This design comes from an exercise in tuning for small area on the open sky130 flow, not from production work.
The RTL was checked by simulation tests, not by an equivalence proof against the original design.
Not every run is shown, and edits may drop behaviour that the tests do not exercise.

<file path="design/flow/design.v">
`timescale 1ns / 1ps
module _latency #(
    parameter Latency = 7,
    parameter DATA_Width = 8,
    parameter RST_Enable = 1
)
(
    input clk,rst,clk_en,
    input [DATA_Width-1:0] din,
    output [DATA_Width-1:0] dout 
);
reg [DATA_Width-1:0] _delay [Latency-1:0];
integer i;
always @(posedge clk) begin
    if(clk_en) begin
        for(i=0; i<Latency-1; i=i+1)
            _delay[i+1] <= _delay[i];
        _delay[0] <= din;
    end
    if(RST_Enable) begin
        if(rst) begin
            for(i=0; i<Latency-1; i=i+1)
                _delay[i] <= 0;
        end
    end
end
assign dout = _delay[Latency-1];
endmodule
`timescale 1ns / 1ps
module  interpolator_raw #
(
    parameter D_width = 6
)
(
    input clk,rst,
    input clk_en,
    input din_valid,
    input din_last,
    input [D_width-1:0]dx,dy,
    input [7:0] lu,ru,ld,rd,
    output dout_valid,
    output dout_last,
    output [7:0] p
);
wire [5:0] dx_n = ~dx;
wire xap1;
mxn u_xap1 (.s(dx[0]), .sn(dx_n[0]), .l(lu[0]), .r(ru[0]), .y(xap1));
wire xap2;
mxn u_xap2 (.s(dx[0]), .sn(dx_n[0]), .l(lu[1]), .r(ru[1]), .y(xap2));
wire xap3;
mxn u_xap3 (.s(dx[0]), .sn(dx_n[0]), .l(lu[2]), .r(ru[2]), .y(xap3));
wire xap4;
mxn u_xap4 (.s(dx[0]), .sn(dx_n[0]), .l(lu[3]), .r(ru[3]), .y(xap4));
wire xap5;
mxn u_xap5 (.s(dx[0]), .sn(dx_n[0]), .l(lu[4]), .r(ru[4]), .y(xap5));
wire xap6;
mxn u_xap6 (.s(dx[0]), .sn(dx_n[0]), .l(lu[5]), .r(ru[5]), .y(xap6));
wire xap7;
mxn u_xap7 (.s(dx[0]), .sn(dx_n[0]), .l(lu[6]), .r(ru[6]), .y(xap7));
wire xap8;
mxn u_xap8 (.s(dx[0]), .sn(dx_n[0]), .l(lu[7]), .r(ru[7]), .y(xap8));
wire xap9;
mxn u_xap9 (.s(dx[1]), .sn(dx_n[1]), .l(lu[0]), .r(ru[0]), .y(xap9));
wire xap10;
mxn u_xap10 (.s(dx[1]), .sn(dx_n[1]), .l(lu[1]), .r(ru[1]), .y(xap10));
wire xap11;
mxn u_xap11 (.s(dx[1]), .sn(dx_n[1]), .l(lu[2]), .r(ru[2]), .y(xap11));
wire xap12;
mxn u_xap12 (.s(dx[1]), .sn(dx_n[1]), .l(lu[3]), .r(ru[3]), .y(xap12));
wire xap13;
mxn u_xap13 (.s(dx[1]), .sn(dx_n[1]), .l(lu[4]), .r(ru[4]), .y(xap13));
wire xap14;
mxn u_xap14 (.s(dx[1]), .sn(dx_n[1]), .l(lu[5]), .r(ru[5]), .y(xap14));
wire xap15;
mxn u_xap15 (.s(dx[1]), .sn(dx_n[1]), .l(lu[6]), .r(ru[6]), .y(xap15));
wire xap16;
mxn u_xap16 (.s(dx[1]), .sn(dx_n[1]), .l(lu[7]), .r(ru[7]), .y(xap16));
wire xap17;
mxn u_xap17 (.s(dx[2]), .sn(dx_n[2]), .l(lu[0]), .r(ru[0]), .y(xap17));
wire xap18;
mxn u_xap18 (.s(dx[2]), .sn(dx_n[2]), .l(lu[1]), .r(ru[1]), .y(xap18));
wire xap19;
mxn u_xap19 (.s(dx[2]), .sn(dx_n[2]), .l(lu[2]), .r(ru[2]), .y(xap19));
wire xap20;
mxn u_xap20 (.s(dx[2]), .sn(dx_n[2]), .l(lu[3]), .r(ru[3]), .y(xap20));
wire xap21;
mxn u_xap21 (.s(dx[2]), .sn(dx_n[2]), .l(lu[4]), .r(ru[4]), .y(xap21));
wire xap22;
mxn u_xap22 (.s(dx[2]), .sn(dx_n[2]), .l(lu[5]), .r(ru[5]), .y(xap22));
wire xap23;
mxn u_xap23 (.s(dx[2]), .sn(dx_n[2]), .l(lu[6]), .r(ru[6]), .y(xap23));
wire xap24;
mxn u_xap24 (.s(dx[2]), .sn(dx_n[2]), .l(lu[7]), .r(ru[7]), .y(xap24));
wire xap25;
mxn u_xap25 (.s(dx[3]), .sn(dx_n[3]), .l(lu[0]), .r(ru[0]), .y(xap25));
wire xap26;
mxn u_xap26 (.s(dx[3]), .sn(dx_n[3]), .l(lu[1]), .r(ru[1]), .y(xap26));
wire xap27;
mxn u_xap27 (.s(dx[3]), .sn(dx_n[3]), .l(lu[2]), .r(ru[2]), .y(xap27));
wire xap28;
mxn u_xap28 (.s(dx[3]), .sn(dx_n[3]), .l(lu[3]), .r(ru[3]), .y(xap28));
wire xap29;
mxn u_xap29 (.s(dx[3]), .sn(dx_n[3]), .l(lu[4]), .r(ru[4]), .y(xap29));
wire xap30;
mxn u_xap30 (.s(dx[3]), .sn(dx_n[3]), .l(lu[5]), .r(ru[5]), .y(xap30));
wire xap31;
mxn u_xap31 (.s(dx[3]), .sn(dx_n[3]), .l(lu[6]), .r(ru[6]), .y(xap31));
wire xap32;
mxn u_xap32 (.s(dx[3]), .sn(dx_n[3]), .l(lu[7]), .r(ru[7]), .y(xap32));
wire xap33;
mxn u_xap33 (.s(dx[4]), .sn(dx_n[4]), .l(lu[0]), .r(ru[0]), .y(xap33));
wire xap34;
mxn u_xap34 (.s(dx[4]), .sn(dx_n[4]), .l(lu[1]), .r(ru[1]), .y(xap34));
wire xap35;
mxn u_xap35 (.s(dx[4]), .sn(dx_n[4]), .l(lu[2]), .r(ru[2]), .y(xap35));
wire xap36;
mxn u_xap36 (.s(dx[4]), .sn(dx_n[4]), .l(lu[3]), .r(ru[3]), .y(xap36));
wire xap37;
mxn u_xap37 (.s(dx[4]), .sn(dx_n[4]), .l(lu[4]), .r(ru[4]), .y(xap37));
wire xap38;
mxn u_xap38 (.s(dx[4]), .sn(dx_n[4]), .l(lu[5]), .r(ru[5]), .y(xap38));
wire xap39;
mxn u_xap39 (.s(dx[4]), .sn(dx_n[4]), .l(lu[6]), .r(ru[6]), .y(xap39));
wire xap40;
mxn u_xap40 (.s(dx[4]), .sn(dx_n[4]), .l(lu[7]), .r(ru[7]), .y(xap40));
wire xap41;
mxn u_xap41 (.s(dx[5]), .sn(dx_n[5]), .l(lu[0]), .r(ru[0]), .y(xap41));
wire xap42;
mxn u_xap42 (.s(dx[5]), .sn(dx_n[5]), .l(lu[1]), .r(ru[1]), .y(xap42));
wire xap43;
mxn u_xap43 (.s(dx[5]), .sn(dx_n[5]), .l(lu[2]), .r(ru[2]), .y(xap43));
wire xap44;
mxn u_xap44 (.s(dx[5]), .sn(dx_n[5]), .l(lu[3]), .r(ru[3]), .y(xap44));
wire xap45;
mxn u_xap45 (.s(dx[5]), .sn(dx_n[5]), .l(lu[4]), .r(ru[4]), .y(xap45));
wire xap46;
mxn u_xap46 (.s(dx[5]), .sn(dx_n[5]), .l(lu[5]), .r(ru[5]), .y(xap46));
wire xap47;
mxn u_xap47 (.s(dx[5]), .sn(dx_n[5]), .l(lu[6]), .r(ru[6]), .y(xap47));
wire xap48;
mxn u_xap48 (.s(dx[5]), .sn(dx_n[5]), .l(lu[7]), .r(ru[7]), .y(xap48));
wire xas50, xac49;
fa u_xas50 (.a(xap10), .b(xap17), .ci(xap3), .s(xas50), .co(xac49));
wire xas52, xac51;
fa u_xas52 (.a(xap11), .b(xap18), .ci(xap25), .s(xas52), .co(xac51));
wire xas54, xac53;
fa u_xas54 (.a(xap4), .b(xac49), .ci(xas52), .s(xas54), .co(xac53));
wire xas56, xac55;
fa u_xas56 (.a(xap12), .b(xap19), .ci(xap26), .s(xas56), .co(xac55));
wire xas58, xac57;
fa u_xas58 (.a(xap33), .b(xap5), .ci(xac51), .s(xas58), .co(xac57));
wire xas60, xac59;
fa u_xas60 (.a(xas56), .b(xac53), .ci(xas58), .s(xas60), .co(xac59));
wire xas62, xac61;
fa u_xas62 (.a(xap13), .b(xap20), .ci(xap27), .s(xas62), .co(xac61));
wire xas64, xac63;
fa u_xas64 (.a(xap34), .b(xap41), .ci(xap6), .s(xas64), .co(xac63));
wire xas66, xac65;
fa u_xas66 (.a(xac55), .b(xas62), .ci(xas64), .s(xas66), .co(xac65));
wire xas68, xac67;
fa u_xas68 (.a(xac57), .b(xas66), .ci(xac59), .s(xas68), .co(xac67));
wire xas70, xac69;
fa u_xas70 (.a(xap14), .b(xap21), .ci(xap28), .s(xas70), .co(xac69));
wire xas72, xac71;
fa u_xas72 (.a(xap35), .b(xap42), .ci(xap7), .s(xas72), .co(xac71));
wire xas74, xac73;
fa u_xas74 (.a(xac61), .b(xac63), .ci(xas70), .s(xas74), .co(xac73));
wire xas76, xac75;
fa u_xas76 (.a(xas72), .b(xac65), .ci(xas74), .s(xas76), .co(xac75));
wire xas78, xac77;
fa u_xas78 (.a(xap15), .b(xap22), .ci(xap29), .s(xas78), .co(xac77));
wire xas80, xac79;
fa u_xas80 (.a(xap36), .b(xap43), .ci(xap8), .s(xas80), .co(xac79));
wire xas82, xac81;
fa u_xas82 (.a(xac69), .b(xac71), .ci(xas78), .s(xas82), .co(xac81));
wire xas84, xac83;
fa u_xas84 (.a(xas80), .b(xac73), .ci(xas82), .s(xas84), .co(xac83));
wire xas86, xac85;
fa u_xas86 (.a(xap16), .b(xap23), .ci(xap30), .s(xas86), .co(xac85));
wire xas88, xac87;
fa u_xas88 (.a(xap37), .b(xap44), .ci(xac77), .s(xas88), .co(xac87));
wire xas90, xac89;
fa u_xas90 (.a(xac79), .b(xas86), .ci(xac81), .s(xas90), .co(xac89));
wire xas92, xac91;
fa u_xas92 (.a(xas88), .b(xac83), .ci(xas90), .s(xas92), .co(xac91));
wire xas94, xac93;
fa u_xas94 (.a(xap24), .b(xap31), .ci(xap38), .s(xas94), .co(xac93));
wire xas96, xac95;
fa u_xas96 (.a(xap45), .b(xac85), .ci(xas94), .s(xas96), .co(xac95));
wire xas98, xac97;
fa u_xas98 (.a(xac87), .b(xas96), .ci(xac89), .s(xas98), .co(xac97));
wire xas100, xac99;
fa u_xas100 (.a(xap32), .b(xap39), .ci(xap46), .s(xas100), .co(xac99));
wire xas102, xac101;
fa u_xas102 (.a(xac93), .b(xas100), .ci(xac95), .s(xas102), .co(xac101));
wire xas104, xac103;
fa u_xas104 (.a(xap40), .b(xap47), .ci(xac99), .s(xas104), .co(xac103));
wire xak105, xap106;
or2 u_xak105 (.a(xap2), .b(xap9), .y(xak105));
xor2 u_xap106 (.a(xap2), .b(xap9), .y(xap106));
wire xak107 = xas50;
wire xap108 = 1'b1;
wire xak109 = xas54;
wire xap110 = 1'b1;
wire xak111 = xas60;
wire xap112 = 1'b1;
wire xak113 = xas68;
wire xap114 = 1'b1;
wire xak115, xap116;
kp u_xak115 (.a(xas76), .b(xac67), .k(xak115), .p(xap116));
wire xak117, xap118;
kp u_xak117 (.a(xac75), .b(xas84), .k(xak117), .p(xap118));
wire xak119 = xas92;
wire xap120 = 1'b1;
wire xak121, xap122;
kp u_xak121 (.a(xac91), .b(xas98), .k(xak121), .p(xap122));
wire xak123, xap124;
kp u_xak123 (.a(xas102), .b(xac97), .k(xak123), .p(xap124));
wire xak125, xap126;
kp u_xak125 (.a(xas104), .b(xac101), .k(xak125), .p(xap126));
wire xak127, xap128;
kp u_xak127 (.a(xap48), .b(xac103), .k(xak127), .p(xap128));
wire xak129 = 1'b1;
wire xap130 = 1'b0;
wire xaK131 = xak107 | (xap108 & xak105);
wire xaP132 = xap108 & xap106;
wire xaK133 = xak111 | (xap112 & xak109);
wire xaP134 = xap112 & xap110;
wire xaK135 = xak115 | (xap116 & xak113);
wire xaP136 = xap116 & xap114;
wire xaK137 = xak119 | (xap120 & xak117);
wire xaP138 = xap120 & xap118;
wire xaK139 = xak123 | (xap124 & xak121);
wire xaP140 = xap124 & xap122;
wire xaK141 = xak127 | (xap128 & xak125);
wire xaP142 = xap128 & xap126;
wire xaK143 = xak109 | (xap110 & xaK131);
wire xaP144 = xap110 & xaP132;
wire xaK145 = xaK133 | (xaP134 & xaK131);
wire xaP146 = xaP134 & xaP132;
wire xaK147 = xak117 | (xap118 & xaK135);
wire xaP148 = xap118 & xaP136;
wire xaK149 = xaK137 | (xaP138 & xaK135);
wire xaP150 = xaP138 & xaP136;
wire xaK151 = xak125 | (xap126 & xaK139);
wire xaP152 = xap126 & xaP140;
wire xaK153 = xaK141 | (xaP142 & xaK139);
wire xaP154 = xaP142 & xaP140;
wire xaK155 = xak113 | (xap114 & xaK145);
wire xaP156 = xap114 & xaP146;
wire xaK157 = xaK135 | (xaP136 & xaK145);
wire xaP158 = xaP136 & xaP146;
wire xaK159 = xaK147 | (xaP148 & xaK145);
wire xaP160 = xaP148 & xaP146;
wire xaK161 = xaK149 | (xaP150 & xaK145);
wire xaP162 = xaP150 & xaP146;
wire xaK163 = xak129 | (xap130 & xaK153);
wire xaP164 = xap130 & xaP154;
wire xaK165 = xak121 | (xap122 & xaK161);
wire xaP166 = xap122 & xaP162;
wire xaK167 = xaK139 | (xaP140 & xaK161);
wire xaP168 = xaP140 & xaP162;
wire xaK169 = xaK151 | (xaP152 & xaK161);
wire xaP170 = xaP152 & xaP162;
wire xaK171 = xaK153 | (xaP154 & xaK161);
wire xaP172 = xaP154 & xaP162;
wire xaK173 = xaK163 | (xaP164 & xaK161);
wire xaP174 = xaP164 & xaP162;
wire xao175;
xor2 u_xao175 (.a(xas50), .b(xak105), .y(xao175));
wire xao176;
xor2 u_xao176 (.a(xas54), .b(xaK131), .y(xao176));
wire xao177;
xor2 u_xao177 (.a(xas60), .b(xaK143), .y(xao177));
wire xao178;
xor2 u_xao178 (.a(xas68), .b(xaK145), .y(xao178));
wire xao179;
xnor2 u_xao179 (.a(xap116), .b(xaK155), .y(xao179));
wire xao180;
xnor2 u_xao180 (.a(xap118), .b(xaK157), .y(xao180));
wire xao181;
xor2 u_xao181 (.a(xas92), .b(xaK159), .y(xao181));
wire xao182;
xnor2 u_xao182 (.a(xap122), .b(xaK161), .y(xao182));
wire xao183;
xnor2 u_xao183 (.a(xap124), .b(xaK165), .y(xao183));
wire xao184;
xnor2 u_xao184 (.a(xap126), .b(xaK167), .y(xao184));
wire xao185;
xnor2 u_xao185 (.a(xap128), .b(xaK169), .y(xao185));
wire xbp186;
mxn u_xbp186 (.s(dx[0]), .sn(dx_n[0]), .l(ld[0]), .r(rd[0]), .y(xbp186));
wire xbp187;
mxn u_xbp187 (.s(dx[0]), .sn(dx_n[0]), .l(ld[1]), .r(rd[1]), .y(xbp187));
wire xbp188;
mxn u_xbp188 (.s(dx[0]), .sn(dx_n[0]), .l(ld[2]), .r(rd[2]), .y(xbp188));
wire xbp189;
mxn u_xbp189 (.s(dx[0]), .sn(dx_n[0]), .l(ld[3]), .r(rd[3]), .y(xbp189));
wire xbp190;
mxn u_xbp190 (.s(dx[0]), .sn(dx_n[0]), .l(ld[4]), .r(rd[4]), .y(xbp190));
wire xbp191;
mxn u_xbp191 (.s(dx[0]), .sn(dx_n[0]), .l(ld[5]), .r(rd[5]), .y(xbp191));
wire xbp192;
mxn u_xbp192 (.s(dx[0]), .sn(dx_n[0]), .l(ld[6]), .r(rd[6]), .y(xbp192));
wire xbp193;
mxn u_xbp193 (.s(dx[0]), .sn(dx_n[0]), .l(ld[7]), .r(rd[7]), .y(xbp193));
wire xbp194;
mxn u_xbp194 (.s(dx[1]), .sn(dx_n[1]), .l(ld[0]), .r(rd[0]), .y(xbp194));
wire xbp195;
mxn u_xbp195 (.s(dx[1]), .sn(dx_n[1]), .l(ld[1]), .r(rd[1]), .y(xbp195));
wire xbp196;
mxn u_xbp196 (.s(dx[1]), .sn(dx_n[1]), .l(ld[2]), .r(rd[2]), .y(xbp196));
wire xbp197;
mxn u_xbp197 (.s(dx[1]), .sn(dx_n[1]), .l(ld[3]), .r(rd[3]), .y(xbp197));
wire xbp198;
mxn u_xbp198 (.s(dx[1]), .sn(dx_n[1]), .l(ld[4]), .r(rd[4]), .y(xbp198));
wire xbp199;
mxn u_xbp199 (.s(dx[1]), .sn(dx_n[1]), .l(ld[5]), .r(rd[5]), .y(xbp199));
wire xbp200;
mxn u_xbp200 (.s(dx[1]), .sn(dx_n[1]), .l(ld[6]), .r(rd[6]), .y(xbp200));
wire xbp201;
mxn u_xbp201 (.s(dx[1]), .sn(dx_n[1]), .l(ld[7]), .r(rd[7]), .y(xbp201));
wire xbp202;
mxn u_xbp202 (.s(dx[2]), .sn(dx_n[2]), .l(ld[0]), .r(rd[0]), .y(xbp202));
wire xbp203;
mxn u_xbp203 (.s(dx[2]), .sn(dx_n[2]), .l(ld[1]), .r(rd[1]), .y(xbp203));
wire xbp204;
mxn u_xbp204 (.s(dx[2]), .sn(dx_n[2]), .l(ld[2]), .r(rd[2]), .y(xbp204));
wire xbp205;
mxn u_xbp205 (.s(dx[2]), .sn(dx_n[2]), .l(ld[3]), .r(rd[3]), .y(xbp205));
wire xbp206;
mxn u_xbp206 (.s(dx[2]), .sn(dx_n[2]), .l(ld[4]), .r(rd[4]), .y(xbp206));
wire xbp207;
mxn u_xbp207 (.s(dx[2]), .sn(dx_n[2]), .l(ld[5]), .r(rd[5]), .y(xbp207));
wire xbp208;
mxn u_xbp208 (.s(dx[2]), .sn(dx_n[2]), .l(ld[6]), .r(rd[6]), .y(xbp208));
wire xbp209;
mxn u_xbp209 (.s(dx[2]), .sn(dx_n[2]), .l(ld[7]), .r(rd[7]), .y(xbp209));
wire xbp210;
mxn u_xbp210 (.s(dx[3]), .sn(dx_n[3]), .l(ld[0]), .r(rd[0]), .y(xbp210));
wire xbp211;
mxn u_xbp211 (.s(dx[3]), .sn(dx_n[3]), .l(ld[1]), .r(rd[1]), .y(xbp211));
wire xbp212;
mxn u_xbp212 (.s(dx[3]), .sn(dx_n[3]), .l(ld[2]), .r(rd[2]), .y(xbp212));
wire xbp213;
mxn u_xbp213 (.s(dx[3]), .sn(dx_n[3]), .l(ld[3]), .r(rd[3]), .y(xbp213));
wire xbp214;
mxn u_xbp214 (.s(dx[3]), .sn(dx_n[3]), .l(ld[4]), .r(rd[4]), .y(xbp214));
wire xbp215;
mxn u_xbp215 (.s(dx[3]), .sn(dx_n[3]), .l(ld[5]), .r(rd[5]), .y(xbp215));
wire xbp216;
mxn u_xbp216 (.s(dx[3]), .sn(dx_n[3]), .l(ld[6]), .r(rd[6]), .y(xbp216));
wire xbp217;
mxn u_xbp217 (.s(dx[3]), .sn(dx_n[3]), .l(ld[7]), .r(rd[7]), .y(xbp217));
wire xbp218;
mxn u_xbp218 (.s(dx[4]), .sn(dx_n[4]), .l(ld[0]), .r(rd[0]), .y(xbp218));
wire xbp219;
mxn u_xbp219 (.s(dx[4]), .sn(dx_n[4]), .l(ld[1]), .r(rd[1]), .y(xbp219));
wire xbp220;
mxn u_xbp220 (.s(dx[4]), .sn(dx_n[4]), .l(ld[2]), .r(rd[2]), .y(xbp220));
wire xbp221;
mxn u_xbp221 (.s(dx[4]), .sn(dx_n[4]), .l(ld[3]), .r(rd[3]), .y(xbp221));
wire xbp222;
mxn u_xbp222 (.s(dx[4]), .sn(dx_n[4]), .l(ld[4]), .r(rd[4]), .y(xbp222));
wire xbp223;
mxn u_xbp223 (.s(dx[4]), .sn(dx_n[4]), .l(ld[5]), .r(rd[5]), .y(xbp223));
wire xbp224;
mxn u_xbp224 (.s(dx[4]), .sn(dx_n[4]), .l(ld[6]), .r(rd[6]), .y(xbp224));
wire xbp225;
mxn u_xbp225 (.s(dx[4]), .sn(dx_n[4]), .l(ld[7]), .r(rd[7]), .y(xbp225));
wire xbp226;
mxn u_xbp226 (.s(dx[5]), .sn(dx_n[5]), .l(ld[0]), .r(rd[0]), .y(xbp226));
wire xbp227;
mxn u_xbp227 (.s(dx[5]), .sn(dx_n[5]), .l(ld[1]), .r(rd[1]), .y(xbp227));
wire xbp228;
mxn u_xbp228 (.s(dx[5]), .sn(dx_n[5]), .l(ld[2]), .r(rd[2]), .y(xbp228));
wire xbp229;
mxn u_xbp229 (.s(dx[5]), .sn(dx_n[5]), .l(ld[3]), .r(rd[3]), .y(xbp229));
wire xbp230;
mxn u_xbp230 (.s(dx[5]), .sn(dx_n[5]), .l(ld[4]), .r(rd[4]), .y(xbp230));
wire xbp231;
mxn u_xbp231 (.s(dx[5]), .sn(dx_n[5]), .l(ld[5]), .r(rd[5]), .y(xbp231));
wire xbp232;
mxn u_xbp232 (.s(dx[5]), .sn(dx_n[5]), .l(ld[6]), .r(rd[6]), .y(xbp232));
wire xbp233;
mxn u_xbp233 (.s(dx[5]), .sn(dx_n[5]), .l(ld[7]), .r(rd[7]), .y(xbp233));
wire xbs235, xbc234;
fa u_xbs235 (.a(xbp188), .b(xbp195), .ci(xbp202), .s(xbs235), .co(xbc234));
wire xbs237, xbc236;
fa u_xbs237 (.a(xbp189), .b(xbp196), .ci(xbp203), .s(xbs237), .co(xbc236));
wire xbs239, xbc238;
fa u_xbs239 (.a(xbp210), .b(xbc234), .ci(xbs237), .s(xbs239), .co(xbc238));
wire xbs241, xbc240;
fa u_xbs241 (.a(xbp190), .b(xbp197), .ci(xbp204), .s(xbs241), .co(xbc240));
wire xbs243, xbc242;
fa u_xbs243 (.a(xbp211), .b(xbp218), .ci(xbc236), .s(xbs243), .co(xbc242));
wire xbs245, xbc244;
fa u_xbs245 (.a(xbs241), .b(xbc238), .ci(xbs243), .s(xbs245), .co(xbc244));
wire xbs247, xbc246;
fa u_xbs247 (.a(xbp191), .b(xbp198), .ci(xbp205), .s(xbs247), .co(xbc246));
wire xbs249, xbc248;
fa u_xbs249 (.a(xbp212), .b(xbp219), .ci(xbp226), .s(xbs249), .co(xbc248));
wire xbs251, xbc250;
fa u_xbs251 (.a(xbc240), .b(xbs247), .ci(xbs249), .s(xbs251), .co(xbc250));
wire xbs253, xbc252;
fa u_xbs253 (.a(xbc242), .b(xbs251), .ci(xbc244), .s(xbs253), .co(xbc252));
wire xbs255, xbc254;
fa u_xbs255 (.a(xbp192), .b(xbp199), .ci(xbp206), .s(xbs255), .co(xbc254));
wire xbs257, xbc256;
fa u_xbs257 (.a(xbp213), .b(xbp220), .ci(xbp227), .s(xbs257), .co(xbc256));
wire xbs259, xbc258;
fa u_xbs259 (.a(xbc246), .b(xbc248), .ci(xbs255), .s(xbs259), .co(xbc258));
wire xbs261, xbc260;
fa u_xbs261 (.a(xbs257), .b(xbc250), .ci(xbs259), .s(xbs261), .co(xbc260));
wire xbs263, xbc262;
fa u_xbs263 (.a(xbp193), .b(xbp200), .ci(xbp207), .s(xbs263), .co(xbc262));
wire xbs265, xbc264;
fa u_xbs265 (.a(xbp214), .b(xbp221), .ci(xbp228), .s(xbs265), .co(xbc264));
wire xbs267, xbc266;
fa u_xbs267 (.a(xbc254), .b(xbc256), .ci(xbs263), .s(xbs267), .co(xbc266));
wire xbs269, xbc268;
fa u_xbs269 (.a(xbs265), .b(xbc258), .ci(xbs267), .s(xbs269), .co(xbc268));
wire xbs271, xbc270;
fa u_xbs271 (.a(xbp201), .b(xbp208), .ci(xbp215), .s(xbs271), .co(xbc270));
wire xbs273, xbc272;
fa u_xbs273 (.a(xbp222), .b(xbp229), .ci(xbc262), .s(xbs273), .co(xbc272));
wire xbs275, xbc274;
fa u_xbs275 (.a(xbc264), .b(xbs271), .ci(xbc266), .s(xbs275), .co(xbc274));
wire xbs277, xbc276;
fa u_xbs277 (.a(xbs273), .b(xbc268), .ci(xbs275), .s(xbs277), .co(xbc276));
wire xbs279, xbc278;
fa u_xbs279 (.a(xbp209), .b(xbp216), .ci(xbp223), .s(xbs279), .co(xbc278));
wire xbs281, xbc280;
fa u_xbs281 (.a(xbp230), .b(xbc270), .ci(xbs279), .s(xbs281), .co(xbc280));
wire xbs283, xbc282;
fa u_xbs283 (.a(xbc272), .b(xbs281), .ci(xbc274), .s(xbs283), .co(xbc282));
wire xbs285, xbc284;
fa u_xbs285 (.a(xbp217), .b(xbp224), .ci(xbp231), .s(xbs285), .co(xbc284));
wire xbs287, xbc286;
fa u_xbs287 (.a(xbc278), .b(xbs285), .ci(xbc280), .s(xbs287), .co(xbc286));
wire xbs289, xbc288;
fa u_xbs289 (.a(xbp225), .b(xbp232), .ci(xbc284), .s(xbs289), .co(xbc288));
wire xbk290, xbp291;
or2 u_xbk290 (.a(xbp187), .b(xbp194), .y(xbk290));
xor2 u_xbp291 (.a(xbp187), .b(xbp194), .y(xbp291));
wire xbk292 = xbs235;
wire xbp293 = 1'b1;
wire xbk294 = xbs239;
wire xbp295 = 1'b1;
wire xbk296 = xbs245;
wire xbp297 = 1'b1;
wire xbk298 = xbs253;
wire xbp299 = 1'b1;
wire xbk300, xbp301;
kp u_xbk300 (.a(xbs261), .b(xbc252), .k(xbk300), .p(xbp301));
wire xbk302, xbp303;
kp u_xbk302 (.a(xbc260), .b(xbs269), .k(xbk302), .p(xbp303));
wire xbk304 = xbs277;
wire xbp305 = 1'b1;
wire xbk306, xbp307;
kp u_xbk306 (.a(xbc276), .b(xbs283), .k(xbk306), .p(xbp307));
wire xbk308, xbp309;
kp u_xbk308 (.a(xbs287), .b(xbc282), .k(xbk308), .p(xbp309));
wire xbk310, xbp311;
kp u_xbk310 (.a(xbs289), .b(xbc286), .k(xbk310), .p(xbp311));
wire xbk312, xbp313;
kp u_xbk312 (.a(xbp233), .b(xbc288), .k(xbk312), .p(xbp313));
wire xbk314 = 1'b1;
wire xbp315 = 1'b0;
wire xbK316 = xbk292 | (xbp293 & xbk290);
wire xbP317 = xbp293 & xbp291;
wire xbK318 = xbk296 | (xbp297 & xbk294);
wire xbP319 = xbp297 & xbp295;
wire xbK320 = xbk300 | (xbp301 & xbk298);
wire xbP321 = xbp301 & xbp299;
wire xbK322 = xbk304 | (xbp305 & xbk302);
wire xbP323 = xbp305 & xbp303;
wire xbK324 = xbk308 | (xbp309 & xbk306);
wire xbP325 = xbp309 & xbp307;
wire xbK326 = xbk312 | (xbp313 & xbk310);
wire xbP327 = xbp313 & xbp311;
wire xbK328 = xbk294 | (xbp295 & xbK316);
wire xbP329 = xbp295 & xbP317;
wire xbK330 = xbK318 | (xbP319 & xbK316);
wire xbP331 = xbP319 & xbP317;
wire xbK332 = xbk302 | (xbp303 & xbK320);
wire xbP333 = xbp303 & xbP321;
wire xbK334 = xbK322 | (xbP323 & xbK320);
wire xbP335 = xbP323 & xbP321;
wire xbK336 = xbk310 | (xbp311 & xbK324);
wire xbP337 = xbp311 & xbP325;
wire xbK338 = xbK326 | (xbP327 & xbK324);
wire xbP339 = xbP327 & xbP325;
wire xbK340 = xbk298 | (xbp299 & xbK330);
wire xbP341 = xbp299 & xbP331;
wire xbK342 = xbK320 | (xbP321 & xbK330);
wire xbP343 = xbP321 & xbP331;
wire xbK344 = xbK332 | (xbP333 & xbK330);
wire xbP345 = xbP333 & xbP331;
wire xbK346 = xbK334 | (xbP335 & xbK330);
wire xbP347 = xbP335 & xbP331;
wire xbK348 = xbk314 | (xbp315 & xbK338);
wire xbP349 = xbp315 & xbP339;
wire xbK350 = xbk306 | (xbp307 & xbK346);
wire xbP351 = xbp307 & xbP347;
wire xbK352 = xbK324 | (xbP325 & xbK346);
wire xbP353 = xbP325 & xbP347;
wire xbK354 = xbK336 | (xbP337 & xbK346);
wire xbP355 = xbP337 & xbP347;
wire xbK356 = xbK338 | (xbP339 & xbK346);
wire xbP357 = xbP339 & xbP347;
wire xbK358 = xbK348 | (xbP349 & xbK346);
wire xbP359 = xbP349 & xbP347;
wire xbo360;
xor2 u_xbo360 (.a(xbs235), .b(xbk290), .y(xbo360));
wire xbo361;
xor2 u_xbo361 (.a(xbs239), .b(xbK316), .y(xbo361));
wire xbo362;
xor2 u_xbo362 (.a(xbs245), .b(xbK328), .y(xbo362));
wire xbo363;
xor2 u_xbo363 (.a(xbs253), .b(xbK330), .y(xbo363));
wire xbo364;
xnor2 u_xbo364 (.a(xbp301), .b(xbK340), .y(xbo364));
wire xbo365;
xnor2 u_xbo365 (.a(xbp303), .b(xbK342), .y(xbo365));
wire xbo366;
xor2 u_xbo366 (.a(xbs277), .b(xbK344), .y(xbo366));
wire xbo367;
xnor2 u_xbo367 (.a(xbp307), .b(xbK346), .y(xbo367));
wire xbo368;
xnor2 u_xbo368 (.a(xbp309), .b(xbK350), .y(xbo368));
wire xbo369;
xnor2 u_xbo369 (.a(xbp311), .b(xbK352), .y(xbo369));
wire xbo370;
xnor2 u_xbo370 (.a(xbp313), .b(xbK354), .y(xbo370));
wire [13:0] a = {~xaK171, xao185, xao184, xao183, xao182, xao181, xao180, xao179, xao178, xao177, xao176, xao175, xap106, ~xap1};
wire [13:0] b = {~xbK356, xbo370, xbo369, xbo368, xbo367, xbo366, xbo365, xbo364, xbo363, xbo362, xbo361, xbo360, xbp291, ~xbp186};
reg [13:0] a_1, b_1;
reg [5:0] dy_1;
always @ (posedge clk)
    if (clk_en) begin
        a_1 <= a;
        b_1 <= b;
        dy_1 <= dy;
    end
wire [5:0] dy_1_n = ~dy_1;
wire yp371;
mxn u_yp371 (.s(dy_1[0]), .sn(dy_1_n[0]), .l(a_1[0]), .r(b_1[0]), .y(yp371));
wire yp372;
mxn u_yp372 (.s(dy_1[0]), .sn(dy_1_n[0]), .l(a_1[1]), .r(b_1[1]), .y(yp372));
wire yp373;
mxn u_yp373 (.s(dy_1[0]), .sn(dy_1_n[0]), .l(a_1[2]), .r(b_1[2]), .y(yp373));
wire yp374;
mxn u_yp374 (.s(dy_1[0]), .sn(dy_1_n[0]), .l(a_1[3]), .r(b_1[3]), .y(yp374));
wire yp375;
mxn u_yp375 (.s(dy_1[0]), .sn(dy_1_n[0]), .l(a_1[4]), .r(b_1[4]), .y(yp375));
wire yp376;
mxn u_yp376 (.s(dy_1[0]), .sn(dy_1_n[0]), .l(a_1[5]), .r(b_1[5]), .y(yp376));
wire yp377;
mxn u_yp377 (.s(dy_1[0]), .sn(dy_1_n[0]), .l(a_1[6]), .r(b_1[6]), .y(yp377));
wire yp378;
mxn u_yp378 (.s(dy_1[0]), .sn(dy_1_n[0]), .l(a_1[7]), .r(b_1[7]), .y(yp378));
wire yp379;
mxn u_yp379 (.s(dy_1[0]), .sn(dy_1_n[0]), .l(a_1[8]), .r(b_1[8]), .y(yp379));
wire yp380;
mxn u_yp380 (.s(dy_1[0]), .sn(dy_1_n[0]), .l(a_1[9]), .r(b_1[9]), .y(yp380));
wire yp381;
mxn u_yp381 (.s(dy_1[0]), .sn(dy_1_n[0]), .l(a_1[10]), .r(b_1[10]), .y(yp381));
wire yp382;
mxn u_yp382 (.s(dy_1[0]), .sn(dy_1_n[0]), .l(a_1[11]), .r(b_1[11]), .y(yp382));
wire yp383;
mxn u_yp383 (.s(dy_1[0]), .sn(dy_1_n[0]), .l(a_1[12]), .r(b_1[12]), .y(yp383));
wire yp384;
mxn u_yp384 (.s(dy_1[0]), .sn(dy_1_n[0]), .l(a_1[13]), .r(b_1[13]), .y(yp384));
wire yp385;
mxn u_yp385 (.s(dy_1[1]), .sn(dy_1_n[1]), .l(a_1[0]), .r(b_1[0]), .y(yp385));
wire yp386;
mxn u_yp386 (.s(dy_1[1]), .sn(dy_1_n[1]), .l(a_1[1]), .r(b_1[1]), .y(yp386));
wire yp387;
mxn u_yp387 (.s(dy_1[1]), .sn(dy_1_n[1]), .l(a_1[2]), .r(b_1[2]), .y(yp387));
wire yp388;
mxn u_yp388 (.s(dy_1[1]), .sn(dy_1_n[1]), .l(a_1[3]), .r(b_1[3]), .y(yp388));
wire yp389;
mxn u_yp389 (.s(dy_1[1]), .sn(dy_1_n[1]), .l(a_1[4]), .r(b_1[4]), .y(yp389));
wire yp390;
mxn u_yp390 (.s(dy_1[1]), .sn(dy_1_n[1]), .l(a_1[5]), .r(b_1[5]), .y(yp390));
wire yp391;
mxn u_yp391 (.s(dy_1[1]), .sn(dy_1_n[1]), .l(a_1[6]), .r(b_1[6]), .y(yp391));
wire yp392;
mxn u_yp392 (.s(dy_1[1]), .sn(dy_1_n[1]), .l(a_1[7]), .r(b_1[7]), .y(yp392));
wire yp393;
mxn u_yp393 (.s(dy_1[1]), .sn(dy_1_n[1]), .l(a_1[8]), .r(b_1[8]), .y(yp393));
wire yp394;
mxn u_yp394 (.s(dy_1[1]), .sn(dy_1_n[1]), .l(a_1[9]), .r(b_1[9]), .y(yp394));
wire yp395;
mxn u_yp395 (.s(dy_1[1]), .sn(dy_1_n[1]), .l(a_1[10]), .r(b_1[10]), .y(yp395));
wire yp396;
mxn u_yp396 (.s(dy_1[1]), .sn(dy_1_n[1]), .l(a_1[11]), .r(b_1[11]), .y(yp396));
wire yp397;
mxn u_yp397 (.s(dy_1[1]), .sn(dy_1_n[1]), .l(a_1[12]), .r(b_1[12]), .y(yp397));
wire yp398;
mxn u_yp398 (.s(dy_1[1]), .sn(dy_1_n[1]), .l(a_1[13]), .r(b_1[13]), .y(yp398));
wire yp399;
mxn u_yp399 (.s(dy_1[2]), .sn(dy_1_n[2]), .l(a_1[0]), .r(b_1[0]), .y(yp399));
wire yp400;
mxn u_yp400 (.s(dy_1[2]), .sn(dy_1_n[2]), .l(a_1[1]), .r(b_1[1]), .y(yp400));
wire yp401;
mxn u_yp401 (.s(dy_1[2]), .sn(dy_1_n[2]), .l(a_1[2]), .r(b_1[2]), .y(yp401));
wire yp402;
mxn u_yp402 (.s(dy_1[2]), .sn(dy_1_n[2]), .l(a_1[3]), .r(b_1[3]), .y(yp402));
wire yp403;
mxn u_yp403 (.s(dy_1[2]), .sn(dy_1_n[2]), .l(a_1[4]), .r(b_1[4]), .y(yp403));
wire yp404;
mxn u_yp404 (.s(dy_1[2]), .sn(dy_1_n[2]), .l(a_1[5]), .r(b_1[5]), .y(yp404));
wire yp405;
mxn u_yp405 (.s(dy_1[2]), .sn(dy_1_n[2]), .l(a_1[6]), .r(b_1[6]), .y(yp405));
wire yp406;
mxn u_yp406 (.s(dy_1[2]), .sn(dy_1_n[2]), .l(a_1[7]), .r(b_1[7]), .y(yp406));
wire yp407;
mxn u_yp407 (.s(dy_1[2]), .sn(dy_1_n[2]), .l(a_1[8]), .r(b_1[8]), .y(yp407));
wire yp408;
mxn u_yp408 (.s(dy_1[2]), .sn(dy_1_n[2]), .l(a_1[9]), .r(b_1[9]), .y(yp408));
wire yp409;
mxn u_yp409 (.s(dy_1[2]), .sn(dy_1_n[2]), .l(a_1[10]), .r(b_1[10]), .y(yp409));
wire yp410;
mxn u_yp410 (.s(dy_1[2]), .sn(dy_1_n[2]), .l(a_1[11]), .r(b_1[11]), .y(yp410));
wire yp411;
mxn u_yp411 (.s(dy_1[2]), .sn(dy_1_n[2]), .l(a_1[12]), .r(b_1[12]), .y(yp411));
wire yp412;
mxn u_yp412 (.s(dy_1[2]), .sn(dy_1_n[2]), .l(a_1[13]), .r(b_1[13]), .y(yp412));
wire yp413;
mxn u_yp413 (.s(dy_1[3]), .sn(dy_1_n[3]), .l(a_1[0]), .r(b_1[0]), .y(yp413));
wire yp414;
mxn u_yp414 (.s(dy_1[3]), .sn(dy_1_n[3]), .l(a_1[1]), .r(b_1[1]), .y(yp414));
wire yp415;
mxn u_yp415 (.s(dy_1[3]), .sn(dy_1_n[3]), .l(a_1[2]), .r(b_1[2]), .y(yp415));
wire yp416;
mxn u_yp416 (.s(dy_1[3]), .sn(dy_1_n[3]), .l(a_1[3]), .r(b_1[3]), .y(yp416));
wire yp417;
mxn u_yp417 (.s(dy_1[3]), .sn(dy_1_n[3]), .l(a_1[4]), .r(b_1[4]), .y(yp417));
wire yp418;
mxn u_yp418 (.s(dy_1[3]), .sn(dy_1_n[3]), .l(a_1[5]), .r(b_1[5]), .y(yp418));
wire yp419;
mxn u_yp419 (.s(dy_1[3]), .sn(dy_1_n[3]), .l(a_1[6]), .r(b_1[6]), .y(yp419));
wire yp420;
mxn u_yp420 (.s(dy_1[3]), .sn(dy_1_n[3]), .l(a_1[7]), .r(b_1[7]), .y(yp420));
wire yp421;
mxn u_yp421 (.s(dy_1[3]), .sn(dy_1_n[3]), .l(a_1[8]), .r(b_1[8]), .y(yp421));
wire yp422;
mxn u_yp422 (.s(dy_1[3]), .sn(dy_1_n[3]), .l(a_1[9]), .r(b_1[9]), .y(yp422));
wire yp423;
mxn u_yp423 (.s(dy_1[3]), .sn(dy_1_n[3]), .l(a_1[10]), .r(b_1[10]), .y(yp423));
wire yp424;
mxn u_yp424 (.s(dy_1[3]), .sn(dy_1_n[3]), .l(a_1[11]), .r(b_1[11]), .y(yp424));
wire yp425;
mxn u_yp425 (.s(dy_1[3]), .sn(dy_1_n[3]), .l(a_1[12]), .r(b_1[12]), .y(yp425));
wire yp426;
mxn u_yp426 (.s(dy_1[3]), .sn(dy_1_n[3]), .l(a_1[13]), .r(b_1[13]), .y(yp426));
wire yp427;
mxn u_yp427 (.s(dy_1[4]), .sn(dy_1_n[4]), .l(a_1[0]), .r(b_1[0]), .y(yp427));
wire yp428;
mxn u_yp428 (.s(dy_1[4]), .sn(dy_1_n[4]), .l(a_1[1]), .r(b_1[1]), .y(yp428));
wire yp429;
mxn u_yp429 (.s(dy_1[4]), .sn(dy_1_n[4]), .l(a_1[2]), .r(b_1[2]), .y(yp429));
wire yp430;
mxn u_yp430 (.s(dy_1[4]), .sn(dy_1_n[4]), .l(a_1[3]), .r(b_1[3]), .y(yp430));
wire yp431;
mxn u_yp431 (.s(dy_1[4]), .sn(dy_1_n[4]), .l(a_1[4]), .r(b_1[4]), .y(yp431));
wire yp432;
mxn u_yp432 (.s(dy_1[4]), .sn(dy_1_n[4]), .l(a_1[5]), .r(b_1[5]), .y(yp432));
wire yp433;
mxn u_yp433 (.s(dy_1[4]), .sn(dy_1_n[4]), .l(a_1[6]), .r(b_1[6]), .y(yp433));
wire yp434;
mxn u_yp434 (.s(dy_1[4]), .sn(dy_1_n[4]), .l(a_1[7]), .r(b_1[7]), .y(yp434));
wire yp435;
mxn u_yp435 (.s(dy_1[4]), .sn(dy_1_n[4]), .l(a_1[8]), .r(b_1[8]), .y(yp435));
wire yp436;
mxn u_yp436 (.s(dy_1[4]), .sn(dy_1_n[4]), .l(a_1[9]), .r(b_1[9]), .y(yp436));
wire yp437;
mxn u_yp437 (.s(dy_1[4]), .sn(dy_1_n[4]), .l(a_1[10]), .r(b_1[10]), .y(yp437));
wire yp438;
mxn u_yp438 (.s(dy_1[4]), .sn(dy_1_n[4]), .l(a_1[11]), .r(b_1[11]), .y(yp438));
wire yp439;
mxn u_yp439 (.s(dy_1[4]), .sn(dy_1_n[4]), .l(a_1[12]), .r(b_1[12]), .y(yp439));
wire yp440;
mxn u_yp440 (.s(dy_1[4]), .sn(dy_1_n[4]), .l(a_1[13]), .r(b_1[13]), .y(yp440));
wire yp441;
mxn u_yp441 (.s(dy_1[5]), .sn(dy_1_n[5]), .l(a_1[0]), .r(b_1[0]), .y(yp441));
wire yp442;
mxn u_yp442 (.s(dy_1[5]), .sn(dy_1_n[5]), .l(a_1[1]), .r(b_1[1]), .y(yp442));
wire yp443;
mxn u_yp443 (.s(dy_1[5]), .sn(dy_1_n[5]), .l(a_1[2]), .r(b_1[2]), .y(yp443));
wire yp444;
mxn u_yp444 (.s(dy_1[5]), .sn(dy_1_n[5]), .l(a_1[3]), .r(b_1[3]), .y(yp444));
wire yp445;
mxn u_yp445 (.s(dy_1[5]), .sn(dy_1_n[5]), .l(a_1[4]), .r(b_1[4]), .y(yp445));
wire yp446;
mxn u_yp446 (.s(dy_1[5]), .sn(dy_1_n[5]), .l(a_1[5]), .r(b_1[5]), .y(yp446));
wire yp447;
mxn u_yp447 (.s(dy_1[5]), .sn(dy_1_n[5]), .l(a_1[6]), .r(b_1[6]), .y(yp447));
wire yp448;
mxn u_yp448 (.s(dy_1[5]), .sn(dy_1_n[5]), .l(a_1[7]), .r(b_1[7]), .y(yp448));
wire yp449;
mxn u_yp449 (.s(dy_1[5]), .sn(dy_1_n[5]), .l(a_1[8]), .r(b_1[8]), .y(yp449));
wire yp450;
mxn u_yp450 (.s(dy_1[5]), .sn(dy_1_n[5]), .l(a_1[9]), .r(b_1[9]), .y(yp450));
wire yp451;
mxn u_yp451 (.s(dy_1[5]), .sn(dy_1_n[5]), .l(a_1[10]), .r(b_1[10]), .y(yp451));
wire yp452;
mxn u_yp452 (.s(dy_1[5]), .sn(dy_1_n[5]), .l(a_1[11]), .r(b_1[11]), .y(yp452));
wire yp453;
mxn u_yp453 (.s(dy_1[5]), .sn(dy_1_n[5]), .l(a_1[12]), .r(b_1[12]), .y(yp453));
wire yp454;
mxn u_yp454 (.s(dy_1[5]), .sn(dy_1_n[5]), .l(a_1[13]), .r(b_1[13]), .y(yp454));
wire ys456, yc455;
fa u_ys456 (.a(yp373), .b(yp386), .ci(yp399), .s(ys456), .co(yc455));
wire ys458, yc457;
fa u_ys458 (.a(yp374), .b(yp387), .ci(yp400), .s(ys458), .co(yc457));
wire ys460, yc459;
fa u_ys460 (.a(yp413), .b(yc455), .ci(ys458), .s(ys460), .co(yc459));
wire ys462, yc461;
fa u_ys462 (.a(yp375), .b(yp388), .ci(yp401), .s(ys462), .co(yc461));
wire ys464, yc463;
fa u_ys464 (.a(yp414), .b(yp427), .ci(yc457), .s(ys464), .co(yc463));
wire ys466, yc465;
fa u_ys466 (.a(ys462), .b(yc459), .ci(ys464), .s(ys466), .co(yc465));
wire ys468, yc467;
fa u_ys468 (.a(yp376), .b(yp389), .ci(yp402), .s(ys468), .co(yc467));
wire ys470, yc469;
fa u_ys470 (.a(yp415), .b(yp428), .ci(yp441), .s(ys470), .co(yc469));
wire ys472, yc471;
fa u_ys472 (.a(yc461), .b(ys468), .ci(ys470), .s(ys472), .co(yc471));
wire ys474, yc473;
fa u_ys474 (.a(yc463), .b(ys472), .ci(yc465), .s(ys474), .co(yc473));
wire ys476, yc475;
fa u_ys476 (.a(yp377), .b(yp390), .ci(yp403), .s(ys476), .co(yc475));
wire ys478, yc477;
fa u_ys478 (.a(yp416), .b(yp429), .ci(yp442), .s(ys478), .co(yc477));
wire ys480, yc479;
fa u_ys480 (.a(yc467), .b(yc469), .ci(ys476), .s(ys480), .co(yc479));
wire ys482, yc481;
fa u_ys482 (.a(ys478), .b(yc471), .ci(ys480), .s(ys482), .co(yc481));
wire ys484, yc483;
fa u_ys484 (.a(yp378), .b(yp391), .ci(yp404), .s(ys484), .co(yc483));
wire ys486, yc485;
fa u_ys486 (.a(yp417), .b(yp430), .ci(yp443), .s(ys486), .co(yc485));
wire ys488, yc487;
fa u_ys488 (.a(yc475), .b(yc477), .ci(ys484), .s(ys488), .co(yc487));
wire ys490, yc489;
fa u_ys490 (.a(ys486), .b(yc479), .ci(ys488), .s(ys490), .co(yc489));
wire ys492, yc491;
fa u_ys492 (.a(yp379), .b(yp392), .ci(yp405), .s(ys492), .co(yc491));
wire ys494, yc493;
fa u_ys494 (.a(yp418), .b(yp431), .ci(yp444), .s(ys494), .co(yc493));
wire ys496, yc495;
fa u_ys496 (.a(yc483), .b(yc485), .ci(ys492), .s(ys496), .co(yc495));
wire ys498, yc497;
fa u_ys498 (.a(ys494), .b(yc487), .ci(ys496), .s(ys498), .co(yc497));
wire ys500, yc499;
fa u_ys500 (.a(yp380), .b(yp393), .ci(yp406), .s(ys500), .co(yc499));
wire ys502, yc501;
fa u_ys502 (.a(yp419), .b(yp432), .ci(yp445), .s(ys502), .co(yc501));
wire ys504, yc503;
fa u_ys504 (.a(yc491), .b(yc493), .ci(ys500), .s(ys504), .co(yc503));
wire ys506, yc505;
fa u_ys506 (.a(ys502), .b(yc495), .ci(ys504), .s(ys506), .co(yc505));
wire ys508, yc507;
fa u_ys508 (.a(yp381), .b(yp394), .ci(yp407), .s(ys508), .co(yc507));
wire ys510, yc509;
fa u_ys510 (.a(yp420), .b(yp433), .ci(yp446), .s(ys510), .co(yc509));
wire ys512, yc511;
fa u_ys512 (.a(yc499), .b(yc501), .ci(ys508), .s(ys512), .co(yc511));
wire ys514, yc513;
fa u_ys514 (.a(ys510), .b(yc503), .ci(ys512), .s(ys514), .co(yc513));
wire ys516, yc515;
fa u_ys516 (.a(yp382), .b(yp395), .ci(yp408), .s(ys516), .co(yc515));
wire ys518, yc517;
fa u_ys518 (.a(yp421), .b(yp434), .ci(yp447), .s(ys518), .co(yc517));
wire ys520, yc519;
fa u_ys520 (.a(yc507), .b(yc509), .ci(ys516), .s(ys520), .co(yc519));
wire ys522, yc521;
fa u_ys522 (.a(ys518), .b(yc511), .ci(ys520), .s(ys522), .co(yc521));
wire ys524, yc523;
fa u_ys524 (.a(yp383), .b(yp396), .ci(yp409), .s(ys524), .co(yc523));
wire ys526, yc525;
fa u_ys526 (.a(yp422), .b(yp435), .ci(yp448), .s(ys526), .co(yc525));
wire ys528, yc527;
fa u_ys528 (.a(yc515), .b(yc517), .ci(ys524), .s(ys528), .co(yc527));
wire ys530, yc529;
fa u_ys530 (.a(ys526), .b(yc519), .ci(ys528), .s(ys530), .co(yc529));
wire ys532, yc531;
fa u_ys532 (.a(yp384), .b(yp397), .ci(yp410), .s(ys532), .co(yc531));
wire ys534, yc533;
fa u_ys534 (.a(yp423), .b(yp436), .ci(yp449), .s(ys534), .co(yc533));
wire ys536, yc535;
fa u_ys536 (.a(yc523), .b(yc525), .ci(ys532), .s(ys536), .co(yc535));
wire ys538, yc537;
fa u_ys538 (.a(ys534), .b(yc527), .ci(ys536), .s(ys538), .co(yc537));
wire ys540, yc539;
fa u_ys540 (.a(yp398), .b(yp411), .ci(yp424), .s(ys540), .co(yc539));
wire ys542, yc541;
fa u_ys542 (.a(yp437), .b(yp450), .ci(yc531), .s(ys542), .co(yc541));
wire ys544, yc543;
fa u_ys544 (.a(yc533), .b(ys540), .ci(yc535), .s(ys544), .co(yc543));
wire ys546, yc545;
fa u_ys546 (.a(ys542), .b(yc537), .ci(ys544), .s(ys546), .co(yc545));
wire ys548, yc547;
fa u_ys548 (.a(yp412), .b(yp425), .ci(yp438), .s(ys548), .co(yc547));
wire ys550, yc549;
fa u_ys550 (.a(yp451), .b(yc539), .ci(ys548), .s(ys550), .co(yc549));
wire ys552, yc551;
fa u_ys552 (.a(yc541), .b(ys550), .ci(yc543), .s(ys552), .co(yc551));
wire ys554, yc553;
fa u_ys554 (.a(yp426), .b(yp439), .ci(yp452), .s(ys554), .co(yc553));
wire ys556, yc555;
fa u_ys556 (.a(yc547), .b(ys554), .ci(yc549), .s(ys556), .co(yc555));
wire ys558, yc557;
fa u_ys558 (.a(yp440), .b(yp453), .ci(yc553), .s(ys558), .co(yc557));
wire yk559, yp560;
or2 u_yk559 (.a(yp372), .b(yp385), .y(yk559));
xor2 u_yp560 (.a(yp372), .b(yp385), .y(yp560));
wire yk561 = ys456;
wire yp562 = 1'b1;
wire yk563 = ys460;
wire yp564 = 1'b1;
wire yk565 = ys466;
wire yp566 = 1'b1;
wire yk567 = ys474;
wire yp568 = 1'b1;
wire yk569, yp570;
kp u_yk569 (.a(ys482), .b(yc473), .k(yk569), .p(yp570));
wire yk571, yp572;
kp u_yk571 (.a(yc481), .b(ys490), .k(yk571), .p(yp572));
wire yk573, yp574;
kp u_yk573 (.a(yc489), .b(ys498), .k(yk573), .p(yp574));
wire yk575, yp576;
kp u_yk575 (.a(yc497), .b(ys506), .k(yk575), .p(yp576));
wire yk577, yp578;
kp u_yk577 (.a(yc505), .b(ys514), .k(yk577), .p(yp578));
wire yk579, yp580;
kp u_yk579 (.a(yc513), .b(ys522), .k(yk579), .p(yp580));
wire yk581, yp582;
kp u_yk581 (.a(yc521), .b(ys530), .k(yk581), .p(yp582));
wire yk583, yp584;
kp u_yk583 (.a(yc529), .b(ys538), .k(yk583), .p(yp584));
wire yk585 = ys546;
wire yp586 = 1'b1;
wire yk587, yp588;
kp u_yk587 (.a(yc545), .b(ys552), .k(yk587), .p(yp588));
wire yk589, yp590;
kp u_yk589 (.a(ys556), .b(yc551), .k(yk589), .p(yp590));
wire yk591, yp592;
kp u_yk591 (.a(ys558), .b(yc555), .k(yk591), .p(yp592));
wire yk593, yp594;
kp u_yk593 (.a(yp454), .b(yc557), .k(yk593), .p(yp594));
wire yk595 = 1'b1;
wire yp596 = 1'b0;
wire yK597 = yk561 | (yp562 & yk559);
wire yP598 = yp562 & yp560;
wire yK599 = yk565 | (yp566 & yk563);
wire yP600 = yp566 & yp564;
wire yK601 = yk569 | (yp570 & yk567);
wire yP602 = yp570 & yp568;
wire yK603 = yk573 | (yp574 & yk571);
wire yP604 = yp574 & yp572;
wire yK605 = yk577 | (yp578 & yk575);
wire yP606 = yp578 & yp576;
wire yK607 = yk581 | (yp582 & yk579);
wire yP608 = yp582 & yp580;
wire yK609 = yk585 | (yp586 & yk583);
wire yP610 = yp586 & yp584;
wire yK611 = yk589 | (yp590 & yk587);
wire yP612 = yp590 & yp588;
wire yK613 = yk593 | (yp594 & yk591);
wire yP614 = yp594 & yp592;
wire yK615 = yk563 | (yp564 & yK597);
wire yP616 = yp564 & yP598;
wire yK617 = yK599 | (yP600 & yK597);
wire yP618 = yP600 & yP598;
wire yK619 = yk571 | (yp572 & yK601);
wire yP620 = yp572 & yP602;
wire yK621 = yK603 | (yP604 & yK601);
wire yP622 = yP604 & yP602;
wire yK623 = yk579 | (yp580 & yK605);
wire yP624 = yp580 & yP606;
wire yK625 = yK607 | (yP608 & yK605);
wire yP626 = yP608 & yP606;
wire yK627 = yk587 | (yp588 & yK609);
wire yP628 = yp588 & yP610;
wire yK629 = yK611 | (yP612 & yK609);
wire yP630 = yP612 & yP610;
wire yK631 = yk595 | (yp596 & yK613);
wire yP632 = yp596 & yP614;
wire yK633 = yk567 | (yp568 & yK617);
wire yP634 = yp568 & yP618;
wire yK635 = yK601 | (yP602 & yK617);
wire yP636 = yP602 & yP618;
wire yK637 = yK619 | (yP620 & yK617);
wire yP638 = yP620 & yP618;
wire yK639 = yK621 | (yP622 & yK617);
wire yP640 = yP622 & yP618;
wire yK641 = yk583 | (yp584 & yK625);
wire yP642 = yp584 & yP626;
wire yK643 = yK609 | (yP610 & yK625);
wire yP644 = yP610 & yP626;
wire yK645 = yK627 | (yP628 & yK625);
wire yP646 = yP628 & yP626;
wire yK647 = yK629 | (yP630 & yK625);
wire yP648 = yP630 & yP626;
wire yK649 = yk575 | (yp576 & yK639);
wire yP650 = yp576 & yP640;
wire yK651 = yK605 | (yP606 & yK639);
wire yP652 = yP606 & yP640;
wire yK653 = yK623 | (yP624 & yK639);
wire yP654 = yP624 & yP640;
wire yK655 = yK625 | (yP626 & yK639);
wire yP656 = yP626 & yP640;
wire yK657 = yK641 | (yP642 & yK639);
wire yP658 = yP642 & yP640;
wire yK659 = yK643 | (yP644 & yK639);
wire yP660 = yP644 & yP640;
wire yK661 = yK645 | (yP646 & yK639);
wire yP662 = yP646 & yP640;
wire yK663 = yK647 | (yP648 & yK639);
wire yP664 = yP648 & yP640;
wire yK665 = yk591 | (yp592 & yK663);
wire yP666 = yp592 & yP664;
wire yK667 = yK613 | (yP614 & yK663);
wire yP668 = yP614 & yP664;
wire yK669 = yK631 | (yP632 & yK663);
wire yP670 = yP632 & yP664;
wire yo671;
xnor2 u_yo671 (.a(yp582), .b(yK653), .y(yo671));
wire yo672;
xnor2 u_yo672 (.a(yp584), .b(yK655), .y(yo672));
wire yo673;
xor2 u_yo673 (.a(ys546), .b(yK657), .y(yo673));
wire yo674;
xnor2 u_yo674 (.a(yp588), .b(yK659), .y(yo674));
wire yo675;
xnor2 u_yo675 (.a(yp590), .b(yK661), .y(yo675));
wire yo676;
xnor2 u_yo676 (.a(yp592), .b(yK663), .y(yo676));
wire yo677;
xnor2 u_yo677 (.a(yp594), .b(yK665), .y(yo677));
wire [7:0] s_hi = {~yK667, yo677, yo676, yo675, yo674, yo673, yo672, yo671};
reg [7:0] p2, p3, p4;
always @ (posedge clk)
    if (clk_en) begin
        p2 <= s_hi;
        p3 <= p2;
        p4 <= p3;
    end
assign p = p4;
reg [3:0] v, l;
always @ (posedge clk) begin
    if (clk_en) begin
        v <= {v[2:0], din_valid};
        l <= {l[2:0], din_last};
    end
    if (rst)
        v[2:0] <= 3'b0;
end
assign dout_valid = v[3];
assign dout_last = l[3];
endmodule
module mxn (
    input s, sn, l, r,
    output y
);
assign y = ~((s | l) & (sn | r));
endmodule
module fa (
    input a, b, ci,
    output s, co
);
assign {co, s} = a + b + ci;
endmodule
module mj (
    input a, b, c,
    output y
);
assign y = (a & b) | (a & c) | (b & c);
endmodule
module ha (
    input a, b,
    output s, co
);
assign {co, s} = a + b;
endmodule
module han (
    input a, b,
    output s, co
);
assign s = ~(a ^ b);
assign co = a | b;
endmodule
module kp (
    input a, b,
    output k, p
);
assign k = a & b;
assign p = a ^ b;
endmodule
module or2 (
    input a, b,
    output y
);
assign y = a | b;
endmodule
module xor2 (
    input a, b,
    output y
);
assign y = a ^ b;
endmodule
module xnor2 (
    input a, b,
    output y
);
assign y = ~(a ^ b);
endmodule
</file>
<file path="design/flow/flow/run.sh">
#!/bin/bash
# The standard layout (standard.sh: ORFS synthesis to final layout),
# with two changes:
#  - each port gets a sky130_fd_sc_hd__buf_1 buffer instead of the larger
#    delay cell buffer_ports picks by default;
#  - clock tree synthesis builds its tree from clkbuf_4 and adds no dummy
#    loads.
# All of make's output goes to standard.log in this folder; ORFS writes each
# tool's own log under orfs/logs/.
set -euo pipefail
bash standard.sh \
  "BUFFER_PORTS_ARGS=-buffer_cell sky130_fd_sc_hd__buf_1" \
  "CTS_ARGS=-sink_clustering_enable -repair_clock_nets -dont_use_dummy_load -root_buf sky130_fd_sc_hd__clkbuf_4 -buf_list sky130_fd_sc_hd__clkbuf_4" \
  finish > standard.log 2>&1
</file>
<file path="design/flow/standard.sh">
#!/bin/bash
# synth_recipe.tcl (not shown) runs the flow's synth.tcl, then flattens the netlist and writes it again
# the make line also repeats each setting of config.mk as NAME=value (left out here)
make -C /OpenROAD-flow-scripts/flow DESIGN_CONFIG=/design/flow/config.mk WORK_HOME=/design/flow/orfs CLKGATE_MAP_FILE= SYNTH_SCRIPT=/design/flow/synth_recipe.tcl "${@:-finish}"
</file>
<file path="design/flow/config.mk">
export PLATFORM = sky130hd
export DESIGN_NAME = interpolator_raw
export DESIGN_NICKNAME = interpolator_raw
export VERILOG_FILES = /design/flow/design.v
export SDC_FILE = /design/flow/constraint.sdc
export NUM_CORES = 4
export LEC_CHECK = 0
export CAP_MARGIN = 20
export CORE_MARGIN = 2
export CORE_UTILIZATION = 65
export GPL_ROUTABILITY_DRIVEN = 0
export GPL_TIMING_DRIVEN = 0
export PLACE_DENSITY = 0.75
export SLEW_MARGIN = 20
export SYNTH_HIERARCHICAL = 1
export SYNTH_MINIMUM_KEEP_SIZE = 0
</file>
<file path="design/flow/constraint.sdc">
create_clock -name core_clock -period 5.0 [get_ports {clk}]
set_input_delay 1.0000 -clock core_clock [delete_from_list [all_inputs] [get_ports {clk}]]
set_output_delay 1.0000 -clock core_clock [all_outputs]
set_load 0.01 [all_outputs]
</file>
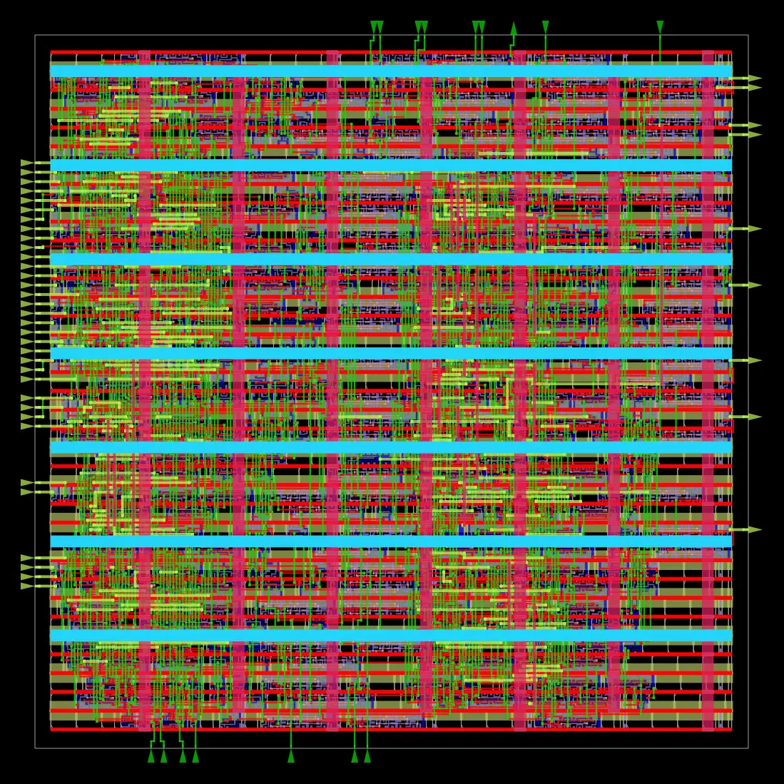
(run_1/final_all.png)
Die Wd: 103.2 um
post-layout instance area: 6935 um^2

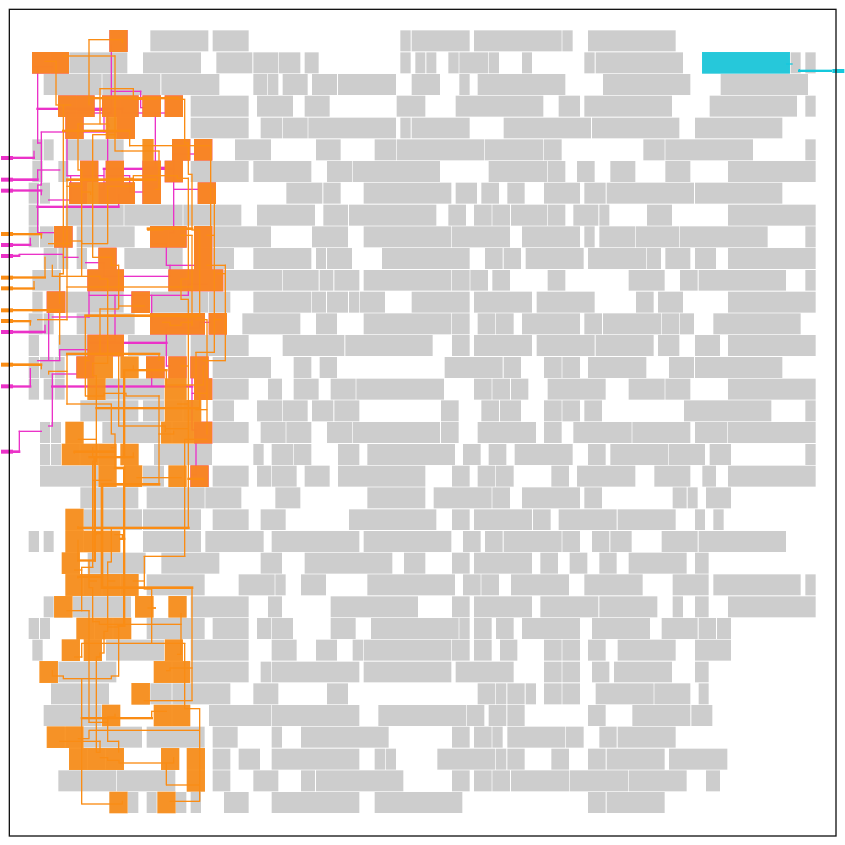
(run_1/port_nets.png)
Drawn at 8 px/um.
- cyan: `dout_last` (direction output; edge right; end cells 1; wire 4.80 um)
- magenta: `rd` (direction input; edge left; end cells 48; wire 347 um)
- orange: `dx` (direction input; edge left; end cells 102; wire 1,070 um)

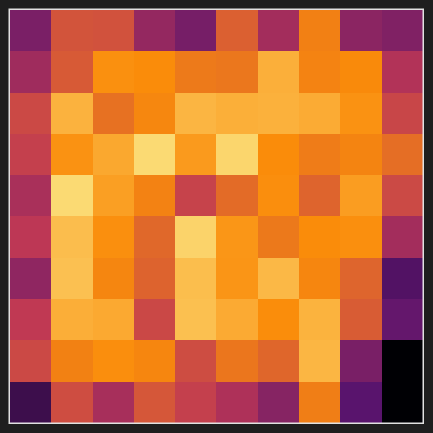
(run_1/density.png)
Drawn at 4 px/um. The die is cut into 10 by 10 equal tiles; black is low, pale yellow is high, 0 to 100% covered.
- mean over tiles: 64%
- emptiest ninth of the die: bottom right
- nearly empty tiles: 2.0%

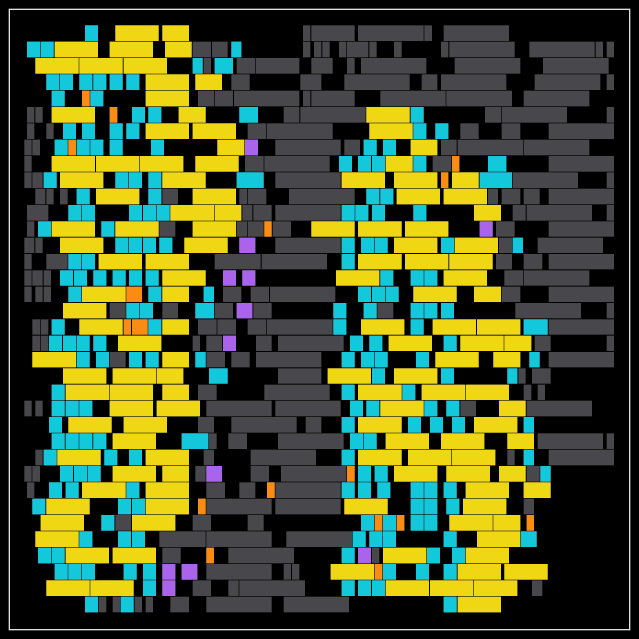
(run_1/gate_families.png)
Drawn at 6 px/um.
- purple: AND and OR gates (cells 12)
- cyan: inverting AOI/OAI gates (cells 200; where all over the die)
- orange: inverters (cells 17)
- yellow: adder and majority cells (cells 132; where all over the die)

-- run 1: cells by family after synthesis --
logic type / count (synthesis) / share of synthesized area, %
AOI/OAI and AO/OA: 212 / 21.46
adders and majority gates: 132 / 38.54
DFF: 66 / 30.55
and+or+nand+nor: 38 / 3.740
xor gates and xnor gates: 31 / 4.249
buffers and inverters: 17 / 0.9986
muxes: 3 / 0.4700
-- run 1: Yosys cell counts (3+ instances only) --
cell | count | share of area, %
edfxtp_1 | 63 | 30
nand2_1 | 5 | 0.29
a21oi_1 | 8 | 0.63
ha_1 | 24 | 4.7
mux2i_1 | 3 | 0.47
or2_1 | 3 | 0.29
xnor2_1 | 18 | 2.5
xor2_1 | 13 | 1.8
nor2_1 | 7 | 0.41
inv_1 | 17 | 1.0
or2_2 | 4 | 0.39
dfxtp_1 | 3 | 0.94
a21o_1 | 10 | 1.2
nor3_1 | 5 | 0.39
o22ai_1 | 179 | 18
o21ai_2 | 5 | 0.69
fa_1 | 108 | 34
-- run 1: flip-flops by register name (all words and copies together), names as in the netlist --
register and flops:
a_1 14, b_1 14, p2 8, p3 8, p4 8, dy_1 6, l 4, v 4
-- run 1: critical path: cells and delay by family --
| kind | cells | cell delay [ps] |
|---|---|---|
| xor gates and xnor gates | 1 | 130 |
| buffers and inverters | 3 | 1150 |
| adders and majority gates | 4 | 1700 |
| and+or+nand+nor | 2 | 330 |
| AOI/OAI and AO/OA | 4 | 650 |
-- run 1: layer usage --
| metal | up-vias | track usage [%] | part of all wire (%) |
|---|---|---|---|
| li1 | 2150 | - | - |
| met1 | 2462 | 36.38 | 38 |
| met2 | 367 | 47.00 | 50 |
| met3 | 43 | 4.746 | 9.5 |
| met4 | 0 | 9.717 | 2.0 |
| met5 | - | 0 | 0 |
-- run 1: metrics by stage --
stage               utilization (%)  setup TNS, ps  instances
floorplan                         -              0        499
global placement              70.28          -4443        690
detailed placement            70.50          -5404        691
CTS                           71.25              0        700
global route                  71.92              0        706
finish                        71.95              0        707
-- run 1: Yosys stat by module (local to each module, per instance) --
module,copies in the design,area [um^2],flops+latches
fa,108,20.02,0
xor2,13,8.758,0
kp,24,12.51,0
mxn,179,6.256,0
interpolator_raw,1,2517,66
xnor2,18,8.758,0
or2,3,6.256,0
-- run 1: final cells by class --
class | instances | area share (%)
diodes | 1 | 0.03608
clock buffers | 9 | 0.9742
well taps | 133 | 2.399
repair buffers | 65 | 4.348
flip-flops and latches | 66 | 28.14
inverters | 17 | 1.028
multi-input cells | 416 | 63.07
-- run 1: final timing paths --
kind / from / endpoint / slack (ps) / depth (start not counted)
max: dx[5] / a_1[11] / 200 / 14
min: p3[5] / p4[5] / 430 / 0
max reg2reg: dy_1[3] / p2[6] / 320 / 13
min reg2reg: p3[5] / p4[5] / 430 / 0
-- run 1: what timing repair did --
item | in CTS | in global routing
gates resized for setup | 4 | 4
setup endpoints to repair | 9 | 2
endpoints found under the hold margin | 0 | 0
hold buffers | 0 | 0
setup buffers | 0 | 6
==> results_dict.tcl, run 1 <==
set metrics [dict create \
    vias 5022 \
    finalWorstSetupSlack_ps 200.5 \
    layout_commonest_cell "o22ai_1" \
    outcome "timing/DRC/antenna clean" \
    required_ps 5150 \
    ff_latch_area_um2 1952 \
    hpwl_um 10680 \
    drc 0 \
    dr.pass1.iters 5 \
    clkTransAtPathRegs_ps 100 \
    cap_viol_max_count 0 \
    fmax_mhz 208.4 \
    cpMostUsedCell "fa_1" \
    holdCritPathClass "reg2reg" \
    grt_pass1_vias 4954 \
    cts_inserted_buffers 9 \
    yosysSeqAreaShare_pct 30.55 \
    whs_ps 429.9 \
    grt_max_degree 38 \
    crit_path_end_kind "flop" \
    clock-sinks 66 \
    dpl_cell_area_um2 6795 \
    rows 36 \
    crit_type "in2reg" \
    synth-edff-count 63 \
    maxSlewHeadroom_pct 48.29 \
    synth_warnings 7 \
    rsz0062_at_grt "false" \
    slowest_delay_ps 680 \
    crit_chain "clkdlybuf4s15_1 -> clkinvlp_4 -> buf_4 -> o22ai_1 -> fa_1 -> fa_1 -> fa_1 -> ha_1 -> nor3_1 -> a211oi_2 -> o21ai_2 -> nand2b_2 -> a21o_1 -> xnor2_1" \
    initial_core_util_pct 66.29 \
    layout-drive-gt1-share_pct 7.504 \
    fin_nets 756 \
    multi_input_area_um2 4374 \
    cp-start-kind "input port" \
    syn_area_per_cell_um2 12.81 \
    synth_top_flop_cell "edfxtp_1" \
    ant_nets 0 \
    cts_tree "built" \
    final_cell_mix "o22ai_1, fa_1, edfxtp_1" \
    core_um2 9639 \
    cts_root_buffer "clkbuf_4" \
    grt_pass1_wl_um 22890 \
    synth-async-reset-ratio_pct 0 \
    skew_ps 40.70 \
    die_area_um2 10640 \
    area_growth_pct 8.537 \
    via_per_inst 7.103 \
    worst_slew_pin_slew_ps 775.6 \
    track_usage_pct 27.70 \
    numPortBuffers 58 \
    crit_arrival_ps 4950 \
    drt_wl_total_um 14110 \
    nFillCells 695 \
    synth.distinct_cells 33 \
    cp_slowest_cell "clkdlybuf4s15_1" \
    post-place-ws_ps -634.1 \
    wl_per_cell_um 19.96 \
    finalHoldViolCount 0 \
    overflow 0 \
    crit_fanout 17 \
    setup_viol 0 \
    htreeDepth 3 \
    max-clock-path-buffers 2 \
    num_io_pins 59 \
    drt_iter0_drc 423 \
    min_period_ps 4800 \
    synthesis.instances 499 \
    clk_latency_ps 410 \
    drv_slew 0 \
    syn_nets 680 \
    fin_crit_sh_pct 95.99 \
    ys_ff_latch 66 \
    mappedNetlistArea_um2 6390 \
    antenna_found_initial 0 \
]
==> run_1/drive_strength.png <==
Drawn at 4 px/um.
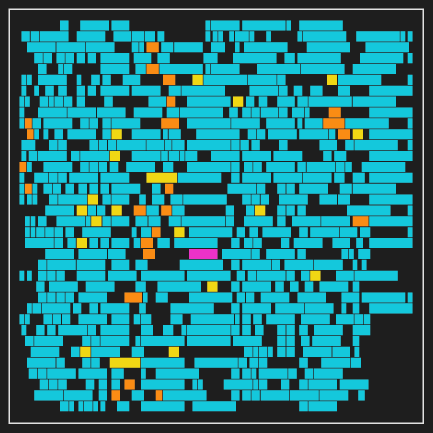

==> run 2, diff against run 1 <==
--- a/design/flow/config.mk
+++ b/design/flow/config.mk
@@ -7,7 +7,7 @@
 export LEC_CHECK = 0
 export CAP_MARGIN = 20
 export CORE_MARGIN = 2
-export CORE_UTILIZATION = 65
+export CORE_UTILIZATION = 60
 export GPL_ROUTABILITY_DRIVEN = 0
 export GPL_TIMING_DRIVEN = 0
 export PLACE_DENSITY = 0.75
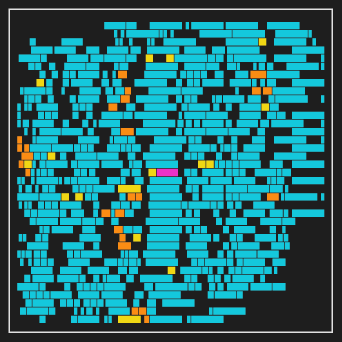
(run_2/drive_strength.png)
Drawn at 3 px/um.
- cyan: drive 1 or less (cells 528; most used o22ai_1)
- magenta: drive 6 and up (cells 1; most used buf_12)
- orange: drive 2 (cells 25; most used o21ai_2)
- yellow: drive 3 to 4 (cells 16; most used clkbuf_4)

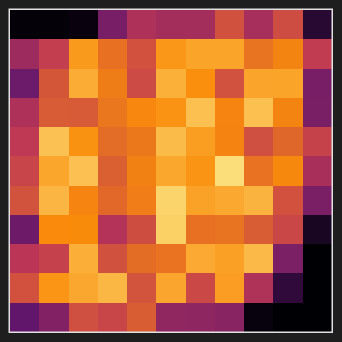
(run_2/density.png)
Drawn at 3 px/um. The die is cut into 11 by 11 equal tiles; black is low, pale yellow is high, 0 to 100% covered.
- emptiest ninth of the die: bottom right
- tiles over 75% full: 30%
- fullest tile: 93%
- densest ninth of the die: middle
- mean over tiles: 59%

==> results_dict.tcl, run 2 <==
set metrics [dict create \
    clkTransAtPathRegs_ps 110 \
    slowest_delay_ps 470 \
    cts_inserted_buffers 9 \
    grt_max_degree 37 \
    placed_cells 694 \
    drv_slew 0 \
    fin_crit_sh_pct 95.32 \
    cp-start-kind "input port" \
    track_usage_pct 26.16 \
    overflow 0 \
    cap_viol_max_count 0 \
    setup-tns-final_ps 0 \
    outcome "timing/DRC/antenna clean" \
    cpMostUsedCell "fa_1" \
    crit_fanout 17 \
    clk_latency_ps 410 \
    crit_chain "buf_2 -> inv_1 -> o22ai_1 -> fa_1 -> fa_1 -> fa_1 -> fa_1 -> ha_1 -> nor3_1 -> a211oi_2 -> o21ai_2 -> nand2b_2 -> a21o_1 -> xnor2_1" \
    layout_commonest_cell "o22ai_1" \
    mappedNetlistArea_um2 6390 \
    clock-sinks 66 \
    rsz0062_at_grt "false" \
    die_area_um2 11490 \
    yosysTopAreaCell "fa_1" \
    synth_warnings 7 \
    drc 0 \
    fin_nets 753 \
    maxSlewHeadroom_pct 54.36 \
    drt_iter0_drc 400 \
    syn_area_per_cell_um2 12.81 \
    fin_cells 707 \
    synth-edff-count 63 \
    num_io_pins 59 \
    path_delay_family "adder cells" \
    synth_common_cells "o22ai_1, fa_1, edfxtp_1, ha_1, xnor2_1" \
    skew_ps 42.36 \
    ys_ff_latch 66 \
    final_cell_mix "o22ai_1, fa_1, edfxtp_1" \
    synth_top_flop_cell "edfxtp_1" \
    utilization_pct 66.96 \
    grt_pass1_wl_um 23720 \
    core_um2 10320 \
    cts_root_buffer "clkbuf_4" \
    cp_slowest_cell "fa_1" \
    area_growth_pct 8.185 \
    synth.distinct_cells 33 \
    yosysSeqAreaShare_pct 30.55 \
    crit_type "in2reg" \
    holdCritPathClass "reg2reg" \
    wl_per_cell_um 19.83 \
    dpl_cell_area_um2 6799 \
    via_per_inst 7.004 \
    syn_nets 680 \
    numPortBuffers 58 \
    worst_slew_pin_slew_ps 684.7 \
    synth-async-reset-ratio_pct 0 \
    synthTopCellsByArea "fa_1, edfxtp_1, o22ai_1" \
    synthesis.instances 499 \
    synth.most_common_cell "o22ai_1" \
    crit_path_end_kind "flop" \
]
==> run 2: cell counts after synthesis <==
Identical to the previous run, type by type.
==> run 2: kinds of logic (layout without fill, tap and decap cells) <==
| group | after synthesis | in the layout | share of synthesized area (%) |
|---|---|---|---|
| AO/OA/AOI/OAI | 212 | 212 | 21.46 |
| adder cells (fa/ha/maj) | 132 | 132 | 38.54 |
| flip-flops | 66 | 66 | 30.55 |
| AND/OR/NAND/NOR | 38 | 38 | 3.740 |
| XOR/XNOR | 31 | 31 | 4.249 |
| buffers and inverters | 17 | 88 | 0.9986 |
| multiplexers | 3 | 3 | 0.4700 |
| other | 0 | 1 | 0 |
==> run 2: through the flow <==
stage	hold slack [ps]	worst slack, ps
final	414.9	233.9
after global routing	425.4	50.85
after CTS	417.1	94.00
after detailed placement	405.2	-678.6
after global placement	400.3	-563.7
after floorplan	400.3	539.7
==> run 2: area by class of cell <==
class	instances	area, um^2
inverters	17	71.32
well taps	136	170.2
multi-input cells	416	4374
repair buffers	62	275.3
diodes	1	2.502
clock buffers	9	67.56
fillers	764	3411
flip-flops and latches	66	1952
==> run 2: final timing paths <==
path / startpoint / slack [ps] / to / depth (start not counted)
setup / recovery: dx[2] / 230 / a_1[11] / 14
hold / removal: p3[5] / 410 / p4[5] / 0
setup reg to reg: dy_1[1] / 280 / p2[6] / 13
hold reg to reg: p3[5] / 410 / p4[5] / 0
==> run 2: timing repair <==
action	CTS	global route
hold endpoints to repair	0	0
resized for setup	6	4
setup buffers	3	0
setup endpoints to repair	10	2
cloned	0	0
pin swaps	0	0
==> run 2: routing by layer <==
layer | global-route usage [%] | wire length, um | up-vias
met3 | 5.532 | 1531 | 34
li1 | - | - | 2154
met1 | 34.72 | 5377 | 2374
met2 | 43.26 | 6845 | 390
met5 | 0 | 0 | -
met4 | 8.720 | 265 | 0
==> run 2: worst reg2reg max path, stage by stage, from the launching register on <==
cell and delay [ps]:
edfxtp_1 700, inv_1 410, o22ai_1 310, fa_1 480
fa_1 470, fa_1 400, fa_1 410, ha_1 370
o21ai_0 110, nand2b_1 110, a221oi_2 300, o21ai_2 120
a21o_1 200, xnor2_1 120
==> run 2: modules after synthesis, one instance, submodules excluded <==
module,times used,cell area [um^2],cells inside,flip-flops and latches
xor2,13,8.758,1,0
or2,3,6.256,1,0
mxn,179,6.256,1,0
fa,108,20.02,1,0
kp,24,12.51,1,0
xnor2,18,8.758,1,0
interpolator_raw,1,2517,154,66
==> run_2/port_nets.png <==
Drawn at 8 px/um.
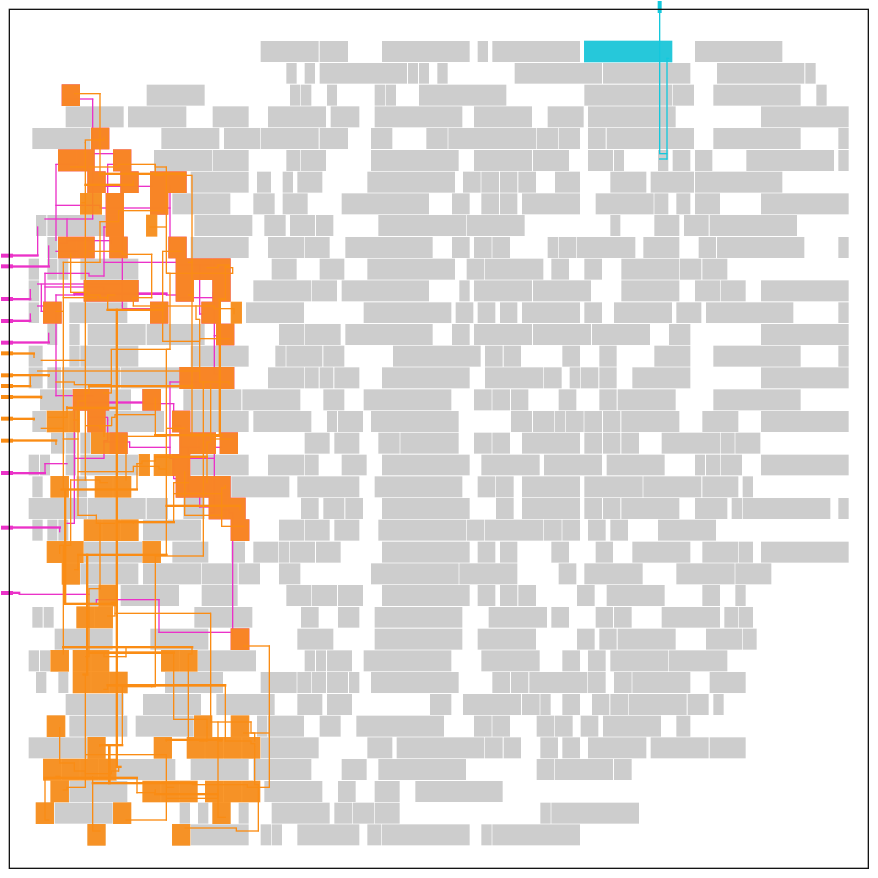

==> run 3: too many edits to list; what changed since run 2 <==
design/flow/design.v: 1022 -> 996 lines; modules unchanged: 10
  interpolator_raw: edited, 937 -> 911 lines
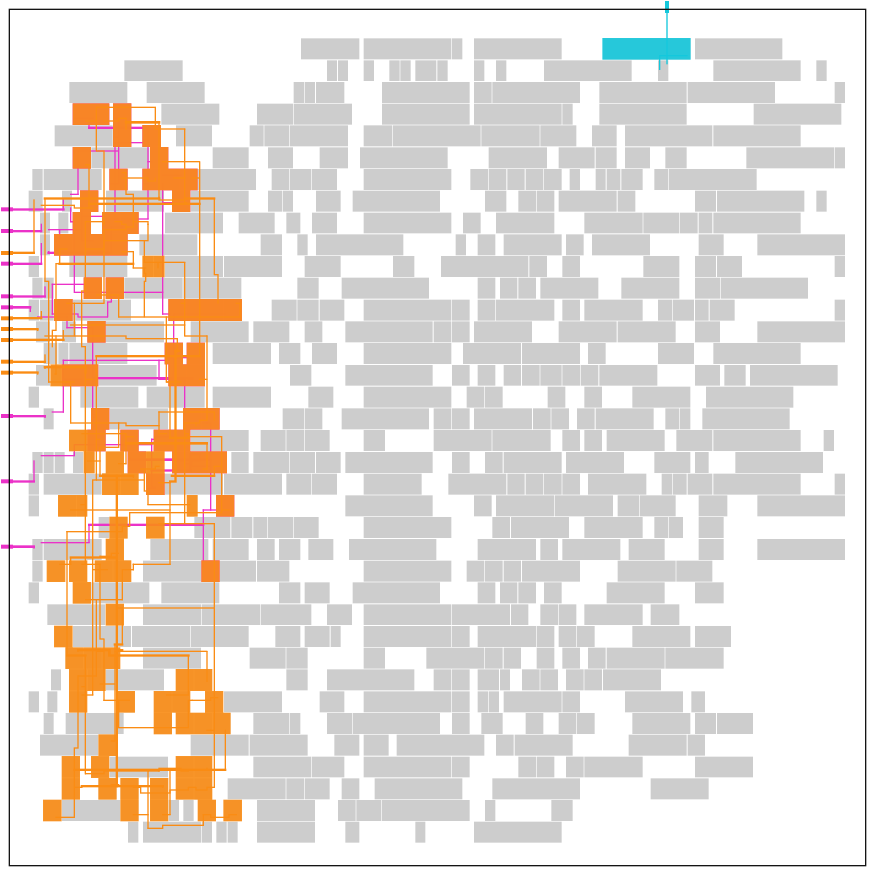
(run_3/port_nets.png)
Drawn at 8 px/um.
- magenta: `rd` (direction input; edge left; end cells 48; wire 370 um)
- cyan: `dout_last` (direction output; edge top; end cells 1; wire 11.4 um)
- orange: `dx` (direction input; edge left; end cells 102; wire 1,080 um)

==> results_dict.tcl, run 3 <==
set metrics [dict create \
    outcome "timing/DRC/antenna clean" \
    maxSlewHeadroom_pct 54.62 \
    via_per_inst 7.094 \
    cap_viol_max_count 0 \
    synth-compound-area-share_pct 22.35 \
    clock-sinks 66 \
    grt_pass1_wl_um 24030 \
    numPortBuffers 58 \
    cts_tree "built" \
    syn_area_per_cell_um2 12.88 \
    cts_root_buffer "clkbuf_4" \
    grt_max_degree 38 \
    yosys.area_share.simple_pct 2.542 \
    whs_ps 428.6 \
    track_usage_pct 26.70 \
    synth-adder-area-share_pct 38.79 \
    final_cell_mix "o22ai_1, fa_1, edfxtp_1" \
    crit_fanout 17 \
    met1_usage_pct 34.67 \
    synth-edff-count 63 \
    synth-async-reset-ratio_pct 0 \
    synthMuxAreaShare_pct 0.4730 \
    overflow 0 \
    core_um2 10280 \
    rsz0062_at_grt "false" \
    area_growth_pct 8.041 \
    synth_xor_area_share_pct 4.277 \
    wl_per_cell_um 20.54 \
    fin_nets 747 \
    finalWorstSetupSlack_ps 160.1 \
    ys_ff_latch 66 \
    fin_crit_sh_pct 96.80 \
    crit_path_end_kind "flop" \
    synth.most_common_cell "o22ai_1" \
    clk_latency_ps 410 \
    cts_inserted_buffers 9 \
    yosysSeqAreaShare_pct 30.74 \
    synth_common_cells "o22ai_1, fa_1, edfxtp_1, ha_1, xnor2_1" \
    die_area_um2 11420 \
    mappedNetlistArea_um2 6349 \
    drc 0 \
    grtUsageMet3_pct 4.073 \
    synth_top_flop_cell "edfxtp_1" \
    synth.distinct_cells 37 \
    yosysTopAreaCell "fa_1" \
    top_usage_layer "met2" \
    synth_warnings 7 \
    synth_top_family_by_area "adder cells" \
    clkTransAtPathRegs_ps 100 \
    syn_nets 674 \
    htreeDepth 3 \
    synthTopCellsByArea "fa_1, edfxtp_1, o22ai_1" \
    holdCritPathClass "reg2reg" \
    worst_slew_pin_slew_ps 680.8 \
    drt_iter0_drc 400 \
    synthesis.instances 493 \
    grt.met2_usage_pct 46.22 \
    crit_type "in2reg" \
    drv_slew 0 \
    cp-start-kind "input port" \
    setup-tns-final_ps 0 \
    utilization_pct 66.74 \
]
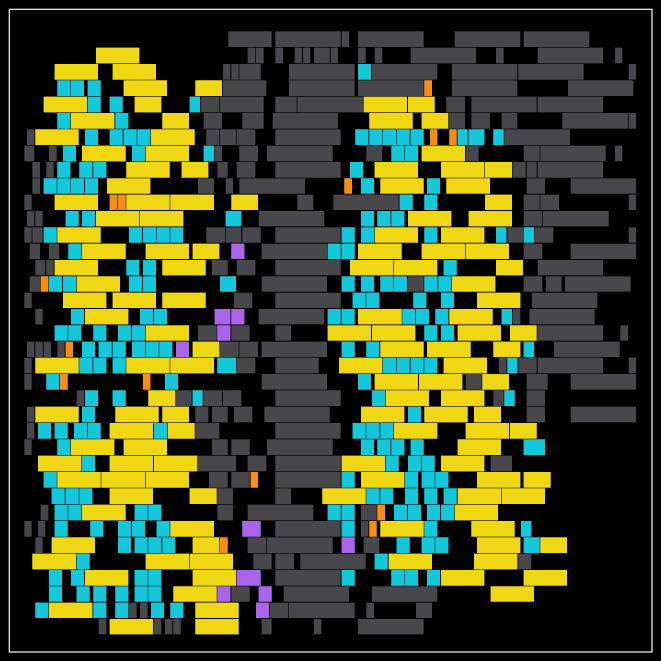
(run_3/gate_families.png)
Drawn at 6 px/um.
final std cells w/o fill: 701
commonest non-fill, non-tap cell in the layout: o22ai_1
multi-input combinational area share: 63.35%

run 3: cell types whose count changed after synthesis, moves of 3 or more:
cell,previous run,this run
nor3_1,5,0
o21ai_0,2,7
o21ai_2,5,0
a211o_1,1,5
a21oi_1,8,5
inv_1,17,14
nand2_1,5,2
run 3: cells by family after synthesis:
kind of cell | after synthesis
xor+xnor | 31
simple gates | 28
mux | 3
buf+inv | 14
compound gates | 219
fa+ha+maj | 132
flops | 66
run 3: cell type report:
type | instances | area (um^2)
Sequential cell | 66 | 1952
Clock buffer | 9 | 67.56
Antenna cell | 1 | 2.502
Timing Repair Buffer | 62 | 269.0
Fill cell | 771 | 3418
Tap cell | 136 | 170.2
Inverter | 14 | 52.55
Multi-Input combinational cell | 413 | 4345
run 3: worst max-delay path, cell delays in order:
cell and delay [ps]:
buf_2 320, inv_1 390, o22ai_1 290, fa_1 470, fa_1 400, fa_1 510, or4_4 540, or2_4 260
a31o_4 250, a21o_1 200, a21o_1 190, xnor2_1 140
run 3: final timing paths:
kind            from  endpoint  slack [ps]  cells after the start
max            dx[2]   a_1[11]         160                     12
min            p2[5]     p3[5]         430                      0
max reg2reg  dy_1[4]     p2[6]         250                     12
min reg2reg    p2[5]     p3[5]         430                      0
run 3: metal layers:
| metal | vias to the layer above | share of wire (%) |
|---|---|---|
| li1 | 2147 | - |
| met5 | - | 0 |
| met1 | 2414 | 38 |
| met4 | 0 | 1.9 |
| met3 | 36 | 9.2 |
| met2 | 376 | 51 |
run 3: Yosys stat by module, one instance, submodules excluded:
module / cell area (um^2) / times used / cells inside / flops+latches
fa: 20.02 / 108 / 1 / 0
interpolator_raw: 2476 / 1 / 148 / 66
kp: 12.51 / 24 / 1 / 0
mxn: 6.256 / 179 / 1 / 0
or2: 6.256 / 3 / 1 / 0
xnor2: 8.758 / 18 / 1 / 0
xor2: 8.758 / 13 / 1 / 0
run 3: what timing repair did:
item | 4_1_cts | 5_1_grt
pin swaps | 0 | 0
resized for setup | 6 | 1
endpoints found under the setup margin | 11 | 7
setup buffers | 2 | 1
run 3: per-stage QoR:
stage               std cells  cell area [um^2]
detailed placement        688              6758
floorplan                 493              6349
CTS                       699              6848
global placement          687              6736
global route              701              6859
finish                    701              6859

-- afterwards: timing with drivers on the ports --
Ports are ideal in the flow. The routed layouts listed here were re-timed in OpenROAD.
Step 1 (the two cells are an assumption about what drives the block):
set clk [get_ports {clk}]
set_driving_cell -lib_cell sky130_fd_sc_hd__clkbuf_16 $clk
set_driving_cell -lib_cell sky130_fd_sc_hd__buf_2 [delete_from_list [all_inputs] $clk]
Step 2, shift: input delay + t, output delay - t, t = (earliest + latest rising clock arrival at the registers) / 2. This alone moves slack from input paths to output paths.
Three values: no drivers, after step 1, after step 2; two values: the first two.
run | t (ns) | setup slack, ns | worst setup path after step 2 | worst slew at a driven data input, ns
run 1 | 0.430 | 0.200 / 0.208 / -0.223 | input to register | 0.03
run 2 | 0.423 | 0.234 / 0.244 / -0.179 | input to register | 0.03
run 3 | 0.423 | 0.160 / 0.171 / -0.252 | input to register | 0.03
Met with ideal ports but missed after step 2: setup timing in every run listed. For run 1, which loses most, drivers alone change the setup slack by +0.008 ns; drivers and shift together by -0.423 ns.
